This design comes from an exercise in tuning for small area on the open sky130 flow, not from production work.
Only simulation tests tie the RTL to the original design; equivalence was not proved.
Some runs may be left out. An edit can pass the tests and still lose a function that they never use.
No activity file was given, so power comes from the tool's default toggle rates.

## design.v

```verilog
module timebase(
    input  wire       clk_1mhz,
    input  wire       rst,
    output reg  [3:0] fr,
    output reg  [3:0] ft,
    output reg        fh,
    output reg  [2:0] scan
);
always @(posedge clk_1mhz or posedge rst) begin
    if (rst) begin
        fr <= 4'd0; ft <= 4'd0; fh <= 1'b0; scan <= 3'd0;
    end else if (fr == 4'd9) begin
        fr <= 4'd0;
        scan <= scan + 3'd1;
        if (ft == 4'd9) begin
            ft <= 4'd0;
            fh <= ~fh;
        end else begin
            ft <= ft + 4'd1;
        end
    end else begin
        fr <= fr + 4'd1;
    end
end
endmodule
module key_button_input(
    input  wire       clk_1mhz,
    input  wire       rst,
    input  wire [10:0] key_button_in,
    output wire       start_btn,    
    output wire       mole_btn,     
    output wire [2:0] mole_idx      
);
reg [3:0] bv;
reg [1:0] btn_sync;
always @(posedge clk_1mhz or posedge rst) begin
    if (rst) begin
        bv <= 4'hf;
        btn_sync <= 2'b00;
    end else begin
        case (key_button_in)
            11'b000_0000_0001: bv <= 4'd0;
            11'b000_0000_0010: bv <= 4'd1;
            11'b000_0000_0100: bv <= 4'd2;
            11'b000_0000_1000: bv <= 4'd3;
            11'b000_0001_0000: bv <= 4'd4;
            11'b000_0010_0000: bv <= 4'd5;
            11'b000_0100_0000: bv <= 4'd6;
            11'b000_1000_0000: bv <= 4'd7;
            11'b001_0000_0000: bv <= 4'd8;
            11'b010_0000_0000: bv <= 4'd9;
            11'b100_0000_0000: bv <= 4'd10;
            default:           bv <= 4'hf;
        endcase
        btn_sync <= {btn_sync[0], ~&bv};
    end
end
wire btn_edge = (btn_sync == 2'b01);
assign start_btn = btn_edge && (bv == 4'd9);
assign mole_btn  = btn_edge && !bv[3];
assign mole_idx  = bv[2:0];
endmodule
module peizo_output(
    input  wire       clk_1MHz,
    input  wire [3:0] mode,
    output reg        piezo_out
);
reg [4:0] freq;
always @(*) begin
    case (mode)
        4'd1: freq = 5'd19;
        4'd2: freq = 5'd17;
        4'd3: freq = 5'd15;
        4'd4: freq = 5'd14;
        4'd5: freq = 5'd13;
        4'd6: freq = 5'd11;
        4'd7: freq = 5'd10;
        4'd8: freq = 5'd9;
        default: freq = 5'd0;
    endcase
end
reg [4:0] cnt;
always @(posedge clk_1MHz) begin
    if (freq != 5'd0) begin
        cnt <= cnt + 5'd1;
        if (cnt >= freq) begin
            piezo_out <= ~piezo_out;
            cnt <= 5'd0;
        end
    end else begin
        cnt <= 5'd0;
        piezo_out <= 1'b0;
    end
end
endmodule
module seg_output(
    input  wire       clk_1mhz,
    input  wire       rst,
    input  wire [1:0] lives,
    output wire [7:0] seg_out
);
reg [1:0] lives_d;
reg       v;
always @(posedge clk_1mhz or posedge rst) begin
    if (rst) v <= 1'b0;
    else v <= 1'b1;
end
always @(posedge clk_1mhz) lives_d <= lives;
reg [7:0] seg;
always @(*) begin
    case (lives_d)
        2'd0: seg = 8'b00111111;
        2'd1: seg = 8'b00000110;
        2'd2: seg = 8'b01011011;
        default: seg = 8'b01001111;
    endcase
end
assign seg_out = v ? seg : 8'd0;
endmodule
module seg_arr_output(
    input  wire [2:0] scan,
    input  wire [1:0] bs1,
    input  wire [3:0] bs0,
    input  wire       sc3,
    input  wire [3:0] sc2, sc1, sc0,
    output wire [7:0] seg_out,
    output wire [7:0] array_out
);
reg [3:0] dval;
reg       dblank;
always @(*) begin
    dval = 4'd0;
    dblank = 1'b0;
    case (scan)
        3'd5: begin dval = {2'b00, bs1}; dblank = (bs1 == 2'd0); end
        3'd4: begin dval = bs0; end
        3'd3: begin dval = {3'b000, sc3}; dblank = !sc3; end
        3'd2: begin dval = sc2; dblank = !sc3 && (sc2 == 4'd0); end
        3'd1: begin dval = sc1; dblank = !sc3 && (sc2 == 4'd0) && (sc1 == 4'd0); end
        3'd0: begin dval = sc0; end
        default: begin dblank = 1'b1; end
    endcase
end
reg [7:0] segd;
always @(*) begin
    case (dval)
        4'd0: segd = 8'b11111100;
        4'd1: segd = 8'b01100000;
        4'd2: segd = 8'b11011010;
        4'd3: segd = 8'b11110010;
        4'd4: segd = 8'b01100110;
        4'd5: segd = 8'b10110110;
        4'd6: segd = 8'b10111110;
        4'd7: segd = 8'b11100000;
        4'd8: segd = 8'b11111110;
        4'd9: segd = 8'b11110110;
        default: segd = 8'b00000000;
    endcase
end
assign seg_out = dblank ? 8'd0 : segd;
assign array_out = ~(8'd1 << scan);
endmodule
module servo_output(
    input  wire       clk_1mhz,
    input  wire       rst,
    input  wire       enable,
    input  wire [2:0] tA,
    input  wire [3:0] tB,
    input  wire [3:0] fr,
    input  wire [3:0] ft,
    input  wire       fh,
    output reg        servo_out
);
wire [4:0] q = enable ? {tA, tB[3:2]} : 5'd8;
wire [5:0] lim = 6'd7 + {1'b0, q};
wire [5:0] frame = (ft[1] ? 6'd20 : ft[0] ? 6'd10 : 6'd0) + {2'b00, fr};
always @(posedge clk_1mhz or posedge rst) begin
    if (rst) servo_out <= 1'b0;
    else servo_out <= !fh && (ft < 4'd3) && (frame < lim);
end
endmodule
module rgb_led_output(
    input  wire       clk,
    input  wire       rst,
    input  wire [2:0] state,
    input  wire       timer_running,
    input  wire       timer_nz,
    output wire [3:0] led_red,
    output wire [3:0] led_green,
    output wire [3:0] led_blue
);
reg red, green;
always @(posedge clk or posedge rst) begin
    if (rst) begin
        red <= 1'b0;
        green <= 1'b0;
    end else begin
        red <= ((state == 3'd1) && timer_running && timer_nz) || (state == 3'd3);
        green <= ((state == 3'd1) && timer_running) || (state == 3'd5);
    end
end
assign led_red = {4{red}};
assign led_green = {4{green}};
assign led_blue = 4'b0000;
endmodule
module text_lcd_output(
    input  wire       clk_1mhz,
    input  wire       rst,
    input  wire       lcd_tick,
    input  wire       clk_100hz,
    input  wire [2:0] gsm_state,
    input  wire       gsm_state_changed,
    input  wire [1:0] gsm_stage,
    input  wire       hs3,
    input  wire [3:0] hs2, hs1, hs0,
    input  wire       hsu,
    output reg        lcd_rs,
    output wire       lcd_rw,
    output wire       lcd_en,
    output wire [7:0] lcd_data
);
localparam L_DELAY = 3'd0, L_FS = 3'd1, L_DO = 3'd2, L_EM = 3'd3,
           L_IDLE = 3'd4, L_CLR = 3'd5, L_L1 = 3'd6, L_L2 = 3'd7;
reg [2:0] lst;
reg [6:0] lcnt;
reg       update_req, prev_hsu;
always @(posedge clk_1mhz or posedge rst) begin
    if (rst) begin
        update_req <= 1'b1;
        prev_hsu <= 1'b0;
    end else begin
        if (gsm_state_changed) update_req <= 1'b1;
        if (hsu != prev_hsu) begin
            update_req <= 1'b1;
            prev_hsu <= hsu;
        end else if (lst == L_CLR) update_req <= 1'b0;
    end
end
wire [6:0] lcnt_inc = lcnt + 7'd1;
always @(posedge clk_1mhz or posedge rst) begin
    if (rst) begin
        lst <= L_DELAY;
        lcnt <= 7'd0;
    end else if (lcd_tick) begin
        lcnt <= lcnt_inc;
        case (lst)
            L_DELAY: if (lcnt == 7'd69) begin lst <= L_FS; lcnt <= 7'd0; end
            L_FS:    if (lcnt == 7'd29) begin lst <= L_DO; lcnt <= 7'd0; end
            L_DO:    if (lcnt == 7'd29) begin lst <= L_EM; lcnt <= 7'd0; end
            L_EM:    if (lcnt == 7'd29) begin lst <= L_IDLE; lcnt <= 7'd0; end
            L_IDLE:  if (update_req) begin lst <= L_CLR; lcnt <= 7'd0; end else lcnt <= 7'd1;
            L_CLR:   if (lcnt == 7'd1) begin lst <= L_L1; lcnt <= 7'd0; end
            L_L1:    if (lcnt == 7'd19) begin lst <= L_L2; lcnt <= 7'd0; end
            default: if (lcnt == 7'd19) begin lst <= L_IDLE; lcnt <= 7'd0; end
        endcase
    end
end
wire [3:0] hd2 = hs3 ? 4'd9 : hs2;
wire [3:0] hd1 = hs3 ? 4'd9 : hs1;
wire [3:0] hd0 = hs3 ? 4'd9 : hs0;
wire [4:0] ci = lcnt[4:0];
reg [7:0] ch1, ch2;
always @(*) begin
    ch1 = 8'h20;
    case (gsm_state)
        3'd1: case (ci) 5'd1: ch1 = "R"; 5'd2: ch1 = "E"; 5'd3: ch1 = "A"; 5'd4: ch1 = "D"; 5'd5: ch1 = "Y"; default: ; endcase
        3'd2: case (ci) 5'd1: ch1 = "P"; 5'd2: ch1 = "L"; 5'd3: ch1 = "A"; 5'd4: ch1 = "Y"; 5'd5: ch1 = "I";
                        5'd6: ch1 = "N"; 5'd7: ch1 = "G"; default: ; endcase
        3'd3: case (ci) 5'd1: ch1 = "G"; 5'd2: ch1 = "A"; 5'd3: ch1 = "M"; 5'd4: ch1 = "E";
                        5'd6: ch1 = "O"; 5'd7: ch1 = "V"; 5'd8: ch1 = "E"; 5'd9: ch1 = "R"; default: ; endcase
        3'd4: case (ci) 5'd1: ch1 = "S"; 5'd2: ch1 = "T"; 5'd3: ch1 = "A"; 5'd4: ch1 = "G"; 5'd5: ch1 = "E";
                        5'd7: ch1 = "C"; 5'd8: ch1 = "L"; 5'd9: ch1 = "E"; 5'd10: ch1 = "A"; default: ; endcase
        3'd5: case (ci) 5'd1: ch1 = "G"; 5'd2: ch1 = "A"; 5'd3: ch1 = "M"; 5'd4: ch1 = "E";
                        5'd6: ch1 = "C"; 5'd7: ch1 = "L"; 5'd8: ch1 = "E"; 5'd9: ch1 = "A"; 5'd10: ch1 = "R"; default: ; endcase
        default: ;
    endcase
    ch2 = 8'h20;
    case (gsm_state)
        3'd1, 3'd2: case (ci) 5'd1: ch2 = "S"; 5'd2: ch2 = "T"; 5'd3: ch2 = "A"; 5'd4: ch2 = "G"; 5'd5: ch2 = "E";
                              5'd6: ch2 = ":"; 5'd8: ch2 = {6'b001100, gsm_stage}; default: ; endcase
        3'd3, 3'd5: case (ci) 5'd1: ch2 = "B"; 5'd2: ch2 = "E"; 5'd3: ch2 = "S"; 5'd4: ch2 = "T"; 5'd5: ch2 = ":";
                              5'd8: if (hd2 != 4'd0) ch2 = {4'b0011, hd2};
                              5'd9: if (hd2 != 4'd0 || hd1 != 4'd0) ch2 = {4'b0011, hd1};
                              5'd10: ch2 = {4'b0011, hd0};
                              5'd11: if (hsu) ch2 = "*";
                              default: ; endcase
        default: ;
    endcase
end
reg [6:0] data_q;
always @(posedge clk_1mhz or posedge rst) begin
    if (rst) begin
        lcd_rs <= 1'b1;
        data_q <= 7'd0;
    end else if (lcd_tick) begin
        case (lst)
            L_FS:  begin lcd_rs <= 1'b0; data_q <= 7'b0111100; end
            L_DO:  begin lcd_rs <= 1'b0; data_q <= 7'b0001100; end
            L_EM:  begin lcd_rs <= 1'b0; data_q <= 7'b0000110; end
            L_CLR: begin lcd_rs <= 1'b0; data_q <= 7'b0000001; end
            L_L1:  begin
                if (lcnt == 7'd0) begin lcd_rs <= 1'b0; data_q <= 7'h00; end
                else begin lcd_rs <= 1'b1; data_q <= ch1[6:0]; end
            end
            L_L2:  begin
                if (lcnt == 7'd0) begin lcd_rs <= 1'b0; data_q <= 7'h40; end
                else begin lcd_rs <= 1'b1; data_q <= ch2[6:0]; end
            end
            default: begin lcd_rs <= 1'b1; data_q <= 7'd0; end
        endcase
    end
end
assign lcd_data = {~lcd_rs & (data_q[5:0] == 6'd0), data_q};
assign lcd_rw = (lst == L_DELAY) || ((lst == L_IDLE) && lcnt[0]) ||
                (((lst == L_FS) || (lst == L_CLR)) && (lcnt == 7'd0));
assign lcd_en = (lst == L_IDLE) ? 1'b0 : clk_100hz;
endmodule
module gsm(
    input  wire       clk_1mhz,
    input  wire       rst,
    input  wire [3:0] flag,
    input  wire       trig,
    output reg        done,
    output reg        sec_posedge,
    output reg        running,
    output reg  [2:0] tA,
    output reg  [3:0] tB,
    output reg  [2:0] state,
    output reg  [1:0] stage,
    output reg  [1:0] lives,
    output reg        sc3,
    output reg  [3:0] sc2, sc1, sc0,
    output reg  [1:0] bs1,
    output reg  [3:0] bs0,
    output reg        hs3,
    output reg  [3:0] hs2, hs1, hs0,
    output reg        hsu,
    output reg        st_chg
);
localparam [13:0] G_LAST = 14'd8629;
reg [13:0] g;
reg [1:0] sync_trig;
wire trig_edge = sync_trig[0] & ~sync_trig[1];
wire g_last = (g == G_LAST);
wire bs_nz = (bs1 != 2'd0) || (bs0 != 4'd0);
wire sc_wrap = sc3 && (sc2 == 4'd0) && (sc1 == 4'd2) && (sc0 == 4'd3);
wire score_gt = {sc3, sc2, sc1, sc0} > {hs3, hs2, hs1, hs0};
wire timer_nz = (tA != 3'd0) || (tB != 4'd0);
reg [2:0] state_n;
always @(*) begin
    state_n = state;
    if (trig_edge) begin
        case (flag)
            4'b1000, 4'b1111: state_n = 3'd1;
            4'b1010: state_n = 3'd2;
            4'b1100: state_n = 3'd4;
            4'b1101: state_n = 3'd3;
            4'b1110: state_n = 3'd5;
            default: ;
        endcase
    end
end
always @(posedge clk_1mhz) begin
    if (rst) begin
        running <= 1'b0;
        tA <= 3'd0; tB <= 4'd4;
        state <= 3'd1;
        stage <= 2'd1;
        lives <= 2'd3;
        bs1 <= 2'd3; bs0 <= 4'd0;
        sc3 <= 1'b0; sc2 <= 4'd0; sc1 <= 4'd0; sc0 <= 4'd0;
        hs3 <= 1'b0; hs2 <= 4'd0; hs1 <= 4'd0; hs0 <= 4'd0;
        hsu <= 1'b0;
        sync_trig <= 2'b00;
    end else begin
        sync_trig <= {sync_trig[0], trig};
        state <= state_n;
        if (trig_edge) begin
            case (flag)
                4'b0001: begin
                    if (sc_wrap) begin
                        sc3 <= 1'b0; sc2 <= 4'd0; sc1 <= 4'd0; sc0 <= 4'd0;
                    end else if (sc0 != 4'd9) begin
                        sc0 <= sc0 + 4'd1;
                    end else begin
                        sc0 <= 4'd0;
                        if (sc1 != 4'd9) begin
                            sc1 <= sc1 + 4'd1;
                        end else begin
                            sc1 <= 4'd0;
                            if (sc2 != 4'd9) begin
                                sc2 <= sc2 + 4'd1;
                            end else begin
                                sc2 <= 4'd0;
                                sc3 <= 1'b1;
                            end
                        end
                    end
                    if (bs_nz) begin
                        if (bs0 != 4'd0) begin
                            bs0 <= bs0 - 4'd1;
                        end else begin
                            bs0 <= 4'd9;
                            bs1 <= bs1 - 2'd1;
                        end
                    end
                end
                4'b0010: begin if (lives != 2'd0) lives <= lives - 2'd1; end
                4'b0101: begin running <= 1'b1; end
                4'b1000: begin
                    tA <= 3'd0; tB <= 4'd4;
                    running <= 1'b0;
                    lives <= 2'd3;
                    bs1 <= 2'd3; bs0 <= 4'd0;
                    hsu <= 1'b0;
                end
                4'b1010: begin
                    tA <= 3'd4; tB <= 4'd0;
                    running <= 1'b1;
                    hsu <= 1'b0;
                end
                4'b1100: begin
                    stage <= stage + 2'd1;
                    running <= 1'b0;
                    hsu <= 1'b0;
                end
                4'b1101, 4'b1110: begin
                    running <= 1'b0;
                    if (score_gt) begin
                        hs3 <= sc3; hs2 <= sc2; hs1 <= sc1; hs0 <= sc0;
                        hsu <= 1'b1;
                    end
                end
                4'b1111: begin
                    tA <= 3'd0; tB <= 4'd4;
                    running <= 1'b0;
                    stage <= 2'd1;
                    lives <= 2'd3;
                    sc3 <= 1'b0; sc2 <= 4'd0; sc1 <= 4'd0; sc0 <= 4'd0;
                    bs1 <= 2'd3; bs0 <= 4'd0;
                    hsu <= 1'b0;
                end
                default: ;
            endcase
        end
        if (running && g_last) begin
            if (timer_nz) begin
                if (tB == 4'd0) begin
                    tB <= 4'd14;
                    tA <= tA - 3'd1;
                end else begin
                    tB <= tB - 4'd1;
                    tA <= tA;
                end
            end else begin
                running <= 1'b0;
            end
        end
    end
end
always @(posedge clk_1mhz) begin
    done <= trig_edge;
    st_chg <= (state_n != state);
    sec_posedge <= running && g_last && timer_nz;
    if (running && !g_last) g <= {g[12:0], ~(g[13] ^ g[12] ^ g[11] ^ g[1])};
    else g <= 14'd0;
end
endmodule
module igm(
    input  wire       clk_1mhz,
    input  wire       rst,
    input  wire       enable,
    input  wire [1:0] gsm_stage,
    input  wire [2:0] btn_idx,
    output wire       hit,         
    output wire [7:0] leds
);
reg [15:0] lfsr1, lfsr2;
always @(posedge clk_1mhz or posedge rst) begin
    if (rst) begin
        lfsr1 <= 16'd123;
        lfsr2 <= 16'd456;
    end else begin
        lfsr1 <= {lfsr1[14:0], lfsr1[15] ^ lfsr1[13] ^ lfsr1[12] ^ lfsr1[10]};
        lfsr2 <= {lfsr2[14:0], lfsr2[15] ^ lfsr2[13] ^ lfsr2[12] ^ lfsr2[10]};
    end
end
wire [8:0] r1 = lfsr1[9:1];
wire [8:0] r2 = lfsr2[9:1];
reg [3:0]  pre;      
reg        show1, show2;
reg [2:0]  pos1, pos2;
reg [9:0]  dc1, dc2;
wire [9:0] dur_m1 = (gsm_stage == 2'd2) ? 10'd749 : (gsm_stage == 2'd3) ? 10'd499 : 10'd999;
function hide_end(input [9:0] d, input [1:0] stg);
    begin
        case (stg)
            2'd2: hide_end = (d == 10'd0) || (d == 10'd250) || (d == 10'd500);
            2'd3: hide_end = (d == 10'd0) || (d == 10'd200) || (d == 10'd400);
            default: hide_end = (d == 10'd0) || (d == 10'd500);
        endcase
    end
endfunction
wire ms_tick = (pre == 4'd9);
always @(posedge clk_1mhz) begin
    if (!enable) begin
        pre <= 4'd15;
        show1 <= 1'b0;
        show2 <= 1'b0;
    end else if (pre == 4'd15) begin
        pre <= 4'd0;
        show1 <= 1'b1; pos1 <= r1[2:0]; dc1 <= dur_m1;
        show2 <= 1'b1; pos2 <= r2[2:0]; dc2 <= dur_m1;
    end else begin
        pre <= ms_tick ? 4'd0 : {pre[2:0], ~(pre[3] ^ pre[2])};
        if (ms_tick) begin
            if (show1) begin
                if (dc1 == 10'd0) begin show1 <= 1'b0; dc1 <= {1'b0, r1}; end
                else dc1 <= dc1 - 10'd1;
            end else begin
                if (hide_end(dc1, gsm_stage)) begin show1 <= 1'b1; pos1 <= r1[2:0]; dc1 <= dur_m1; end
                else dc1 <= dc1 - 10'd1;
            end
            if (show2) begin
                if (dc2 == 10'd0) begin show2 <= 1'b0; dc2 <= {1'b0, r2}; end
                else dc2 <= dc2 - 10'd1;
            end else begin
                if (hide_end(dc2, gsm_stage)) begin show2 <= 1'b1; pos2 <= r2[2:0]; dc2 <= dur_m1; end
                else dc2 <= dc2 - 10'd1;
            end
        end
    end
end
assign hit = (show1 && (pos1 == btn_idx)) || (show2 && (pos2 == btn_idx));
assign leds = ({8{show1}} & (8'd1 << pos1)) | ({8{show2}} & (8'd1 << pos2));
endmodule
module sndm(
    input  wire       clk_1mhz,
    input  wire       rst,
    input  wire [2:0] snd_mode,
    input  wire       trig,
    output reg        playing,
    output wire       piezo_out
);
localparam [10:0] S_LAST = 11'd1491;
reg        ptrig;
reg [2:0]  sidx;
reg [10:0] scnt;
reg [2:0]  lmode;
wire start = trig && !ptrig;
wire note_end = (scnt == S_LAST);
reg [3:0] note;
reg       last;
always @(*) begin
    note = 4'd0;
    case (lmode)
        3'd1: note = 4'd2;
        3'd2: note = 4'd8;
        3'd3: case (sidx) 3'd0: note = 4'd1; default: note = 4'd5; endcase
        3'd4: case (sidx) 3'd1: note = 4'd0; default: note = 4'd3; endcase
        3'd5: case (sidx) 3'd0: note = 4'd1; 3'd1: note = 4'd3; 3'd2: note = 4'd5; default: note = 4'd8; endcase
        3'd6: case (sidx) 3'd0: note = 4'd8; 3'd1: note = 4'd5; 3'd2: note = 4'd3; default: note = 4'd1; endcase
        3'd7: case (sidx) 3'd0: note = 4'd7; 3'd1: note = 4'd3; 3'd2: note = 4'd5; 3'd3: note = 4'd0;
                          3'd4: note = 4'd2; 3'd5: note = 4'd4; default: note = 4'd8; endcase
        default: note = 4'd0;
    endcase
    case (lmode)
        3'd3: last = (sidx == 3'd1);
        3'd4: last = (sidx == 3'd2);
        3'd5, 3'd6: last = (sidx == 3'd3);
        3'd7: last = (sidx == 3'd6);
        default: last = 1'b1;
    endcase
end
always @(posedge clk_1mhz or posedge rst) begin
    if (rst) begin
        playing <= 1'b0;
        ptrig <= 1'b0;
    end else begin
        ptrig <= trig;
        if (start) playing <= 1'b1;
        else if (note_end && last) playing <= 1'b0;
    end
end
always @(posedge clk_1mhz) begin
    if (start) begin
        sidx <= 3'd0;
        scnt <= 11'd0;
        lmode <= snd_mode;
    end else begin
        scnt <= note_end ? 11'd0 : {scnt[9:0], ~(scnt[10] ^ scnt[8])};
        if (note_end) sidx <= sidx + 3'd1;
    end
end
peizo_output peizo_inst(
    .clk_1MHz(clk_1mhz),
    .mode(playing ? note : 4'd0),
    .piezo_out(piezo_out)
);
endmodule
module gm(
    input wire clk_1mhz, input wire rst,
    input wire [10:0] btn_in,
    output wire piezo_out,
    output wire [7:0] led_out,
    output wire [7:0] seg_out,
    output wire [7:0] seg_arr_out,
    output wire [7:0] seg_sel_out,
    output wire servo_out,
    output wire [3:0] led_red_out,
    output wire [3:0] led_green_out,
    output wire [3:0] led_blue_out,
    output wire [7:0] lcd_data,
    output wire lcd_rs,
    output wire lcd_rw,
    output wire lcd_en
);
reg        gsm_trig;
reg [3:0]  gsm_flag;
reg        snd_trig;
reg [2:0]  snd_mode;
wire       gsm_done, gsm_sec_posedge, gsm_running, gsm_hsu, gsm_st_chg;
wire [2:0] tA;
wire [3:0] tB;
wire [2:0] gsm_state;
wire [1:0] gsm_stage, gsm_lives;
wire       sc3, hs3;
wire [3:0] sc2, sc1, sc0, hs2, hs1, hs0, bs0;
wire [1:0] bs1;
gsm gsm_inst(
    .clk_1mhz(clk_1mhz), .rst(rst),
    .flag(gsm_flag), .trig(gsm_trig),
    .done(gsm_done), .sec_posedge(gsm_sec_posedge), .running(gsm_running),
    .tA(tA), .tB(tB), .state(gsm_state), .stage(gsm_stage), .lives(gsm_lives),
    .sc3(sc3), .sc2(sc2), .sc1(sc1), .sc0(sc0), .bs1(bs1), .bs0(bs0),
    .hs3(hs3), .hs2(hs2), .hs1(hs1), .hs0(hs0), .hsu(gsm_hsu), .st_chg(gsm_st_chg)
);
wire timer_nz = (tA != 3'd0) || (tB != 4'd0);
wire start_btn, mole_btn;
wire [2:0] mole_idx;
key_button_input kbi_inst(
    .clk_1mhz(clk_1mhz), .rst(rst), .key_button_in(btn_in),
    .start_btn(start_btn), .mole_btn(mole_btn), .mole_idx(mole_idx)
);
wire igm_enable = (gsm_state == 3'd2) && gsm_running;
wire hit;
igm igm_inst(
    .clk_1mhz(clk_1mhz), .rst(rst), .enable(igm_enable), .gsm_stage(gsm_stage),
    .btn_idx(mole_idx), .hit(hit), .leds(led_out)
);
wire snd_playing;
sndm sndm_inst(
    .clk_1mhz(clk_1mhz), .rst(rst), .snd_mode(snd_mode), .trig(snd_trig),
    .playing(snd_playing), .piezo_out(piezo_out)
);
wire [3:0] fr, ft;
wire       fh;
wire [2:0] scan;
timebase tb_inst(.clk_1mhz(clk_1mhz), .rst(rst), .fr(fr), .ft(ft), .fh(fh), .scan(scan));
seg_output seg_single_inst(.clk_1mhz(clk_1mhz), .rst(rst), .lives(gsm_lives), .seg_out(seg_out));
seg_arr_output seg_inst(
    .scan(scan), .bs1(bs1), .bs0(bs0), .sc3(sc3), .sc2(sc2), .sc1(sc1), .sc0(sc0),
    .seg_out(seg_arr_out), .array_out(seg_sel_out)
);
servo_output servo_inst(
    .clk_1mhz(clk_1mhz), .rst(rst), .enable(igm_enable), .tA(tA), .tB(tB),
    .fr(fr), .ft(ft), .fh(fh), .servo_out(servo_out)
);
rgb_led_output rgb_led_inst(
    .clk(clk_1mhz), .rst(rst), .state(gsm_state), .timer_running(gsm_running),
    .timer_nz(timer_nz), .led_red(led_red_out), .led_green(led_green_out), .led_blue(led_blue_out)
);
text_lcd_output lcd_inst(
    .clk_1mhz(clk_1mhz), .rst(rst),
    .lcd_tick((ft == 4'd4) && (fr == 4'd9)), .clk_100hz(ft >= 4'd5),
    .gsm_state(gsm_state), .gsm_state_changed(gsm_st_chg), .gsm_stage(gsm_stage),
    .hs3(hs3), .hs2(hs2), .hs1(hs1), .hs0(hs0), .hsu(gsm_hsu),
    .lcd_rs(lcd_rs), .lcd_rw(lcd_rw), .lcd_en(lcd_en), .lcd_data(lcd_data)
);
reg [1:0] tsync;
reg       ssync;
reg       rbc, ssp;
wire bs_nz = (bs1 != 2'd0) || (bs0 != 4'd0);
wire [3:0] end_flag = bs_nz ? 4'b1101 : (gsm_stage != 2'd3) ? 4'b1100 : 4'b1110;
always @(posedge clk_1mhz or posedge rst) begin
    if (rst) begin
        gsm_trig <= 1'b0;
        gsm_flag <= 4'd0;
        snd_trig <= 1'b0;
        snd_mode <= 3'd0;
        tsync <= 2'd0;
        ssync <= 1'b0;
        rbc <= 1'b0;
        ssp <= 1'b0;
    end else begin
        tsync <= {tsync[0], gsm_running};
        ssync <= gsm_sec_posedge;
        case (gsm_state)
        3'd1: begin
            gsm_trig <= 1'b0;
            snd_trig <= 1'b0;
            if (start_btn) begin
                gsm_flag <= 4'b0101;
                gsm_trig <= 1'b1;
                rbc <= 1'b1;
            end
            if (rbc) begin
                if (ssync && !snd_playing) begin
                    snd_mode <= timer_nz ? 3'b001 : 3'b010;
                    snd_trig <= 1'b1;
                end
                if (tsync == 2'b10) begin
                    gsm_flag <= 4'b1010;
                    gsm_trig <= 1'b1;
                end
            end
        end
        3'd2: begin
            gsm_trig <= 1'b0;
            snd_trig <= 1'b0;
            rbc <= 1'b0;
            ssp <= 1'b0;
            if (gsm_lives != 2'd0) begin
                if (mole_btn) begin
                    gsm_flag <= hit ? 4'b0001 : 4'b0010;
                    snd_mode <= hit ? 3'b011 : 3'b100;
                    gsm_trig <= 1'b1;
                    snd_trig <= 1'b1;
                end
                if (tsync == 2'b10) begin
                    gsm_flag <= end_flag;
                    gsm_trig <= 1'b1;
                end
            end else if (!gsm_done) begin
                gsm_flag <= end_flag;
                gsm_trig <= 1'b1;
            end
        end
        3'd3, 3'd5: begin
            gsm_trig <= 1'b0;
            snd_trig <= 1'b0;
            if (!snd_playing && !ssp) begin
                snd_mode <= {2'b11, ~gsm_state[1]};
                snd_trig <= 1'b1;
                ssp <= 1'b1;
            end
            if (start_btn) begin
                gsm_flag <= 4'b1111;
                gsm_trig <= 1'b1;
            end
        end
        3'd4: begin
            gsm_trig <= 1'b0;
            snd_trig <= 1'b0;
            if (!snd_playing) begin
                if (snd_mode != 3'b101) begin
                    snd_mode <= 3'b101;
                    snd_trig <= 1'b1;
                end else begin
                    gsm_flag <= 4'b1000;
                    gsm_trig <= 1'b1;
                end
            end
        end
        default: ;
        endcase
    end
end
endmodule
```

## flow/run.sh

```bash
#!/bin/bash
# Own layout flow: the standard ORFS flow, with
#  - the standard synthesis script, only ABC's mapping script swapped (flow/abc_map.script)
#  - port buffers of the smallest buffer cell
#  - clock tree without dummy loads
# Every tool's output goes to a log in this folder (and ORFS's own logs under orfs/logs).
set -euo pipefail
W=$(pwd)
F=$W/flow

# synthesis: synth_recipe.tcl unchanged, with abc's -script argument replaced
cat > $W/own_synth.tcl <<EOT
proc abc {args} {
  set i [lsearch -exact \$args -script]
  if {\$i >= 0} { lset args [expr {\$i + 1}] {$F/abc_map.script} }
  yosys abc {*}\$args
}
source {$W/synth_recipe.tcl}
EOT

# extra settings on top of the standard flow's config.mk
cp $W/config.mk $W/own_config.mk
cat $F/extra.mk >> $W/own_config.mk

sed -e "s#SYNTH_SCRIPT=[^ ]*synth_recipe.tcl#SYNTH_SCRIPT=$W/own_synth.tcl#" \
    -e "s#DESIGN_CONFIG=[^ ]*config.mk#DESIGN_CONFIG=$W/own_config.mk#" \
    $W/standard.sh > $W/own_standard.sh
grep -q own_synth.tcl $W/own_standard.sh
grep -q own_config.mk $W/own_standard.sh

bash $W/own_standard.sh > $W/own_flow.log 2>&1
```

## flow/abc_map.script

```
strash
&get -n
&deepsyn -T 60
&put
dch -f
amap
topo
```

## flow/extra.mk

```make
export BUFFER_PORTS_ARGS = -buffer_cell sky130_fd_sc_hd__buf_1
export CTS_ARGS = -sink_clustering_enable -repair_clock_nets -dont_use_dummy_load -buf_list "sky130_fd_sc_hd__clkbuf_8" -sink_clustering_size 16 -sink_clustering_max_diameter 120
```

## standard.sh

```bash
#!/bin/bash
# synth_recipe.tcl (not shown) runs the flow's synth.tcl, then flattens the netlist and writes it again
# the make line also repeats each setting of config.mk as NAME=value (left out here)
make -C /OpenROAD-flow-scripts/flow DESIGN_CONFIG=/design/flow/config.mk WORK_HOME=/design/flow/orfs CLKGATE_MAP_FILE= SYNTH_SCRIPT=/design/flow/synth_recipe.tcl "${@:-finish}"
```

## config.mk

```make
export PLATFORM = sky130hd
export DESIGN_NAME = gm
export DESIGN_NICKNAME = gm
export VERILOG_FILES = /design/flow/design.v
export SDC_FILE = /design/flow/constraint.sdc
export NUM_CORES = 4
export LEC_CHECK = 0
export ABC_AREA = 1
export CAP_MARGIN = 20
export CORE_MARGIN = 2
export CORE_UTILIZATION = 80
export SLEW_MARGIN = 20
```

## constraint.sdc

```tcl
create_clock -name core_clock -period 25.0 [get_ports {clk_1mhz}]
set_input_delay 5.0000 -clock core_clock [delete_from_list [all_inputs] [get_ports {clk_1mhz}]]
set_output_delay 5.0000 -clock core_clock [all_outputs]
set_load 0.01 [all_outputs]
```

### Power grid, run 1

Pins as bars on the die edge. Tap cells in gray.
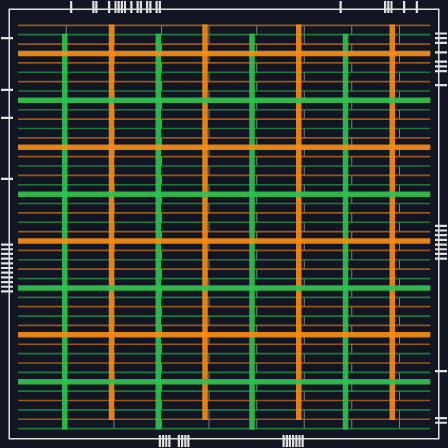
Key: green = VSS; orange = VDD
8 straps on met4. 70 signal pins sit on the boundary. 8 straps on met5. The core has 43 rows. 180 tap cells.
height of the die: 124 um
CORE AREA: 14000 sq um

### Placement by cell class, run 1

Fill, decap, tap and diode cells in gray.
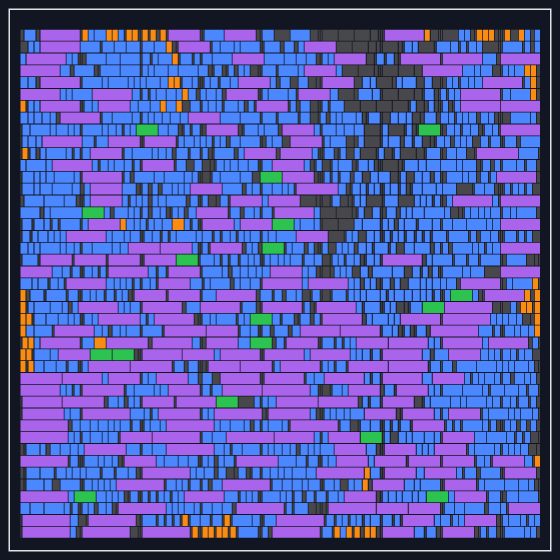
Key: orange = remaining buffers and delay cells [cells 65, share of their area 2.1%]; purple = sequential cells [cells 214, share of their area 42%]; blue = combinational and other logic [cells 1144, share of their area 54%]; green = clock drivers [cells 17, share of their area 2.0%]
sequential share of cell area: 41.5%
Rows: 43
Layout Utilization: 86.9%
post-route cell area: 12200 sq um

==> impl_results.md, run 1 <==
- Setup TNS: 0 ns
- Routed WL: 30500 um
- Initial Util: 82.5%
- Top post-synthesis cells by area: dfxtp_1 16%, dfrtp_1 16%, ha_1 9.2%
- Setup Viol. Count Final: 0
- Pwr/cell area: 49.0 nW/um^2
- Max Cap Viol: 0
- Cell variety after synth: 60
- Post-synth EDFFs: 29
- Gr ovfl total: 0
- Status: finished clean
- Die area: 15400 sq um
- WP data arrival: 3.53 ns
- Antenna viol nets, final: 0
- Clock transition at path regs: 0.10 ns
- Nets: 1541
- Resize count post-CTS: 0
- Lkg Pwr: 0.00466 uW
- Synth area leader: dfxtp_1
- Startpoint types: flop
- Cts hold-fix bufs: 0
- Min Tclk post-route: 8.53 ns
- Largest net degree at the start of global routing: 58
- CTS H-tree lvls: 1
- Busiest grt layer: met2
- Most common cell on crit path: clkinv_1
- First-pass GRT wire length: 49500 um
- Drt wl/cell: 18.8 um
- Dpl hpwl: 22700 um
- Synthesized flop and latch total: 214
- Die X: 124 um
- Met2 Resource Use GR: 66.4%
- FMAX: 117 MHz
- Crit path buffers/inverters: 4
- Pre-antenna DRT Iters: 7
- Cells after synthesis: 1370
- Hold slack: 0.335 ns
- Ratio of cells with drive above 1 in the final layout: 2.57%
- Sequential area share after synthesis: 43.7%
- Peak supply drop: 0.0439 mV
- Routing usage on met1: 51.6%
- Clock Sinks: 214
- Final period utilization: 34.1%
- Detailed-route via count: 11039
- Antenna violations before repair: 0
- # diodes: 0
- Vias per cell: 6.81
- Top delay family on crit path: compound AO/OA/AOI/OAI gates
- Syn Area/Cell: 8.43 sq um
### Clock distribution, run 1

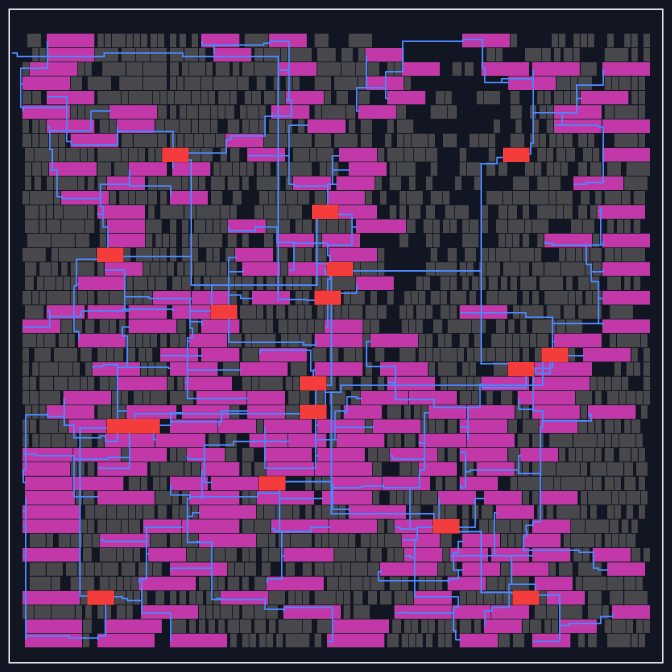
Key: blue = clock wires [length 2230 um]; red = clock drivers [count 17]; magenta = flip-flops [count 214]
Position of the flops: widely spread. There are 18 routed clock nets.
worst skew pair latency: 0.52 ns
Clock Skews: 0.0468 ns
clock network fraction of design power: 28.4%

## run 1: cell families after synthesis
| family | Yosys count | synth area share (%) |
|---|---|---|
| flip-flops | 214 | 43.7 |
| buffers and inverters | 229 | 7.97 |
| adder cells (fa/ha/maj) | 86 | 9.39 |
| AO/OA/AOI/OAI | 351 | 20.2 |
| AND/OR/NAND/NOR | 488 | 18.7 |
| other | 2 | 0.0651 |
## run 1: cell usage in the layout (no fill, tap or decap), types with 23 or more instances in the layout
| cell type | count |
|---|---|
| buf_1 | 63 |
| a21oi_1 | 59 |
| nor2b_1 | 23 |
| nor3_1 | 56 |
| nand2_1 | 118 |
| edfxtp_1 | 29 |
| dfrtp_1 | 74 |
| o21ai_0 | 69 |
| dfxtp_1 | 95 |
| nand3_1 | 24 |
| clkinv_1 | 211 |
| o22ai_1 | 65 |
| nor2_1 | 207 |
| ha_1 | 85 |
## run 1: power by group
part           internal, uW  switching, uW
registers               365           11.1
logic                  19.7           30.4
clock network          61.5            108
total                   446            149
## run 1: sequential cells by signal, summed over array words and instances, names as in the netlist, 5 cells and up
| name | flops |
|---|---|
| lcd_inst.data_q | 7 |
| igm_inst.lfsr1 | 16 |
| igm_inst.dc1 | 10 |
| gsm_inst.g | 14 |
| lcd_inst.lcnt | 7 |
| igm_inst.dc2 | 10 |
| sndm_inst.peizo_inst.cnt | 5 |
| igm_inst.lfsr2 | 16 |
| sndm_inst.scnt | 11 |
## run 1: metrics by stage
step | utilization (%) | worst slack, ns | power (uW) | cell area, sq um | std cells
detailed placement | 85.2 | 17.16 | 432 | 11900 | 1603
global route | 86.9 | 16.32 | 616 | 12200 | 1620
CTS | 86.9 | 16.59 | 594 | 12200 | 1620
finish | 86.9 | 16.47 | 595 | 12200 | 1620
global placement | 85.2 | 17.44 | 428 | 11900 | 1603
floorplan | - | 16.41 | 419 | 11600 | 1375
## run 1: cell type report
class                   instances  area [sq um]
repair buffers                 65           251
multi-input cells             932          5600
inverters                     212           798
flip-flops and latches        214          5040
fillers                       745          1830
clock buffers                  17           234
well taps                     180           225
## run 1: layer usage
metal	vias up	part of all wire, %
li1	4967	-
met4	0	5.0
met1	5027	38
met5	-	0
met3	202	10
met2	843	47
## run 1: worst reg2reg max path: cells and delay by family, from the launching register on
kind / cells / cell delay, ns
AND/OR/NAND/NOR: 7 / 2.18
buffers and inverters: 4 / 0.91
flip-flops: 1 / 0.45
AO/OA/AOI/OAI: 5 / 0.82
adder cells (fa/ha/maj): 2 / 0.49
## run 1: final timing paths
kind                                   start                    to  slack [ns]  cells past startpoint
hold reg to reg            igm_inst.lfsr1[4]     igm_inst.lfsr1[5]        0.33                      0
hold / removal             igm_inst.lfsr1[4]     igm_inst.lfsr1[5]        0.33                      0
min in group asynchronous                rst    igm_inst.lfsr1[13]        4.63                      2
max in group asynchronous                rst    lcd_inst.data_q[1]       19.24                      3
setup / recovery             tb_inst.scan[0]        seg_arr_out[2]       16.47                      9
setup reg to reg           gsm_inst.state[1]  servo_inst.servo_out       20.09                     18
## Run 2: what changed since run 1
--- a/design.v
+++ b/design.v
@@ -8,2 +8,34 @@
 );
+function [15:0] f_inc(input [15:0] x);
+    integer i;
+    reg c;
+    begin
+        c = 1'b1;
+        for (i = 0; i < 16; i = i + 1) begin
+            f_inc[i] = x[i] ^ c;
+            c = c & x[i];
+        end
+    end
+endfunction
+function [15:0] f_dec(input [15:0] x);
+    integer i;
+    reg b;
+    begin
+        b = 1'b1;
+        for (i = 0; i < 16; i = i + 1) begin
+            f_dec[i] = x[i] ^ b;
+            b = b & ~x[i];
+        end
+    end
+endfunction
+function f_lt(input [15:0] a, input [15:0] b);    
+    integer i;
+    reg lt;
+    begin
+        lt = 1'b0;
+        for (i = 0; i < 16; i = i + 1)
+            lt = (~a[i] & b[i]) | (~(a[i] ^ b[i]) & lt);
+        f_lt = lt;
+    end
+endfunction
 always @(posedge clk_1mhz or posedge rst) begin
@@ -13,3 +45,3 @@
         fr <= 4'd0;
-        scan <= scan + 3'd1;
+        scan <= f_inc(scan);
         if (ft == 4'd9) begin
@@ -18,6 +50,6 @@
         end else begin
-            ft <= ft + 4'd1;
+            ft <= f_inc(ft);
         end
     end else begin
-        fr <= fr + 4'd1;
+        fr <= f_inc(fr);
     end
@@ -67,2 +99,34 @@
 );
+function [15:0] f_inc(input [15:0] x);
+    integer i;
+    reg c;
+    begin
+        c = 1'b1;
+        for (i = 0; i < 16; i = i + 1) begin
+            f_inc[i] = x[i] ^ c;
+            c = c & x[i];
+        end
+    end
+endfunction
+function [15:0] f_dec(input [15:0] x);
+    integer i;
+    reg b;
+    begin
+        b = 1'b1;
+        for (i = 0; i < 16; i = i + 1) begin
+            f_dec[i] = x[i] ^ b;
+            b = b & ~x[i];
+        end
+    end
+endfunction
+function f_lt(input [15:0] a, input [15:0] b);    
+    integer i;
+    reg lt;
+    begin
+        lt = 1'b0;
+        for (i = 0; i < 16; i = i + 1)
+            lt = (~a[i] & b[i]) | (~(a[i] ^ b[i]) & lt);
+        f_lt = lt;
+    end
+endfunction
 reg [4:0] freq;
@@ -84,4 +148,4 @@
     if (freq != 5'd0) begin
-        cnt <= cnt + 5'd1;
-        if (cnt >= freq) begin
+        cnt <= f_inc(cnt);
+        if (!f_lt(cnt, freq)) begin
             piezo_out <= ~piezo_out;
@@ -173,8 +237,30 @@
 );
+function [5:0] f_add(input [5:0] a, input [5:0] b);
+    integer i;
+    reg c;
+    begin
+        c = 1'b0;
+        for (i = 0; i < 6; i = i + 1) begin
+            f_add[i] = a[i] ^ b[i] ^ c;
+            c = (a[i] & b[i]) | (c & (a[i] ^ b[i]));
+        end
+    end
+endfunction
+function f_lt(input [5:0] a, input [5:0] b);    
+    integer i;
+    reg lt;
+    begin
+        lt = 1'b0;
+        for (i = 0; i < 6; i = i + 1)
+            lt = (~a[i] & b[i]) | (~(a[i] ^ b[i]) & lt);
+        f_lt = lt;
+    end
+endfunction
 wire [4:0] q = enable ? {tA, tB[3:2]} : 5'd8;
-wire [5:0] lim = 6'd7 + {1'b0, q};
-wire [5:0] frame = (ft[1] ? 6'd20 : ft[0] ? 6'd10 : 6'd0) + {2'b00, fr};
+wire [5:0] lim = f_add(6'd7, {1'b0, q});
+wire [5:0] frame = f_add(ft[1] ? 6'd20 : ft[0] ? 6'd10 : 6'd0, {2'b00, fr});
+wire ft_lt3 = !ft[3] && !ft[2] && !(ft[1] && ft[0]);
 always @(posedge clk_1mhz or posedge rst) begin
     if (rst) servo_out <= 1'b0;
-    else servo_out <= !fh && (ft < 4'd3) && (frame < lim);
+    else servo_out <= !fh && ft_lt3 && f_lt(frame, lim);
 end
@@ -221,2 +307,34 @@
 );
+function [15:0] f_inc(input [15:0] x);
+    integer i;
+    reg c;
+    begin
+        c = 1'b1;
+        for (i = 0; i < 16; i = i + 1) begin
+            f_inc[i] = x[i] ^ c;
+            c = c & x[i];
+        end
+    end
+endfunction
+function [15:0] f_dec(input [15:0] x);
+    integer i;
+    reg b;
+    begin
+        b = 1'b1;
+        for (i = 0; i < 16; i = i + 1) begin
+            f_dec[i] = x[i] ^ b;
+            b = b & ~x[i];
+        end
+    end
+endfunction
+function f_lt(input [15:0] a, input [15:0] b);    
+    integer i;
+    reg lt;
+    begin
+        lt = 1'b0;
+        for (i = 0; i < 16; i = i + 1)
+            lt = (~a[i] & b[i]) | (~(a[i] ^ b[i]) & lt);
+        f_lt = lt;
+    end
+endfunction
 localparam L_DELAY = 3'd0, L_FS = 3'd1, L_DO = 3'd2, L_EM = 3'd3,
@@ -238,3 +356,3 @@
 end
-wire [6:0] lcnt_inc = lcnt + 7'd1;
+wire [6:0] lcnt_inc = f_inc(lcnt);
 always @(posedge clk_1mhz or posedge rst) begin
@@ -339,2 +457,34 @@
 );
+function [15:0] f_inc(input [15:0] x);
+    integer i;
+    reg c;
+    begin
+        c = 1'b1;
+        for (i = 0; i < 16; i = i + 1) begin
+            f_inc[i] = x[i] ^ c;
+            c = c & x[i];
+        end
+    end
+endfunction
+function [15:0] f_dec(input [15:0] x);
+    integer i;
+    reg b;
+    begin
+        b = 1'b1;
+        for (i = 0; i < 16; i = i + 1) begin
+            f_dec[i] = x[i] ^ b;
+            b = b & ~x[i];
+        end
+    end
+endfunction
+function f_lt(input [15:0] a, input [15:0] b);    
+    integer i;
+    reg lt;
+    begin
+        lt = 1'b0;
+        for (i = 0; i < 16; i = i + 1)
+            lt = (~a[i] & b[i]) | (~(a[i] ^ b[i]) & lt);
+        f_lt = lt;
+    end
+endfunction
 localparam [13:0] G_LAST = 14'd8629;
@@ -346,3 +496,3 @@
 wire sc_wrap = sc3 && (sc2 == 4'd0) && (sc1 == 4'd2) && (sc0 == 4'd3);
-wire score_gt = {sc3, sc2, sc1, sc0} > {hs3, hs2, hs1, hs0};
+wire score_gt = f_lt({hs3, hs2, hs1, hs0}, {sc3, sc2, sc1, sc0});
 wire timer_nz = (tA != 3'd0) || (tB != 4'd0);
@@ -383,3 +533,3 @@
                     end else if (sc0 != 4'd9) begin
-                        sc0 <= sc0 + 4'd1;
+                        sc0 <= f_inc(sc0);
                     end else begin
@@ -387,3 +537,3 @@
                         if (sc1 != 4'd9) begin
-                            sc1 <= sc1 + 4'd1;
+                            sc1 <= f_inc(sc1);
                         end else begin
@@ -391,3 +541,3 @@
                             if (sc2 != 4'd9) begin
-                                sc2 <= sc2 + 4'd1;
+                                sc2 <= f_inc(sc2);
                             end else begin
@@ -400,6 +550,6 @@
                         if (bs0 != 4'd0) begin
-                            bs0 <= bs0 - 4'd1;
+                            bs0 <= f_dec(bs0);
                         end else begin
                             bs0 <= 4'd9;
-                            bs1 <= bs1 - 2'd1;
+                            bs1 <= f_dec(bs1);
                         end
@@ -407,3 +557,3 @@
                 end
-                4'b0010: begin if (lives != 2'd0) lives <= lives - 2'd1; end
+                4'b0010: begin if (lives != 2'd0) lives <= f_dec(lives); end
                 4'b0101: begin running <= 1'b1; end
@@ -422,3 +572,3 @@
                 4'b1100: begin
-                    stage <= stage + 2'd1;
+                    stage <= f_inc(stage);
                     running <= 1'b0;
@@ -449,5 +599,5 @@
                     tB <= 4'd14;
-                    tA <= tA - 3'd1;
+                    tA <= f_dec(tA);
                 end else begin
-                    tB <= tB - 4'd1;
+                    tB <= f_dec(tB);
                     tA <= tA;
@@ -477,2 +627,34 @@
 );
+function [15:0] f_inc(input [15:0] x);
+    integer i;
+    reg c;
+    begin
+        c = 1'b1;
+        for (i = 0; i < 16; i = i + 1) begin
+            f_inc[i] = x[i] ^ c;
+            c = c & x[i];
+        end
+    end
+endfunction
+function [15:0] f_dec(input [15:0] x);
+    integer i;
+    reg b;
+    begin
+        b = 1'b1;
+        for (i = 0; i < 16; i = i + 1) begin
+            f_dec[i] = x[i] ^ b;
+            b = b & ~x[i];
+        end
+    end
+endfunction
+function f_lt(input [15:0] a, input [15:0] b);    
+    integer i;
+    reg lt;
+    begin
+        lt = 1'b0;
+        for (i = 0; i < 16; i = i + 1)
+            lt = (~a[i] & b[i]) | (~(a[i] ^ b[i]) & lt);
+        f_lt = lt;
+    end
+endfunction
 reg [15:0] lfsr1, lfsr2;
@@ -518,6 +700,6 @@
                 if (dc1 == 10'd0) begin show1 <= 1'b0; dc1 <= {1'b0, r1}; end
-                else dc1 <= dc1 - 10'd1;
+                else dc1 <= f_dec(dc1);
             end else begin
                 if (hide_end(dc1, gsm_stage)) begin show1 <= 1'b1; pos1 <= r1[2:0]; dc1 <= dur_m1; end
-                else dc1 <= dc1 - 10'd1;
+                else dc1 <= f_dec(dc1);
             end
@@ -525,6 +707,6 @@
                 if (dc2 == 10'd0) begin show2 <= 1'b0; dc2 <= {1'b0, r2}; end
-                else dc2 <= dc2 - 10'd1;
+                else dc2 <= f_dec(dc2);
             end else begin
                 if (hide_end(dc2, gsm_stage)) begin show2 <= 1'b1; pos2 <= r2[2:0]; dc2 <= dur_m1; end
-                else dc2 <= dc2 - 10'd1;
+                else dc2 <= f_dec(dc2);
             end
@@ -544,2 +726,34 @@
 );
+function [15:0] f_inc(input [15:0] x);
+    integer i;
+    reg c;
+    begin
+        c = 1'b1;
+        for (i = 0; i < 16; i = i + 1) begin
+            f_inc[i] = x[i] ^ c;
+            c = c & x[i];
+        end
+    end
+endfunction
+function [15:0] f_dec(input [15:0] x);
+    integer i;
+    reg b;
+    begin
+        b = 1'b1;
+        for (i = 0; i < 16; i = i + 1) begin
+            f_dec[i] = x[i] ^ b;
+            b = b & ~x[i];
+        end
+    end
+endfunction
+function f_lt(input [15:0] a, input [15:0] b);    
+    integer i;
+    reg lt;
+    begin
+        lt = 1'b0;
+        for (i = 0; i < 16; i = i + 1)
+            lt = (~a[i] & b[i]) | (~(a[i] ^ b[i]) & lt);
+        f_lt = lt;
+    end
+endfunction
 localparam [10:0] S_LAST = 11'd1491;
@@ -591,3 +805,3 @@
         scnt <= note_end ? 11'd0 : {scnt[9:0], ~(scnt[10] ^ scnt[8])};
-        if (note_end) sidx <= sidx + 3'd1;
+        if (note_end) sidx <= f_inc(sidx);
     end
@@ -674,3 +888,3 @@
     .clk_1mhz(clk_1mhz), .rst(rst),
-    .lcd_tick((ft == 4'd4) && (fr == 4'd9)), .clk_100hz(ft >= 4'd5),
+    .lcd_tick((ft == 4'd4) && (fr == 4'd9)), .clk_100hz(ft[3] || (ft[2] && (ft[1] || ft[0]))),
     .gsm_state(gsm_state), .gsm_state_changed(gsm_st_chg), .gsm_stage(gsm_stage),
--- a/flow/run.sh
+++ b/flow/run.sh
@@ -5,2 +5,3 @@
 #  - clock tree without dummy loads
+#  - no adder-cell mapping before ABC (extra.mk: ADDER_MAP_FILE empty)
 # Every tool's output goes to a log in this folder (and ORFS's own logs under orfs/logs).
==> flow/abc_map.script (replaced) <==
strash
&get -n
&deepsyn -T 150
&put
dch -f
amap
topo
==> flow/extra.mk (replaced) <==
export BUFFER_PORTS_ARGS = -buffer_cell sky130_fd_sc_hd__buf_1
export CTS_ARGS = -sink_clustering_enable -repair_clock_nets -dont_use_dummy_load -buf_list "sky130_fd_sc_hd__clkbuf_16" -sink_clustering_size 24 -sink_clustering_max_diameter 100
export ADDER_MAP_FILE =
### Clock distribution, run 2

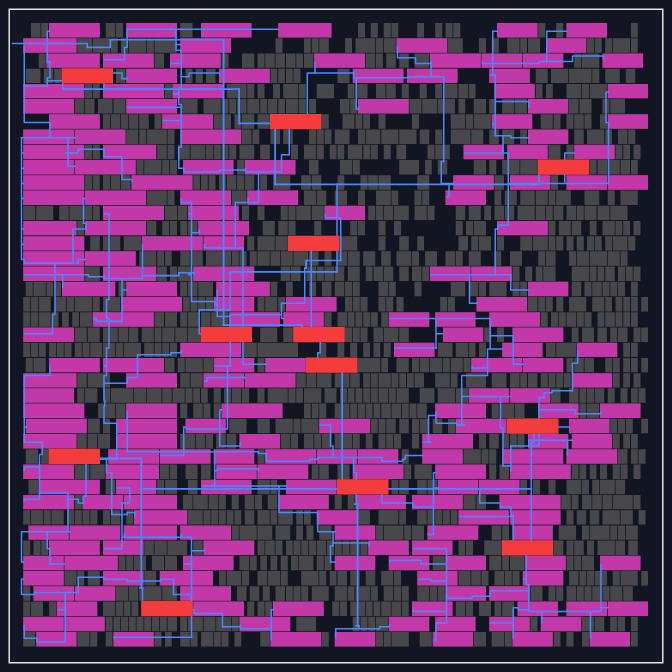
Key: magenta = flip-flops [count 214]; blue = clock wires [length 2110 um]; red = clock drivers [count 12]
There are 13 routed clock nets. Position of the flops: widely spread.

### Routed metal, one color a layer, run 2

Bar = 20 um.
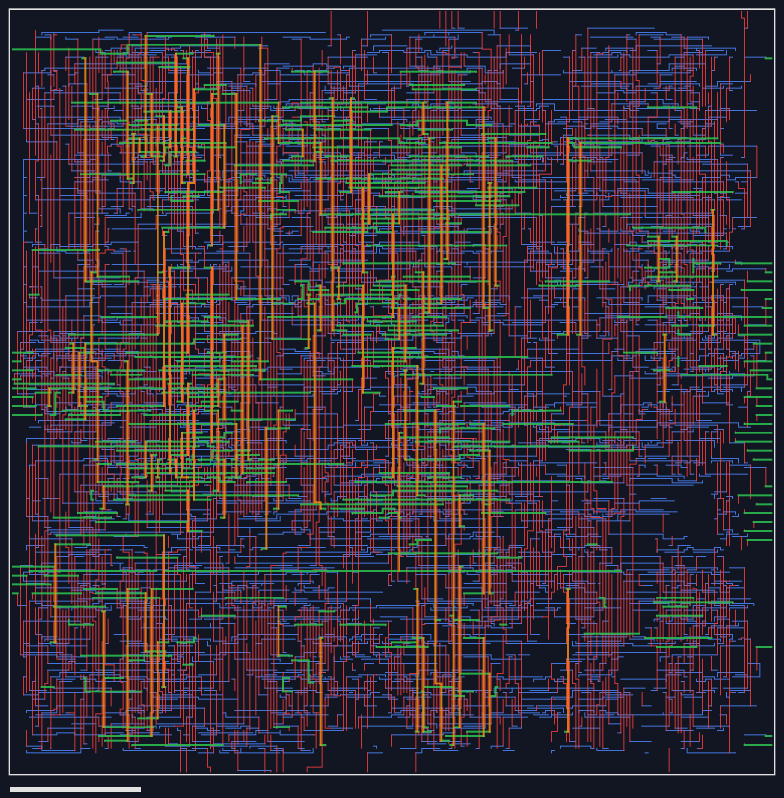
Key: red = metal 2 [wire length 13600 um]; green = metal 3 [wire length 3000 um]; blue = metal 1 [wire length 10500 um]; orange = metal 4 [wire length 1750 um]

### Placement by cell class, run 2

Fill, decap, tap and diode cells in gray.
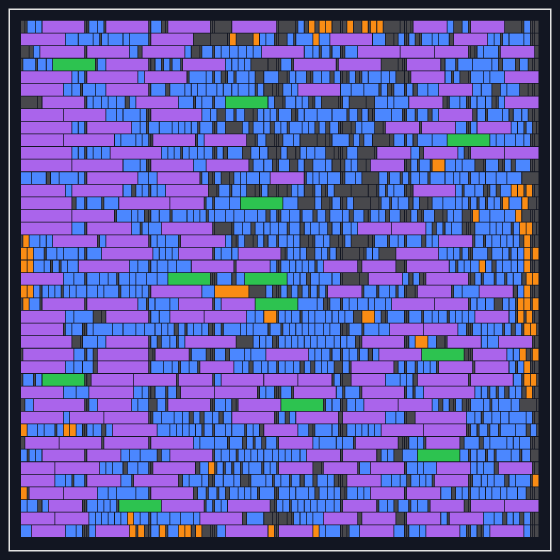
Key: orange = remaining buffers and delay cells [cells 68, share of their area 2.7%]; blue = combinational and other logic [cells 993, share of their area 47%]; green = clock drivers [cells 12, share of their area 2.8%]; purple = sequential cells [cells 214, share of their area 48%]
sequential share of cell area: 46.6%
post-route cell area: 10800 sq um

### Power grid, run 2

Pins as bars on the die edge. Tap cells in gray.
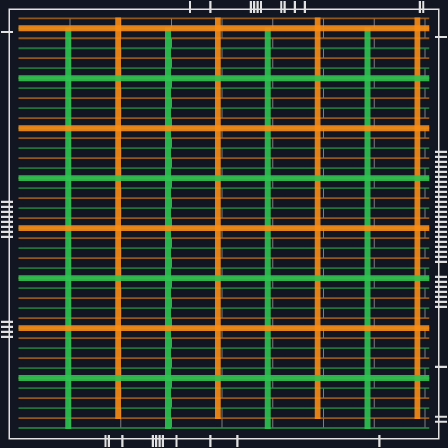
Key: orange = VDD; green = VSS
42 met1 rails follow the rows. The core has 41 rows. 70 signal pins sit on the boundary.

==> impl_results.md, run 2 <==
- Status: finished clean
- WP data arrival: 3.26 ns (-0.27 ns)
- Layout Utilization: 86.8% (about the same)
- Worst r2r dst: gsm_inst.sc2[3]
- Synthesized flop and latch total: 214 (unchanged)
- Nets: 1302 (-16%)
- Pre-CTS setup slack: 17.34 ns (+0.179 ns)
- CORE AREA: 12500 sq um (-11%)
- Peak supply drop: 0.0789 mV (+80%)
- Top delay family on crit path: compound AO/OA/AOI/OAI gates
- Final WS setup: 16.74 ns (+0.266 ns)
- Worst Hold End: ssync
- Largest net degree at the start of global routing: 79 (+36%)
- Synth Area in Adders: 0% (-9.4 points)
- Antenna violations before repair: 0 (unchanged)
- Max Root-Sink Buffers: 3
- Clock transition at path regs: 0.10 ns (about the same)
- Setup TNS: 0 ns (unchanged)
- Placed Area: 10500 sq um (-12%)
- Max Cap Viol: 0 (unchanged)
- Worst hold path depth: 0 (unchanged)
- # IOs: 70
- FMAX: 121 MHz (+3.2%)
- Routed WL: 28800 um (-5.6%)
- Pwr/cell area: 54.6 nW/um^2 (+12%)
- Drt wl/cell: 19.8 um (+4.8%)
- CTS H-tree lvls: 1 (unchanged)
- Leading cell type in the layout, fill and taps excluded: nor2_1
- Xor and xnor area share after synthesis: 0.0865% (+0.087 points)
- Top post-synthesis cells by area: dfxtp_1 19%, dfrtp_1 18%, edfxtp_1 8.6%
- Die X: 116 um (-6.1%)
- Clock Sinks: 214 (unchanged)
- Combinational share of power: 4.9% (-3.5 points)
- Syn Area/Cell: 8.30 sq um (-1.4%)
- Worst skew pair latency: 0.47 ns (-0.05 ns)
- # diodes: 0 (unchanged)
- Setup Viol. Count Final: 0 (unchanged)
- Crit path kind: reg -> out
- Sw power: 134 uW (-10%)
- Dpl hpwl: 19600 um (-14%)
- CP max FO: 11
- Post-synth EDFFs: 29 (unchanged)
- Commonest cells in the netlist: 228 x nor2_1, 179 x clkinv_1, 99 x nand2_1, 95 x dfxtp_1, 76 x o21ai_0
- P_int: 458 uW (+2.5%)
- Post-synthesis simple-gate area fraction: 20.4% (+1.7 points)
- GRT Util Overall: 42.9%
- Synth area leader: dfxtp_1
- Post-synthesis compound-gate area fraction: 21.8% (+1.6 points)
- Most frequent cells in the layout: 228 x nor2_1, 178 x clkinv_1, 99 x nand2_1
- Layout Area Growth over Synthesis: 6.91%
- Sequential share of power: 62.2% (-1.0 points)
- CP required: 20.00 ns
- Resize count post-CTS: 0 (unchanged)
- Asr flop ratio synth: 42.1%
- Root buf cell: clkbuf_16
- Largest registers: igm_inst.lfsr1 x16, igm_inst.lfsr2 x16, gsm_inst.g x14
- Port Buffers: 63
- Worst hold path class: reg -> reg
- Pre-antenna DRT Iters: 7 (unchanged)
- Startpoint types: flop
- Lkg Pwr: 0.00390 uW (-16%)
- Rows: 41 (-4.7%)
- Reg-to-Reg Start: gsm_inst.sync_trig[0]
- Vias per cell: 6.79 (-0.35%)
- Antenna viol nets, final: 0 (unchanged)
- Crit path buffers/inverters: 3 (-1)
- Die area: 13600 sq um (-12%)
- First-pass GRT wire length: 46000 um (-7.0%)
- Ratio of cells with drive above 1 in the final layout: 2.64% (+0.072 points)
- Hold path start: gsm_inst.sec_posedge
- Height of the die: 116 um (-6.1%)
- Sw frac: 22.6% (-2.4 points)
- Sequential area share after synthesis: 49.8% (+6.1 points)
- Min Tclk post-route: 8.26 ns (-0.266 ns)
- Initial Util: 81.2% (-1.3 points)
- Gr ovfl total: 0 (unchanged)
- Largest family of logic cells by synthesized area: compound AO/OA/AOI/OAI gates
- Cells after synthesis: 1219 (-11%)
- Detailed-route via count: 9907 (-10%)
- Cts hold-fix bufs: 0 (unchanged)
- Clock Skews: 0.0172 ns (-0.0296 ns)
- Multiplexer share of the synthesized area: 0% (unchanged)
- Worst r2r path cells: 21 (+3)
- Worst R2R Setup Slack: 20.62 ns (+0.53 ns)
- Clock network fraction of design power: 32.8% (+4.4 points)
- Cell variety after synth: 54 (-10%)
- Final period utilization: 33.0% (-1.1 points)
[run 2: cell count changes in the layout (fill, tap and decap cells not counted), moves of 12 or more]
cell and delta:
nor3_1 -15, clkbuf_16 +12, clkinv_1 -33, clkbuf_8 -17, o22ai_1 -19, ha_1 -85
nor2_1 +21, nand2_1 -19
[run 2: worst max path at each step]
stage / endpoint / startpoint / depth (start not counted)
floorplan: gsm_inst.tA[0] / rst / 8
global placement: seg_arr_out[4] / tb_inst.scan[2] / 12
detailed placement: seg_arr_out[4] / tb_inst.scan[2] / 12
CTS: seg_arr_out[4] / tb_inst.scan[2] / 12
global route: seg_arr_out[3] / tb_inst.scan[2] / 12
finish: seg_arr_out[4] / tb_inst.scan[2] / 12
[run 2: layout make-up]
type | count | area, sq um
sequential | 214 | 5040
multi-input combinational | 814 | 4300
fill | 658 | 1640
inverter | 179 | 674
clock buffer | 12 | 300
timing repair buffer | 68 | 287
tap | 172 | 215
[run 2: cell families (layout without fill, tap and decap cells)]
kind of cell | after synthesis | after routing
and+or+nand+nor | 472 | 472
AOI/OAI and AO/OA | 334 | 334
DFF | 214 | 214
buffers and inverters | 196 | 259
other | 2 | 7
xor gates and xnor gates | 1 | 1
[run 2: routing by layer]
layer / wire length [um] / vias up / share of wire (%) / global-route usage [%]
met5: 0 / - / 0 / 0
li1: - / 4423 / - / -
met4: 1750 / 0 / 6.1 / 21.3
met2: 13600 / 781 / 47 / 72.0
met3: 3000 / 223 / 10 / 8.20
met1: 10500 / 4480 / 36 / 53.7
[run 2: power groups by stage]
stage	clock (uW)	combinational, uW	sequential [uW]
after global placement	0	26.5	374
after global routing	206	33.0	370
after CTS	192	28.6	368
after floorplan	0	21.7	373
after detailed placement	0	27.9	375
final	194	29.2	368
[run 2: metrics by stage]
stage,power (uW),instances,hold WS (ns)
final,591,1459,0.342
after global routing,608,1459,0.346
after CTS,588,1458,0.338
after detailed placement,403,1446,0.326
after global placement,401,1446,0.319
after floorplan,395,1224,0.316
## Run 3: what changed since run 2
==> flow/extra.mk (replaced) <==
export BUFFER_PORTS_ARGS = -buffer_cell sky130_fd_sc_hd__buf_1
export CTS_ARGS = -sink_clustering_enable -repair_clock_nets -dont_use_dummy_load -buf_list "sky130_fd_sc_hd__clkbuf_8" -sink_clustering_size 12 -sink_clustering_max_diameter 100
export ADDER_MAP_FILE =
### Wires after detailed routing, run 3

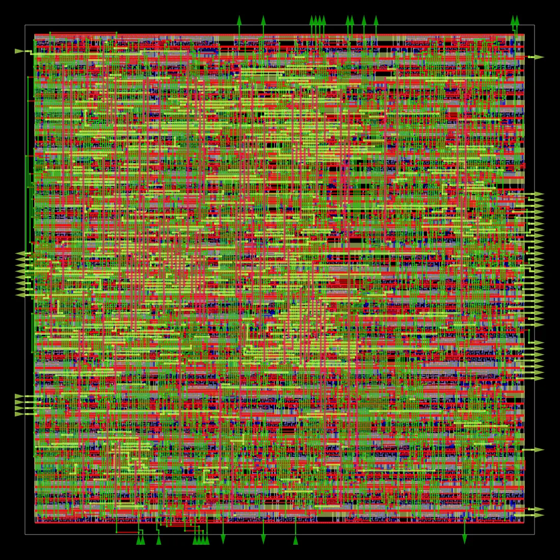
DR top layer: met4
wl on met1: 10600 um
detailed-route via count: 10035

### Clock distribution, run 3

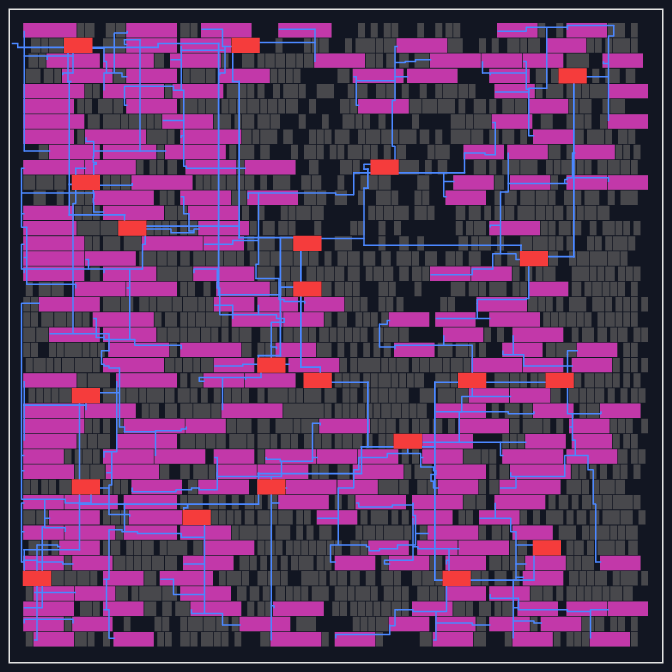
Key: red = clock drivers [count 21]; magenta = flip-flops [count 214]; blue = clock wires [length 2300 um]
There are 22 routed clock nets. Position of the flops: widely spread.
Clk. pwr: 187 uW
clock network fraction of design power: 32.1%
Clock Skews: 0.0215 ns

### Routed metal, one color a layer, run 3

Bar = 20 um.
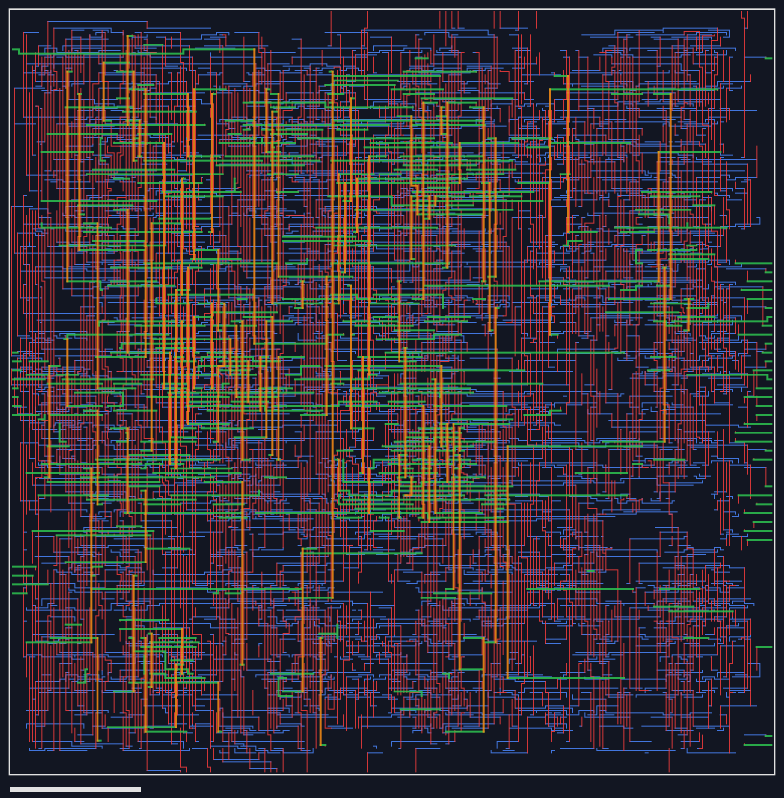
Key: orange = metal 4 [wire length 1760 um]; red = metal 2 [wire length 13900 um]; green = metal 3 [wire length 3220 um]; blue = metal 1 [wire length 10600 um]

### Placement by cell class, run 3

Fill, decap, tap and diode cells in gray.
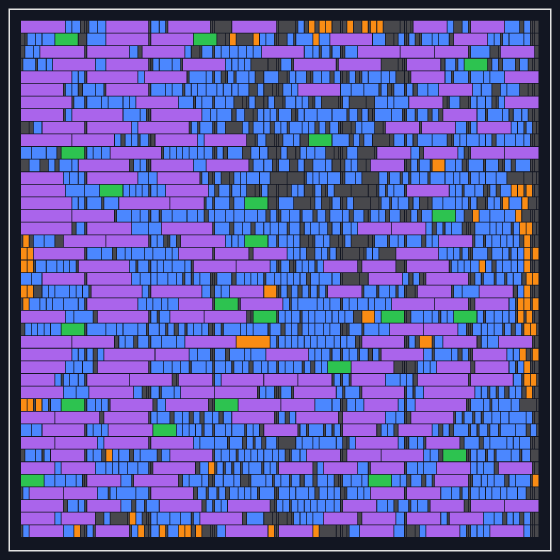
Key: orange = remaining buffers and delay cells [cells 68, share of their area 2.7%]; green = clock drivers [cells 21, share of their area 2.7%]; purple = sequential cells [cells 214, share of their area 48%]; blue = combinational and other logic [cells 993, share of their area 47%]

==> impl_results.md, run 3 <==
- Antenna violations before repair: 0 (unchanged)
- Pwr/cell area: 54.1 nW/um^2 (-1.0%)
- FMAX: 120 MHz (-0.97%)
- Crit path kind: reg -> out
- First-pass GRT wire length: 46500 um (+1.2%)
- Pre-CTS setup slack: 17.34 ns (unchanged)
- Final Non-Filler Cells: 1468 (+0.62%)
- Top post-synthesis cells by area: dfxtp_1 19%, dfrtp_1 18%, edfxtp_1 8.6%
- Gr ovfl total: 0 (unchanged)
- Resize count post-CTS: 0 (unchanged)
- GRT Util Overall: 43.5% (+0.53 points)
- Rows: 41 (unchanged)
- Max Root-Sink Buffers: 3 (unchanged)
- Dpl hpwl: 19600 um (unchanged)
- Ratio of cells with drive above 1 in the final layout: 3.32% (+0.68 points)
- Lkg Pwr: 0.00391 uW (about the same)
- Status: finished clean
- Routed WL: 29400 um (+2.0%)
- Most frequent cells in the layout: 228 x nor2_1, 178 x clkinv_1, 99 x nand2_1
- Initial Util: 81.2% (unchanged)
- Setup TNS: 0 ns (unchanged)
- Max Cap Viol: 0 (unchanged)
- Die X: 116 um (unchanged)
- Asr flop ratio synth: 42.1% (unchanged)
- Hold slack: 0.333 ns (-0.00935 ns)
- Nets: 1311 (+0.69%)
- Largest net degree at the start of global routing: 79 (unchanged)
- Clock Sinks: 214 (unchanged)
- Synthesized flop and latch total: 214 (unchanged)
- Worst skew pair latency: 0.52 ns (+0.05 ns)
- Layout Area Growth over Synthesis: 6.80%
- Peak supply drop: 0.0559 mV (-29%)
- Worst hold path class: reg -> reg
- Height of the die: 116 um (unchanged)
- Final WS setup: 16.66 ns (-0.0807 ns)
- Antenna viol nets, final: 0 (unchanged)
- P_int: 446 uW (-2.5%)
- Port Buffers: 63 (unchanged)
- Combinational share of power: 5.0% (about the same)
- Clock transition at path regs: 0.08 ns (-0.02 ns)
- Sequential area share after synthesis: 49.8% (unchanged)
- Startpoint types: flop
- Min Tclk post-route: 8.34 ns (+0.0807 ns)
- WP data arrival: 3.34 ns (+0.08 ns)
- CTS H-tree lvls: 1 (unchanged)
- Cells after synthesis: 1219 (unchanged)
- Sw power: 139 uW (+3.5%)
- Filler cells: 661 (+0.46%)
- Drt wl/cell: 20.0 um (+1.3%)
- Cell count after placement: 1446 (unchanged)
- Vias per cell: 6.84 (+0.67%)
- Commonest cells in the netlist: 228 x nor2_1, 179 x clkinv_1, 99 x nand2_1, 95 x dfxtp_1, 76 x o21ai_0
==> run 3: critical path, cell delays in order (launching register included) <==
cell and delay [ns]:
dfrtp_1 0.55, clkinv_1 0.31, nand3_1 0.25, o22ai_1 0.11, a311oi_1 0.45, nand2_1 0.14
nand2_1 0.09, o21ai_0 0.15, a21o_1 0.22, a21oi_1 0.17, clkinv_1 0.12, nor2_1 0.12
buf_1 0.16
==> run 3: path summary, 6_finish.rpt <==
check / startpoint / end / slack (ns) / depth (start not counted)
max: tb_inst.scan[2] / seg_arr_out[4] / 16.66 / 12
max reg2reg: lcd_inst.lcnt[0] / lcd_inst.data_q[3] / 20.66 / 17
min: gsm_inst.sec_posedge / ssync / 0.33 / 0
min in group asynchronous: rst / snd_mode[1] / 4.61 / 2
min reg2reg: gsm_inst.sec_posedge / ssync / 0.33 / 0
max in group asynchronous: rst / igm_inst.lfsr2[7] / 19.27 / 4
==> run 3: final cells by class <==
type / instances / area [sq um] / share of cell area (%)
inverters: 179 / 674 / 6.24
multi-input cells: 814 / 4300 / 39.8
repair buffers: 68 / 287 / 2.65
well taps: 172 / 215 / 1.99
flip-flops and latches: 214 / 5040 / 46.7
clock buffers: 21 / 289 / 2.67
==> run 3: kinds of logic (layout without fill, tap and decap cells) <==
logic type                after synthesis  after routing  synth area share (%)
AOI/OAI and AO/OA                     334            334                  21.8
DFF                                   214            214                  49.8
xor gates and xnor gates                1              1                0.0865
buffers and inverters                 196            268                  7.86
other                                   2              7                0.0742
and+or+nand+nor                       472            472                  20.4
==> run 3: power groups by stage <==
stage	registers [uW]	clock network (uW)	logic [uW]
final	368	187	29.1
after global placement	374	0	26.5
after CTS	368	185	28.5
after detailed placement	375	0	27.9
after global routing	369	197	32.9
after floorplan	373	0	21.7
==> run 3: layer usage <==
layer  vias up  global-route usage [%]  routed length (um)
met1      4595                    54.4               10600
met4         0                    20.6                1760
met5         -                       0                   0
li1       4438                       -                   -
met2       794                    74.1               13900
met3       208                    7.32                3220
==> run 3: metrics by stage <==
stage / area, sq um / utilization (%)
2_1_floorplan: 10100 / -
3_3_place_gp: 10500 / 84.3
3_5_place_dp: 10500 / 84.3
4_1_cts: 10800 / 86.6
5_1_grt: 10800 / 86.7
6_report: 10800 / 86.7
## Run 4: what changed since run 3
==> flow/abc_map.script (replaced) <==
strash
&get -n
&deepsyn -T 300
&put
dch -f
amap
topo
==> impl_results.md, run 4 <==
- Reg-to-Reg Start: gsm_inst.sync_trig[0]
- DR top layer: met4
- Sequential area share after synthesis: 50.2% (+0.37 points)
- Antenna violations before repair: 0 (unchanged)
- Setup TNS: 0 ns (unchanged)
- Worst R2R Setup Slack: 20.49 ns (-0.17 ns)
- Most frequent cells in the layout: 216 x nor2_1, 176 x clkinv_1, 99 x nand2_1
- Gr ovfl total: 0 (unchanged)
- Worst hold path depth: 0 (unchanged)
- Wl on met1: 10000 um (-5.0%)
- Initial Util: 82.6% (+1.4 points)
- Pwr/cell area: 56.5 nW/um^2 (+4.4%)
- Clock Sinks: 214 (unchanged)
- Peak supply drop: 0.0506 mV (-9.5%)
- Dpl hpwl: 18900 um (-3.4%)
- Area of the multi-input gates: 4240 sq um (-1.5%)
- Max Cap Viol: 0 (unchanged)
- Top post-synthesis cells by area: dfxtp_1 19%, dfrtp_1 18%, edfxtp_1 8.7%
- CTS H-tree lvls: 1 (unchanged)
- Port Buffers: 63 (unchanged)
- Register Area: 5040 sq um (unchanged)
- Rows: 40 (-2.4%)
- Min Tclk post-route: 8.54 ns (+0.198 ns)
- Layout Area Growth over Synthesis: 6.52%
- Slowest stage delay, CP: 0.49 ns (-0.06 ns)
- Largest net degree at the start of global routing: 70 (-11%)
- Worst r2r path cells: 16 (-1)
- Die X: 116 um (-0.35%)
- Met2 wire length: 12800 um (-7.9%)
- Max Root-Sink Buffers: 3 (unchanged)
- Worst r2r dst: gsm_inst.hs2[1]
- Vias per cell: 6.71 (-1.8%)
- Hold path start: gsm_inst.sec_posedge
- WP data arrival: 3.54 ns (+0.20 ns)
- Height of the die: 116 um (-0.35%)
- Layout Utilization: 88.0% (+1.3 points)
- Crit path cell chain: clkinv_1 -> nand3_1 -> o22ai_1 -> nor2_1 -> clkinv_1 -> nor2_1 -> clkinv_1 -> nor2_1 -> a21oi_1 -> or2_0 -> o32ai_1 -> nor2b_1 -> a21oi_1 -> buf_1
- Synthesized flop and latch total: 214 (unchanged)
- First-pass GRT wire length: 43600 um (-6.3%)
- FMAX: 117 MHz (-2.3%)
- Commonest cells in the netlist: 216 x nor2_1, 177 x clkinv_1, 99 x nand2_1, 95 x dfxtp_1, 83 x o21ai_0
- Ratio of cells with drive above 1 in the final layout: 3.21% (-0.11 points)
- Cell count after placement: 1426 (-1.4%)
- Antenna viol nets, final: 0 (unchanged)
- Drt wl/cell: 18.5 um (-7.4%)
- Routed WL: 26800 um (-8.7%)
- Worst Hold End: ssync
- Lkg Pwr: 0.00390 uW (-0.24%)
- Status: finished clean
- Nets: 1294 (-1.3%)
run 4: changes by cell type after synthesis, moves of 5 or more:
cell,before,now
nand3_1,26,34
nor2_1,228,216
o21ai_0,76,83
o221ai_1,9,17
o22ai_1,46,29
o41ai_1,2,7
run 4: through the flow:
step / area [sq um] / setup WS [ns]
final: 10700 / 16.46
after global routing: 10700 / 16.16
after CTS: 10700 / 16.55
after detailed placement: 10400 / 17.16
after global placement: 10400 / 17.30
after floorplan: 10100 / 16.73
run 4: kinds of logic after synthesis:
family,synth area share [%]
compound gates,21.5
xor+xnor,0.0872
buf+inv,7.84
flops,50.2
other cells,0.0747
simple gates,20.3
run 4: final cells by class:
cell class                 count  area share, %
timing repair buffer          66           2.42
multi-input combinational    801           39.6
sequential                   214           47.1
clock buffer                  21           2.70
tap                          168           1.96
inverter                     177           6.23
run 4: metal layers:
layer	vias to the layer above	track usage [%]
met4	0	19.4
met2	696	69.5
met5	-	0
li1	4420	-
met1	4427	50.6
met3	168	7.95
run 4: critical path, delay by kind of cell (launching register included):
family	cells	cell delay (ns)
flip-flops	1	0.49
AND/OR/NAND/NOR	6	1.25
buffers and inverters	4	0.65
AO/OA/AOI/OAI	4	0.61
run 4: power by group:
part	switching [uW]	total, uW	internal (uW)	leakage (uW)
clock network	110	185	75.0	0.000151
registers	11.8	378	366	0.00218
logic	27.0	41.6	14.6	0.00157
total	149	605	456	0.00390
run 4: worst max-delay path by stage:
stage / from / cells after the start / end
6_report: tb_inst.scan[2] / 14 / seg_arr_out[6]
5_1_grt: tb_inst.scan[2] / 14 / seg_arr_out[6]
4_1_cts: tb_inst.scan[2] / 14 / seg_arr_out[6]
3_5_place_dp: tb_inst.scan[2] / 14 / seg_arr_out[6]
3_3_place_gp: tb_inst.scan[2] / 14 / seg_arr_out[6]
2_1_floorplan: rst / 4 / gsm_inst.tA[0]
### Clock distribution, run 4

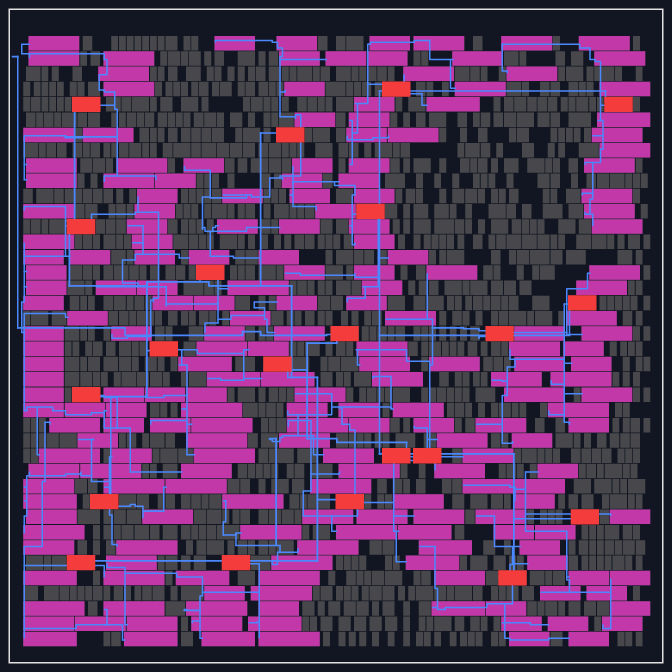
Key: blue = clock wires [length 2250 um]; red = clock drivers [count 21]; magenta = flip-flops [count 214]
Position of the flops: widely spread. There are 22 routed clock nets.
worst skew pair latency: 0.55 ns
clock network fraction of design power: 30.6%
Clock Skews: 0.0529 ns
Clk. pwr: 185 uW

### Placement by cell class, run 4

Fill, decap, tap and diode cells in gray.
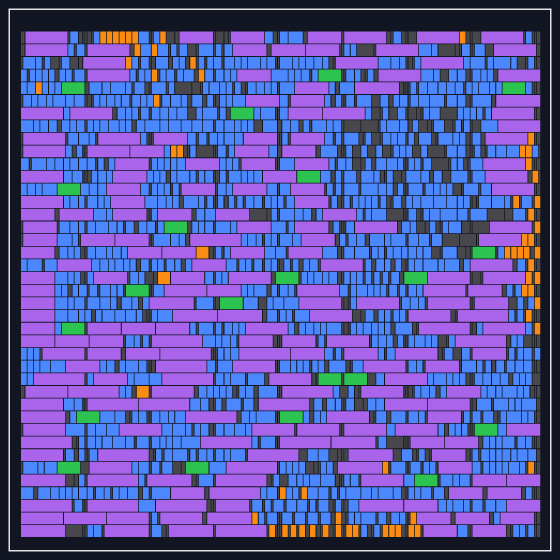
Key: blue = combinational and other logic [cells 978, share of their area 47%]; purple = sequential cells [cells 214, share of their area 48%]; orange = remaining buffers and delay cells [cells 66, share of their area 2.5%]; green = clock drivers [cells 21, share of their area 2.8%]

### Power grid, run 4

Pins as bars on the die edge. Tap cells in gray.
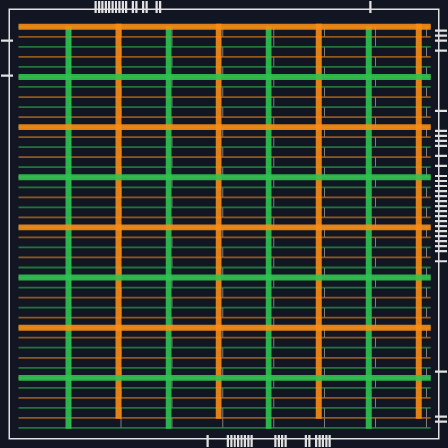
Key: green = VSS; orange = VDD
70 signal pins sit on the boundary. 41 met1 rails follow the rows. The core has 40 rows.

### Wires after detailed routing, run 4

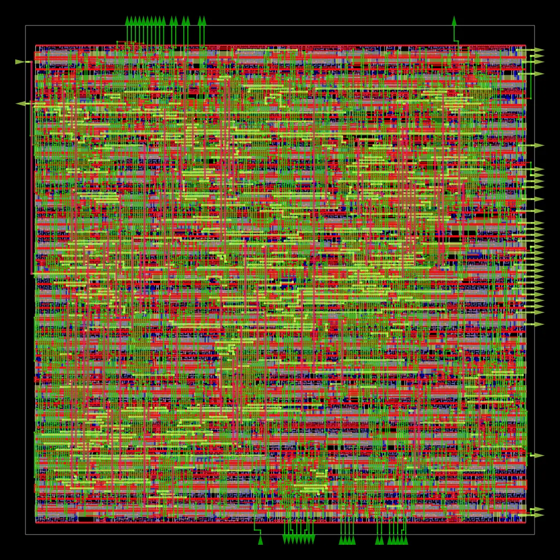
GRT Util Overall: 40.9%
detailed-route via count: 9711

## Run 5: what changed since run 4
--- a/design.v
+++ b/design.v
@@ -283,4 +283,4 @@
     end else begin
-        red <= ((state == 3'd1) && timer_running && timer_nz) || (state == 3'd3);
-        green <= ((state == 3'd1) && timer_running) || (state == 3'd5);
+        red <= ((state == 3'd0) && timer_running && timer_nz) || (state == 3'd2);
+        green <= ((state == 3'd0) && timer_running) || (state == 3'd3);
     end
@@ -383,6 +383,6 @@
     case (gsm_state)
-        3'd1: case (ci) 5'd1: ch1 = "R"; 5'd2: ch1 = "E"; 5'd3: ch1 = "A"; 5'd4: ch1 = "D"; 5'd5: ch1 = "Y"; default: ; endcase
-        3'd2: case (ci) 5'd1: ch1 = "P"; 5'd2: ch1 = "L"; 5'd3: ch1 = "A"; 5'd4: ch1 = "Y"; 5'd5: ch1 = "I";
+        3'd0: case (ci) 5'd1: ch1 = "R"; 5'd2: ch1 = "E"; 5'd3: ch1 = "A"; 5'd4: ch1 = "D"; 5'd5: ch1 = "Y"; default: ; endcase
+        3'd1: case (ci) 5'd1: ch1 = "P"; 5'd2: ch1 = "L"; 5'd3: ch1 = "A"; 5'd4: ch1 = "Y"; 5'd5: ch1 = "I";
                         5'd6: ch1 = "N"; 5'd7: ch1 = "G"; default: ; endcase
-        3'd3: case (ci) 5'd1: ch1 = "G"; 5'd2: ch1 = "A"; 5'd3: ch1 = "M"; 5'd4: ch1 = "E";
+        3'd2: case (ci) 5'd1: ch1 = "G"; 5'd2: ch1 = "A"; 5'd3: ch1 = "M"; 5'd4: ch1 = "E";
                         5'd6: ch1 = "O"; 5'd7: ch1 = "V"; 5'd8: ch1 = "E"; 5'd9: ch1 = "R"; default: ; endcase
@@ -390,3 +390,3 @@
                         5'd7: ch1 = "C"; 5'd8: ch1 = "L"; 5'd9: ch1 = "E"; 5'd10: ch1 = "A"; default: ; endcase
-        3'd5: case (ci) 5'd1: ch1 = "G"; 5'd2: ch1 = "A"; 5'd3: ch1 = "M"; 5'd4: ch1 = "E";
+        3'd3: case (ci) 5'd1: ch1 = "G"; 5'd2: ch1 = "A"; 5'd3: ch1 = "M"; 5'd4: ch1 = "E";
                         5'd6: ch1 = "C"; 5'd7: ch1 = "L"; 5'd8: ch1 = "E"; 5'd9: ch1 = "A"; 5'd10: ch1 = "R"; default: ; endcase
@@ -396,5 +396,5 @@
     case (gsm_state)
-        3'd1, 3'd2: case (ci) 5'd1: ch2 = "S"; 5'd2: ch2 = "T"; 5'd3: ch2 = "A"; 5'd4: ch2 = "G"; 5'd5: ch2 = "E";
+        3'd0, 3'd1: case (ci) 5'd1: ch2 = "S"; 5'd2: ch2 = "T"; 5'd3: ch2 = "A"; 5'd4: ch2 = "G"; 5'd5: ch2 = "E";
                               5'd6: ch2 = ":"; 5'd8: ch2 = {6'b001100, gsm_stage}; default: ; endcase
-        3'd3, 3'd5: case (ci) 5'd1: ch2 = "B"; 5'd2: ch2 = "E"; 5'd3: ch2 = "S"; 5'd4: ch2 = "T"; 5'd5: ch2 = ":";
+        3'd2, 3'd3: case (ci) 5'd1: ch2 = "B"; 5'd2: ch2 = "E"; 5'd3: ch2 = "S"; 5'd4: ch2 = "T"; 5'd5: ch2 = ":";
                               5'd8: if (hd2 != 4'd0) ch2 = {4'b0011, hd2};
@@ -503,7 +503,7 @@
         case (flag)
-            4'b1000, 4'b1111: state_n = 3'd1;
-            4'b1010: state_n = 3'd2;
+            4'b1000, 4'b1111: state_n = 3'd0;
+            4'b1010: state_n = 3'd1;
             4'b1100: state_n = 3'd4;
-            4'b1101: state_n = 3'd3;
-            4'b1110: state_n = 3'd5;
+            4'b1101: state_n = 3'd2;
+            4'b1110: state_n = 3'd3;
             default: ;
@@ -516,3 +516,3 @@
         tA <= 3'd0; tB <= 4'd4;
-        state <= 3'd1;
+        state <= 3'd0;
         stage <= 2'd1;
@@ -858,3 +858,3 @@
 );
-wire igm_enable = (gsm_state == 3'd2) && gsm_running;
+wire igm_enable = (gsm_state == 3'd1) && gsm_running;
 wire hit;
@@ -912,3 +912,3 @@
         case (gsm_state)
-        3'd1: begin
+        3'd0: begin
             gsm_trig <= 1'b0;
@@ -931,3 +931,3 @@
         end
-        3'd2: begin
+        3'd1: begin
             gsm_trig <= 1'b0;
@@ -952,3 +952,3 @@
         end
-        3'd3, 3'd5: begin
+        3'd2, 3'd3: begin
             gsm_trig <= 1'b0;
@@ -956,3 +956,3 @@
             if (!snd_playing && !ssp) begin
-                snd_mode <= {2'b11, ~gsm_state[1]};
+                snd_mode <= (gsm_state == 3'd2) ? 3'b110 : 3'b111;
                 snd_trig <= 1'b1;
### Clock distribution, run 5

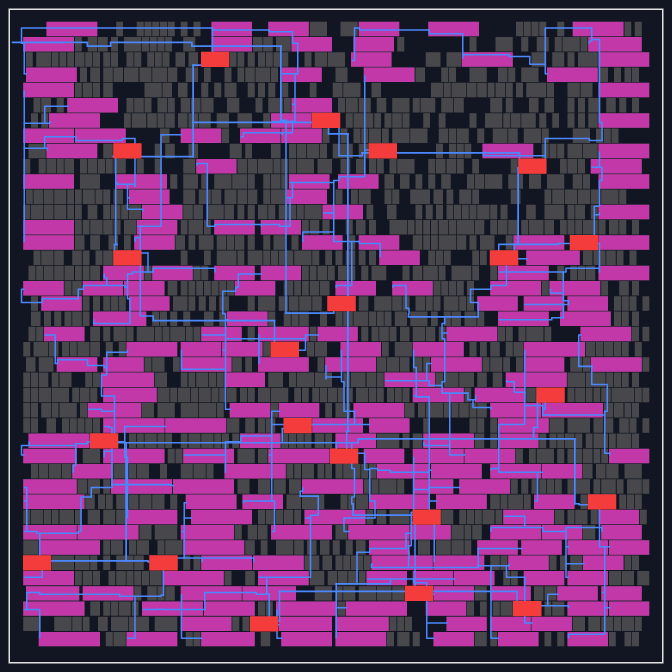
Key: red = clock drivers [count 21]; blue = clock wires [length 2270 um]; magenta = flip-flops [count 214]
There are 22 routed clock nets.

### Wires after detailed routing, run 5

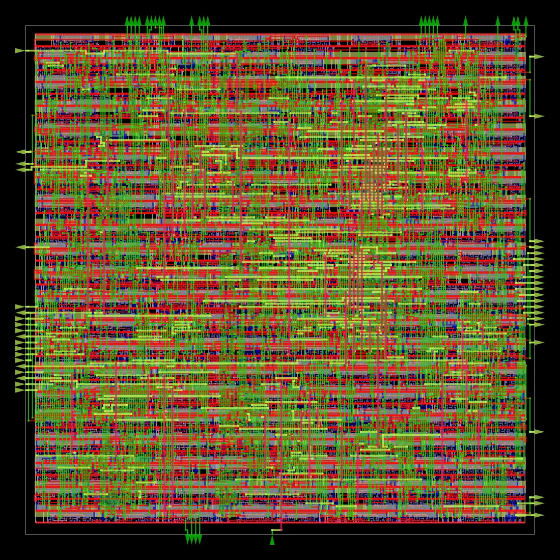
Routed WL: 25900 um
drt wl/cell: 17.7 um
met3 WL post-DR: 2250 um

==> impl_results.md, run 5 <==
- Antenna violations before repair: 0 (unchanged)
- Worst hold path depth: 0 (unchanged)
- Nets: 1307 (+1.0%)
- Most frequent cells in the layout: 225 x nor2_1, 169 x clkinv_1, 121 x nand2_1
- Root buf cell: clkbuf_8
- Worst R2R Setup Slack: 20.50 ns (about the same)
- CP required: 20.00 ns
- GP Congestion: 1.05
- Max Cap Viol: 0 (unchanged)
- WP data arrival: 3.02 ns (-0.52 ns)
- Post-CTS setup buffer count: 0
- Layout Area Growth over Synthesis: 6.48% (about the same)
- Post-synthesis simple-gate area fraction: 22.2% (+1.8 points)
- Peak supply drop: 0.0622 mV (+23%)
- # DRC: 0
- CTS Buf Count: 21
- Top-count cell post-synth: nor2_1
- Xor and xnor area share after synthesis: 0.0869% (-0.00028 points)
- Worst r2r dst: lcd_inst.data_q[3]
- Worst Hold End: igm_inst.lfsr1[15]
- Die X: 116 um (+0.16%)
- Port Buffers: 63 (unchanged)
- Synth Area in Adders: 0% (unchanged)
- Leading cell type in the layout, fill and taps excluded: nor2_1
- Vias in the first global route: 9019
- Ys Warns: 12
- Clock network fraction of design power: 28.6% (-2.0 points)
- Vias per cell: 6.52 (-2.9%)
- # IOs: 70
- Sw frac: 27.0% (+2.4 points)
- Slew margin rel.: 46.9%
- Final slew viol count: 0
- Gr ovfl total: 0 (unchanged)
- Crit path kind: reg -> out
- Largest registers: igm_inst.lfsr1 x16, igm_inst.lfsr2 x16, gsm_inst.g x14
- CTS H-tree lvls: 1 (unchanged)
- Height of the die: 116 um (+0.16%)
- Final period utilization: 32.1%
- Post-synthesis compound-gate area fraction: 20.1% (-1.4 points)
- Synthesized flop and latch total: 214 (unchanged)
- Resize count post-CTS: 0
- Combinational share of power: 10.7% (+3.8 points)
- Violation count after the first detailed-route iteration: 1164
- Hold Fails Final Rpt: 0
- Initial Util: 80.9% (-1.8 points)
- Clock Skews: 0.0355 ns (-0.0174 ns)
- First-pass GRT wire length: 41700 um (-4.3%)
- Sequential area share after synthesis: 50.0% (-0.16 points)
- Cts hold-fix bufs: 0
- Sw power: 175 uW (+17%)
- Setup TNS: 0 ns (unchanged)
- Min Tclk post-route: 8.02 ns (-0.517 ns)
- Hold path start: igm_inst.lfsr1[14]
- Largest family of logic cells by synthesized area: simple AND/OR/NAND/NOR gates
- Multiplexer share of the synthesized area: 0% (unchanged)
- Startpoint types: flop
- Largest net degree at the start of global routing: 50 (-29%)
- Post-synth EDFFs: 29
- P_int: 472 uW (+3.5%)
- Worst r2r path cells: 20 (+4)
- Final WS setup: 16.98 ns (+0.517 ns)
- Ratio of cells with drive above 1 in the final layout: 3.10% (-0.11 points)
- Antenna viol nets, final: 0 (unchanged)
- Worst skew pair latency: 0.53 ns (-0.02 ns)
- CTS tree: done
- Reg-to-Reg Start: lcd_inst.lcnt[2]
- Area of the multi-input gates: 4290 sq um (+1.4%)
- Lkg Pwr: 0.00398 uW (+2.1%)
- Max Root-Sink Buffers: 3 (unchanged)
- Status: finished clean
- Commonest cells in the netlist: 225 x nor2_1, 170 x clkinv_1, 121 x nand2_1, 95 x dfxtp_1, 80 x o21ai_0
- Top post-synthesis cells by area: dfxtp_1 19%, dfrtp_1 18%, edfxtp_1 8.6%
- FMAX: 125 MHz (+6.4%)
- Sequential share of power: 60.7% (-1.8 points)
- Dpl hpwl: 18900 um (-0.38%)
- RSZ-0062 raised after global routing: false
- Clock Sinks: 214 (unchanged)
- Cells after synthesis: 1218
- Pre-CTS setup slack: 17.59 ns (+0.426 ns)
- Register Area: 5040 sq um (unchanged)
- Pwr/cell area: 60.2 nW/um^2 (+6.6%)
- Pre-antenna DRT Iters: 6
### Routed metal, one color a layer, run 5

Bar = 20 um.
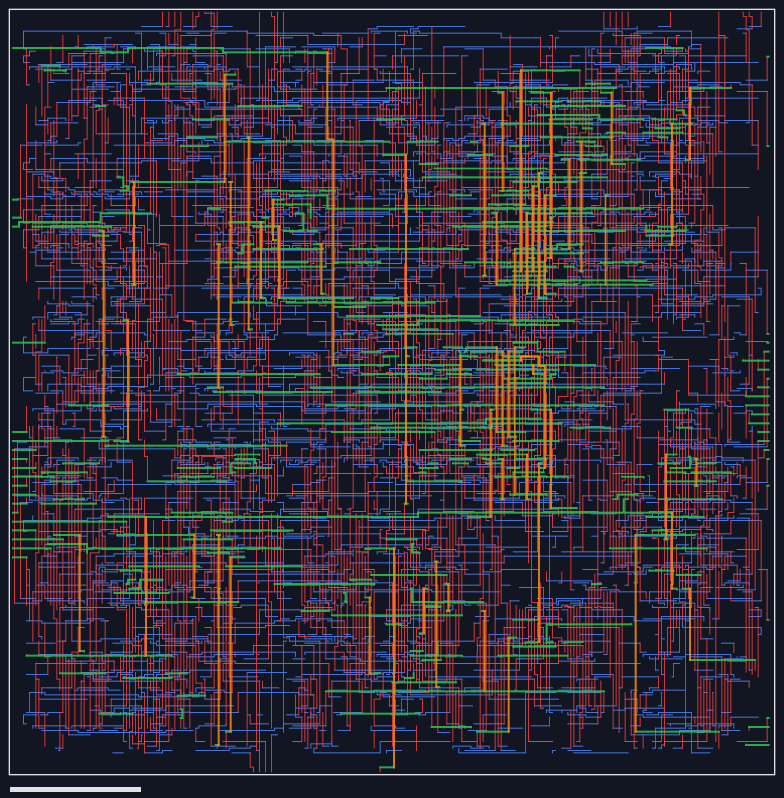
Key: red = metal 2 [wire length 12500 um]; blue = metal 1 [wire length 10200 um]; green = metal 3 [wire length 2250 um]; orange = metal 4 [wire length 1000 um]
detailed-route via count: 9540
GRT Util Overall: 38.8%

### Placement by cell class, run 5

Fill, decap, tap and diode cells in gray.
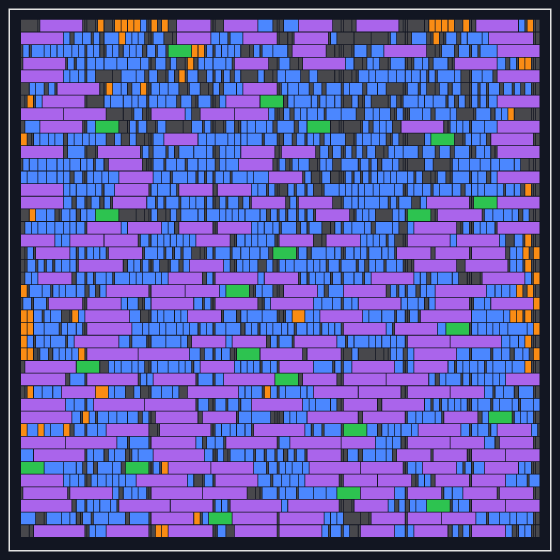
Key: green = clock drivers [cells 21, share of their area 2.7%]; purple = sequential cells [cells 214, share of their area 48%]; blue = combinational and other logic [cells 992, share of their area 47%]; orange = remaining buffers and delay cells [cells 65, share of their area 2.4%]
sequential share of cell area: 47.0%
Rows: 41
CORE AREA: 12500 sq um

run 5: cell types whose count changed in the layout (fill, tap and decap cells not counted), sizes merged, moves of 6 or more:
cell / previous run / this run
nand3: 34 / 27
nand2: 99 / 121
a21oi: 66 / 59
o221ai: 17 / 9
o22a: 10 / 17
nor2: 216 / 225
nor2b: 14 / 20
a2111oi: 9 / 3
clkinv: 176 / 169
run 5: worst max-delay path by stage:
stage,startpoint,endpoint,slack [ns],cells past startpoint
after floorplan,rst,gsm_inst.running,16.93,5
after global placement,tb_inst.scan[2],seg_arr_out[4],17.70,10
after detailed placement,tb_inst.scan[2],seg_arr_out[4],17.59,10
after CTS,tb_inst.scan[2],seg_arr_out[4],17.05,10
after global routing,tb_inst.scan[2],seg_arr_out[4],16.75,10
final,tb_inst.scan[2],seg_arr_out[4],16.98,10
run 5: cells by family after synthesis:
group / count (synthesis)
DFF: 214
other: 2
AOI/OAI and AO/OA: 306
buffers and inverters: 187
and+or+nand+nor: 508
xor gates and xnor gates: 1
run 5: critical path: stages (launching register included):
cell and delay, ns:
dfrtp_1 0.53, clkinv_1 0.29, nand3_1 0.25, o22ai_1 0.10
nor2_1 0.30, a21oi_1 0.14, or2_0 0.28, a21oi_1 0.19
nand2_1 0.11, nor2_1 0.14, buf_1 0.19
run 5: power groups by stage:
stage          Clock (uW)  Combinational [uW]  Sequential (uW)
2_1_floorplan           0                56.9              394
3_3_place_gp            0                62.1              398
3_5_place_dp            0                66.1              399
4_1_cts               185                68.4              392
5_1_grt               198                78.0              396
6_report              185                69.3              392
run 5: routing by layer:
| layer | vias to the layer above | share of wire [%] | GRT usage, % |
|---|---|---|---|
| met5 | - | 0 | 0 |
| met3 | 122 | 8.7 | 5.76 |
| met4 | 0 | 3.9 | 16.3 |
| li1 | 4400 | - | - |
| met1 | 4414 | 39 | 50.8 |
| met2 | 604 | 48 | 65.2 |
run 5: stage by stage:
step	instances	utilization (%)	power [uW]	hold slack (ns)	cell area, sq um
floorplan	1223	-	451	0.316	10100
global placement	1443	83.8	460	0.316	10400
detailed placement	1443	83.8	465	0.330	10400
CTS	1464	86.1	645	0.352	10700
global route	1464	86.1	672	0.352	10700
finish	1464	86.1	646	0.351	10700
run 5: cell type report:
class	instances	share of cell area [%]
Timing Repair Buffer	65	2.34
Tap cell	172	2.00
Multi-Input combinational cell	822	40.0
Inverter	170	5.97
Clock buffer	21	2.69
Sequential cell	214	47.0

-- afterwards: timing with drivers on the ports --
The results above use ideal ports. As a check the final layouts listed here were re-extracted and re-timed, cells and wires unchanged. Step 1 assumes that a clkbuf_16 drives the clock port and a buf_2 every other input. Step 2 times the ports against the registers' clock, not the clock port: input delays grow and output delays shrink by t, the midpoint of the rising clock arrivals with the driver on. a / b / c = no drivers / after step 1 / after step 2; a / b = the first two.
run	t, ns	slack for setup (ns)	hold WS [ns]	worst setup path at the end	worst data-port slew with drivers (ns)
run 1	0.536	16.474 / 16.434 / 16.969	0.335 / 0.335 / 0.335	register to output	0.04
run 2	0.500	16.740 / 16.697 / 17.197	0.342 / 0.342 / 0.342	register to output	0.04
run 3	0.550	16.659 / 16.621 / 17.171	0.333 / 0.333 / 0.333	register to output	0.05
run 4	0.558	16.461 / 16.423 / 16.981	0.349 / 0.349 / 0.349	register to output	0.04
run 5	0.553	16.978 / 16.939 / 17.492	0.351 / 0.351 / 0.351	register to output	0.06
After both steps setup and hold are still met in every run listed.
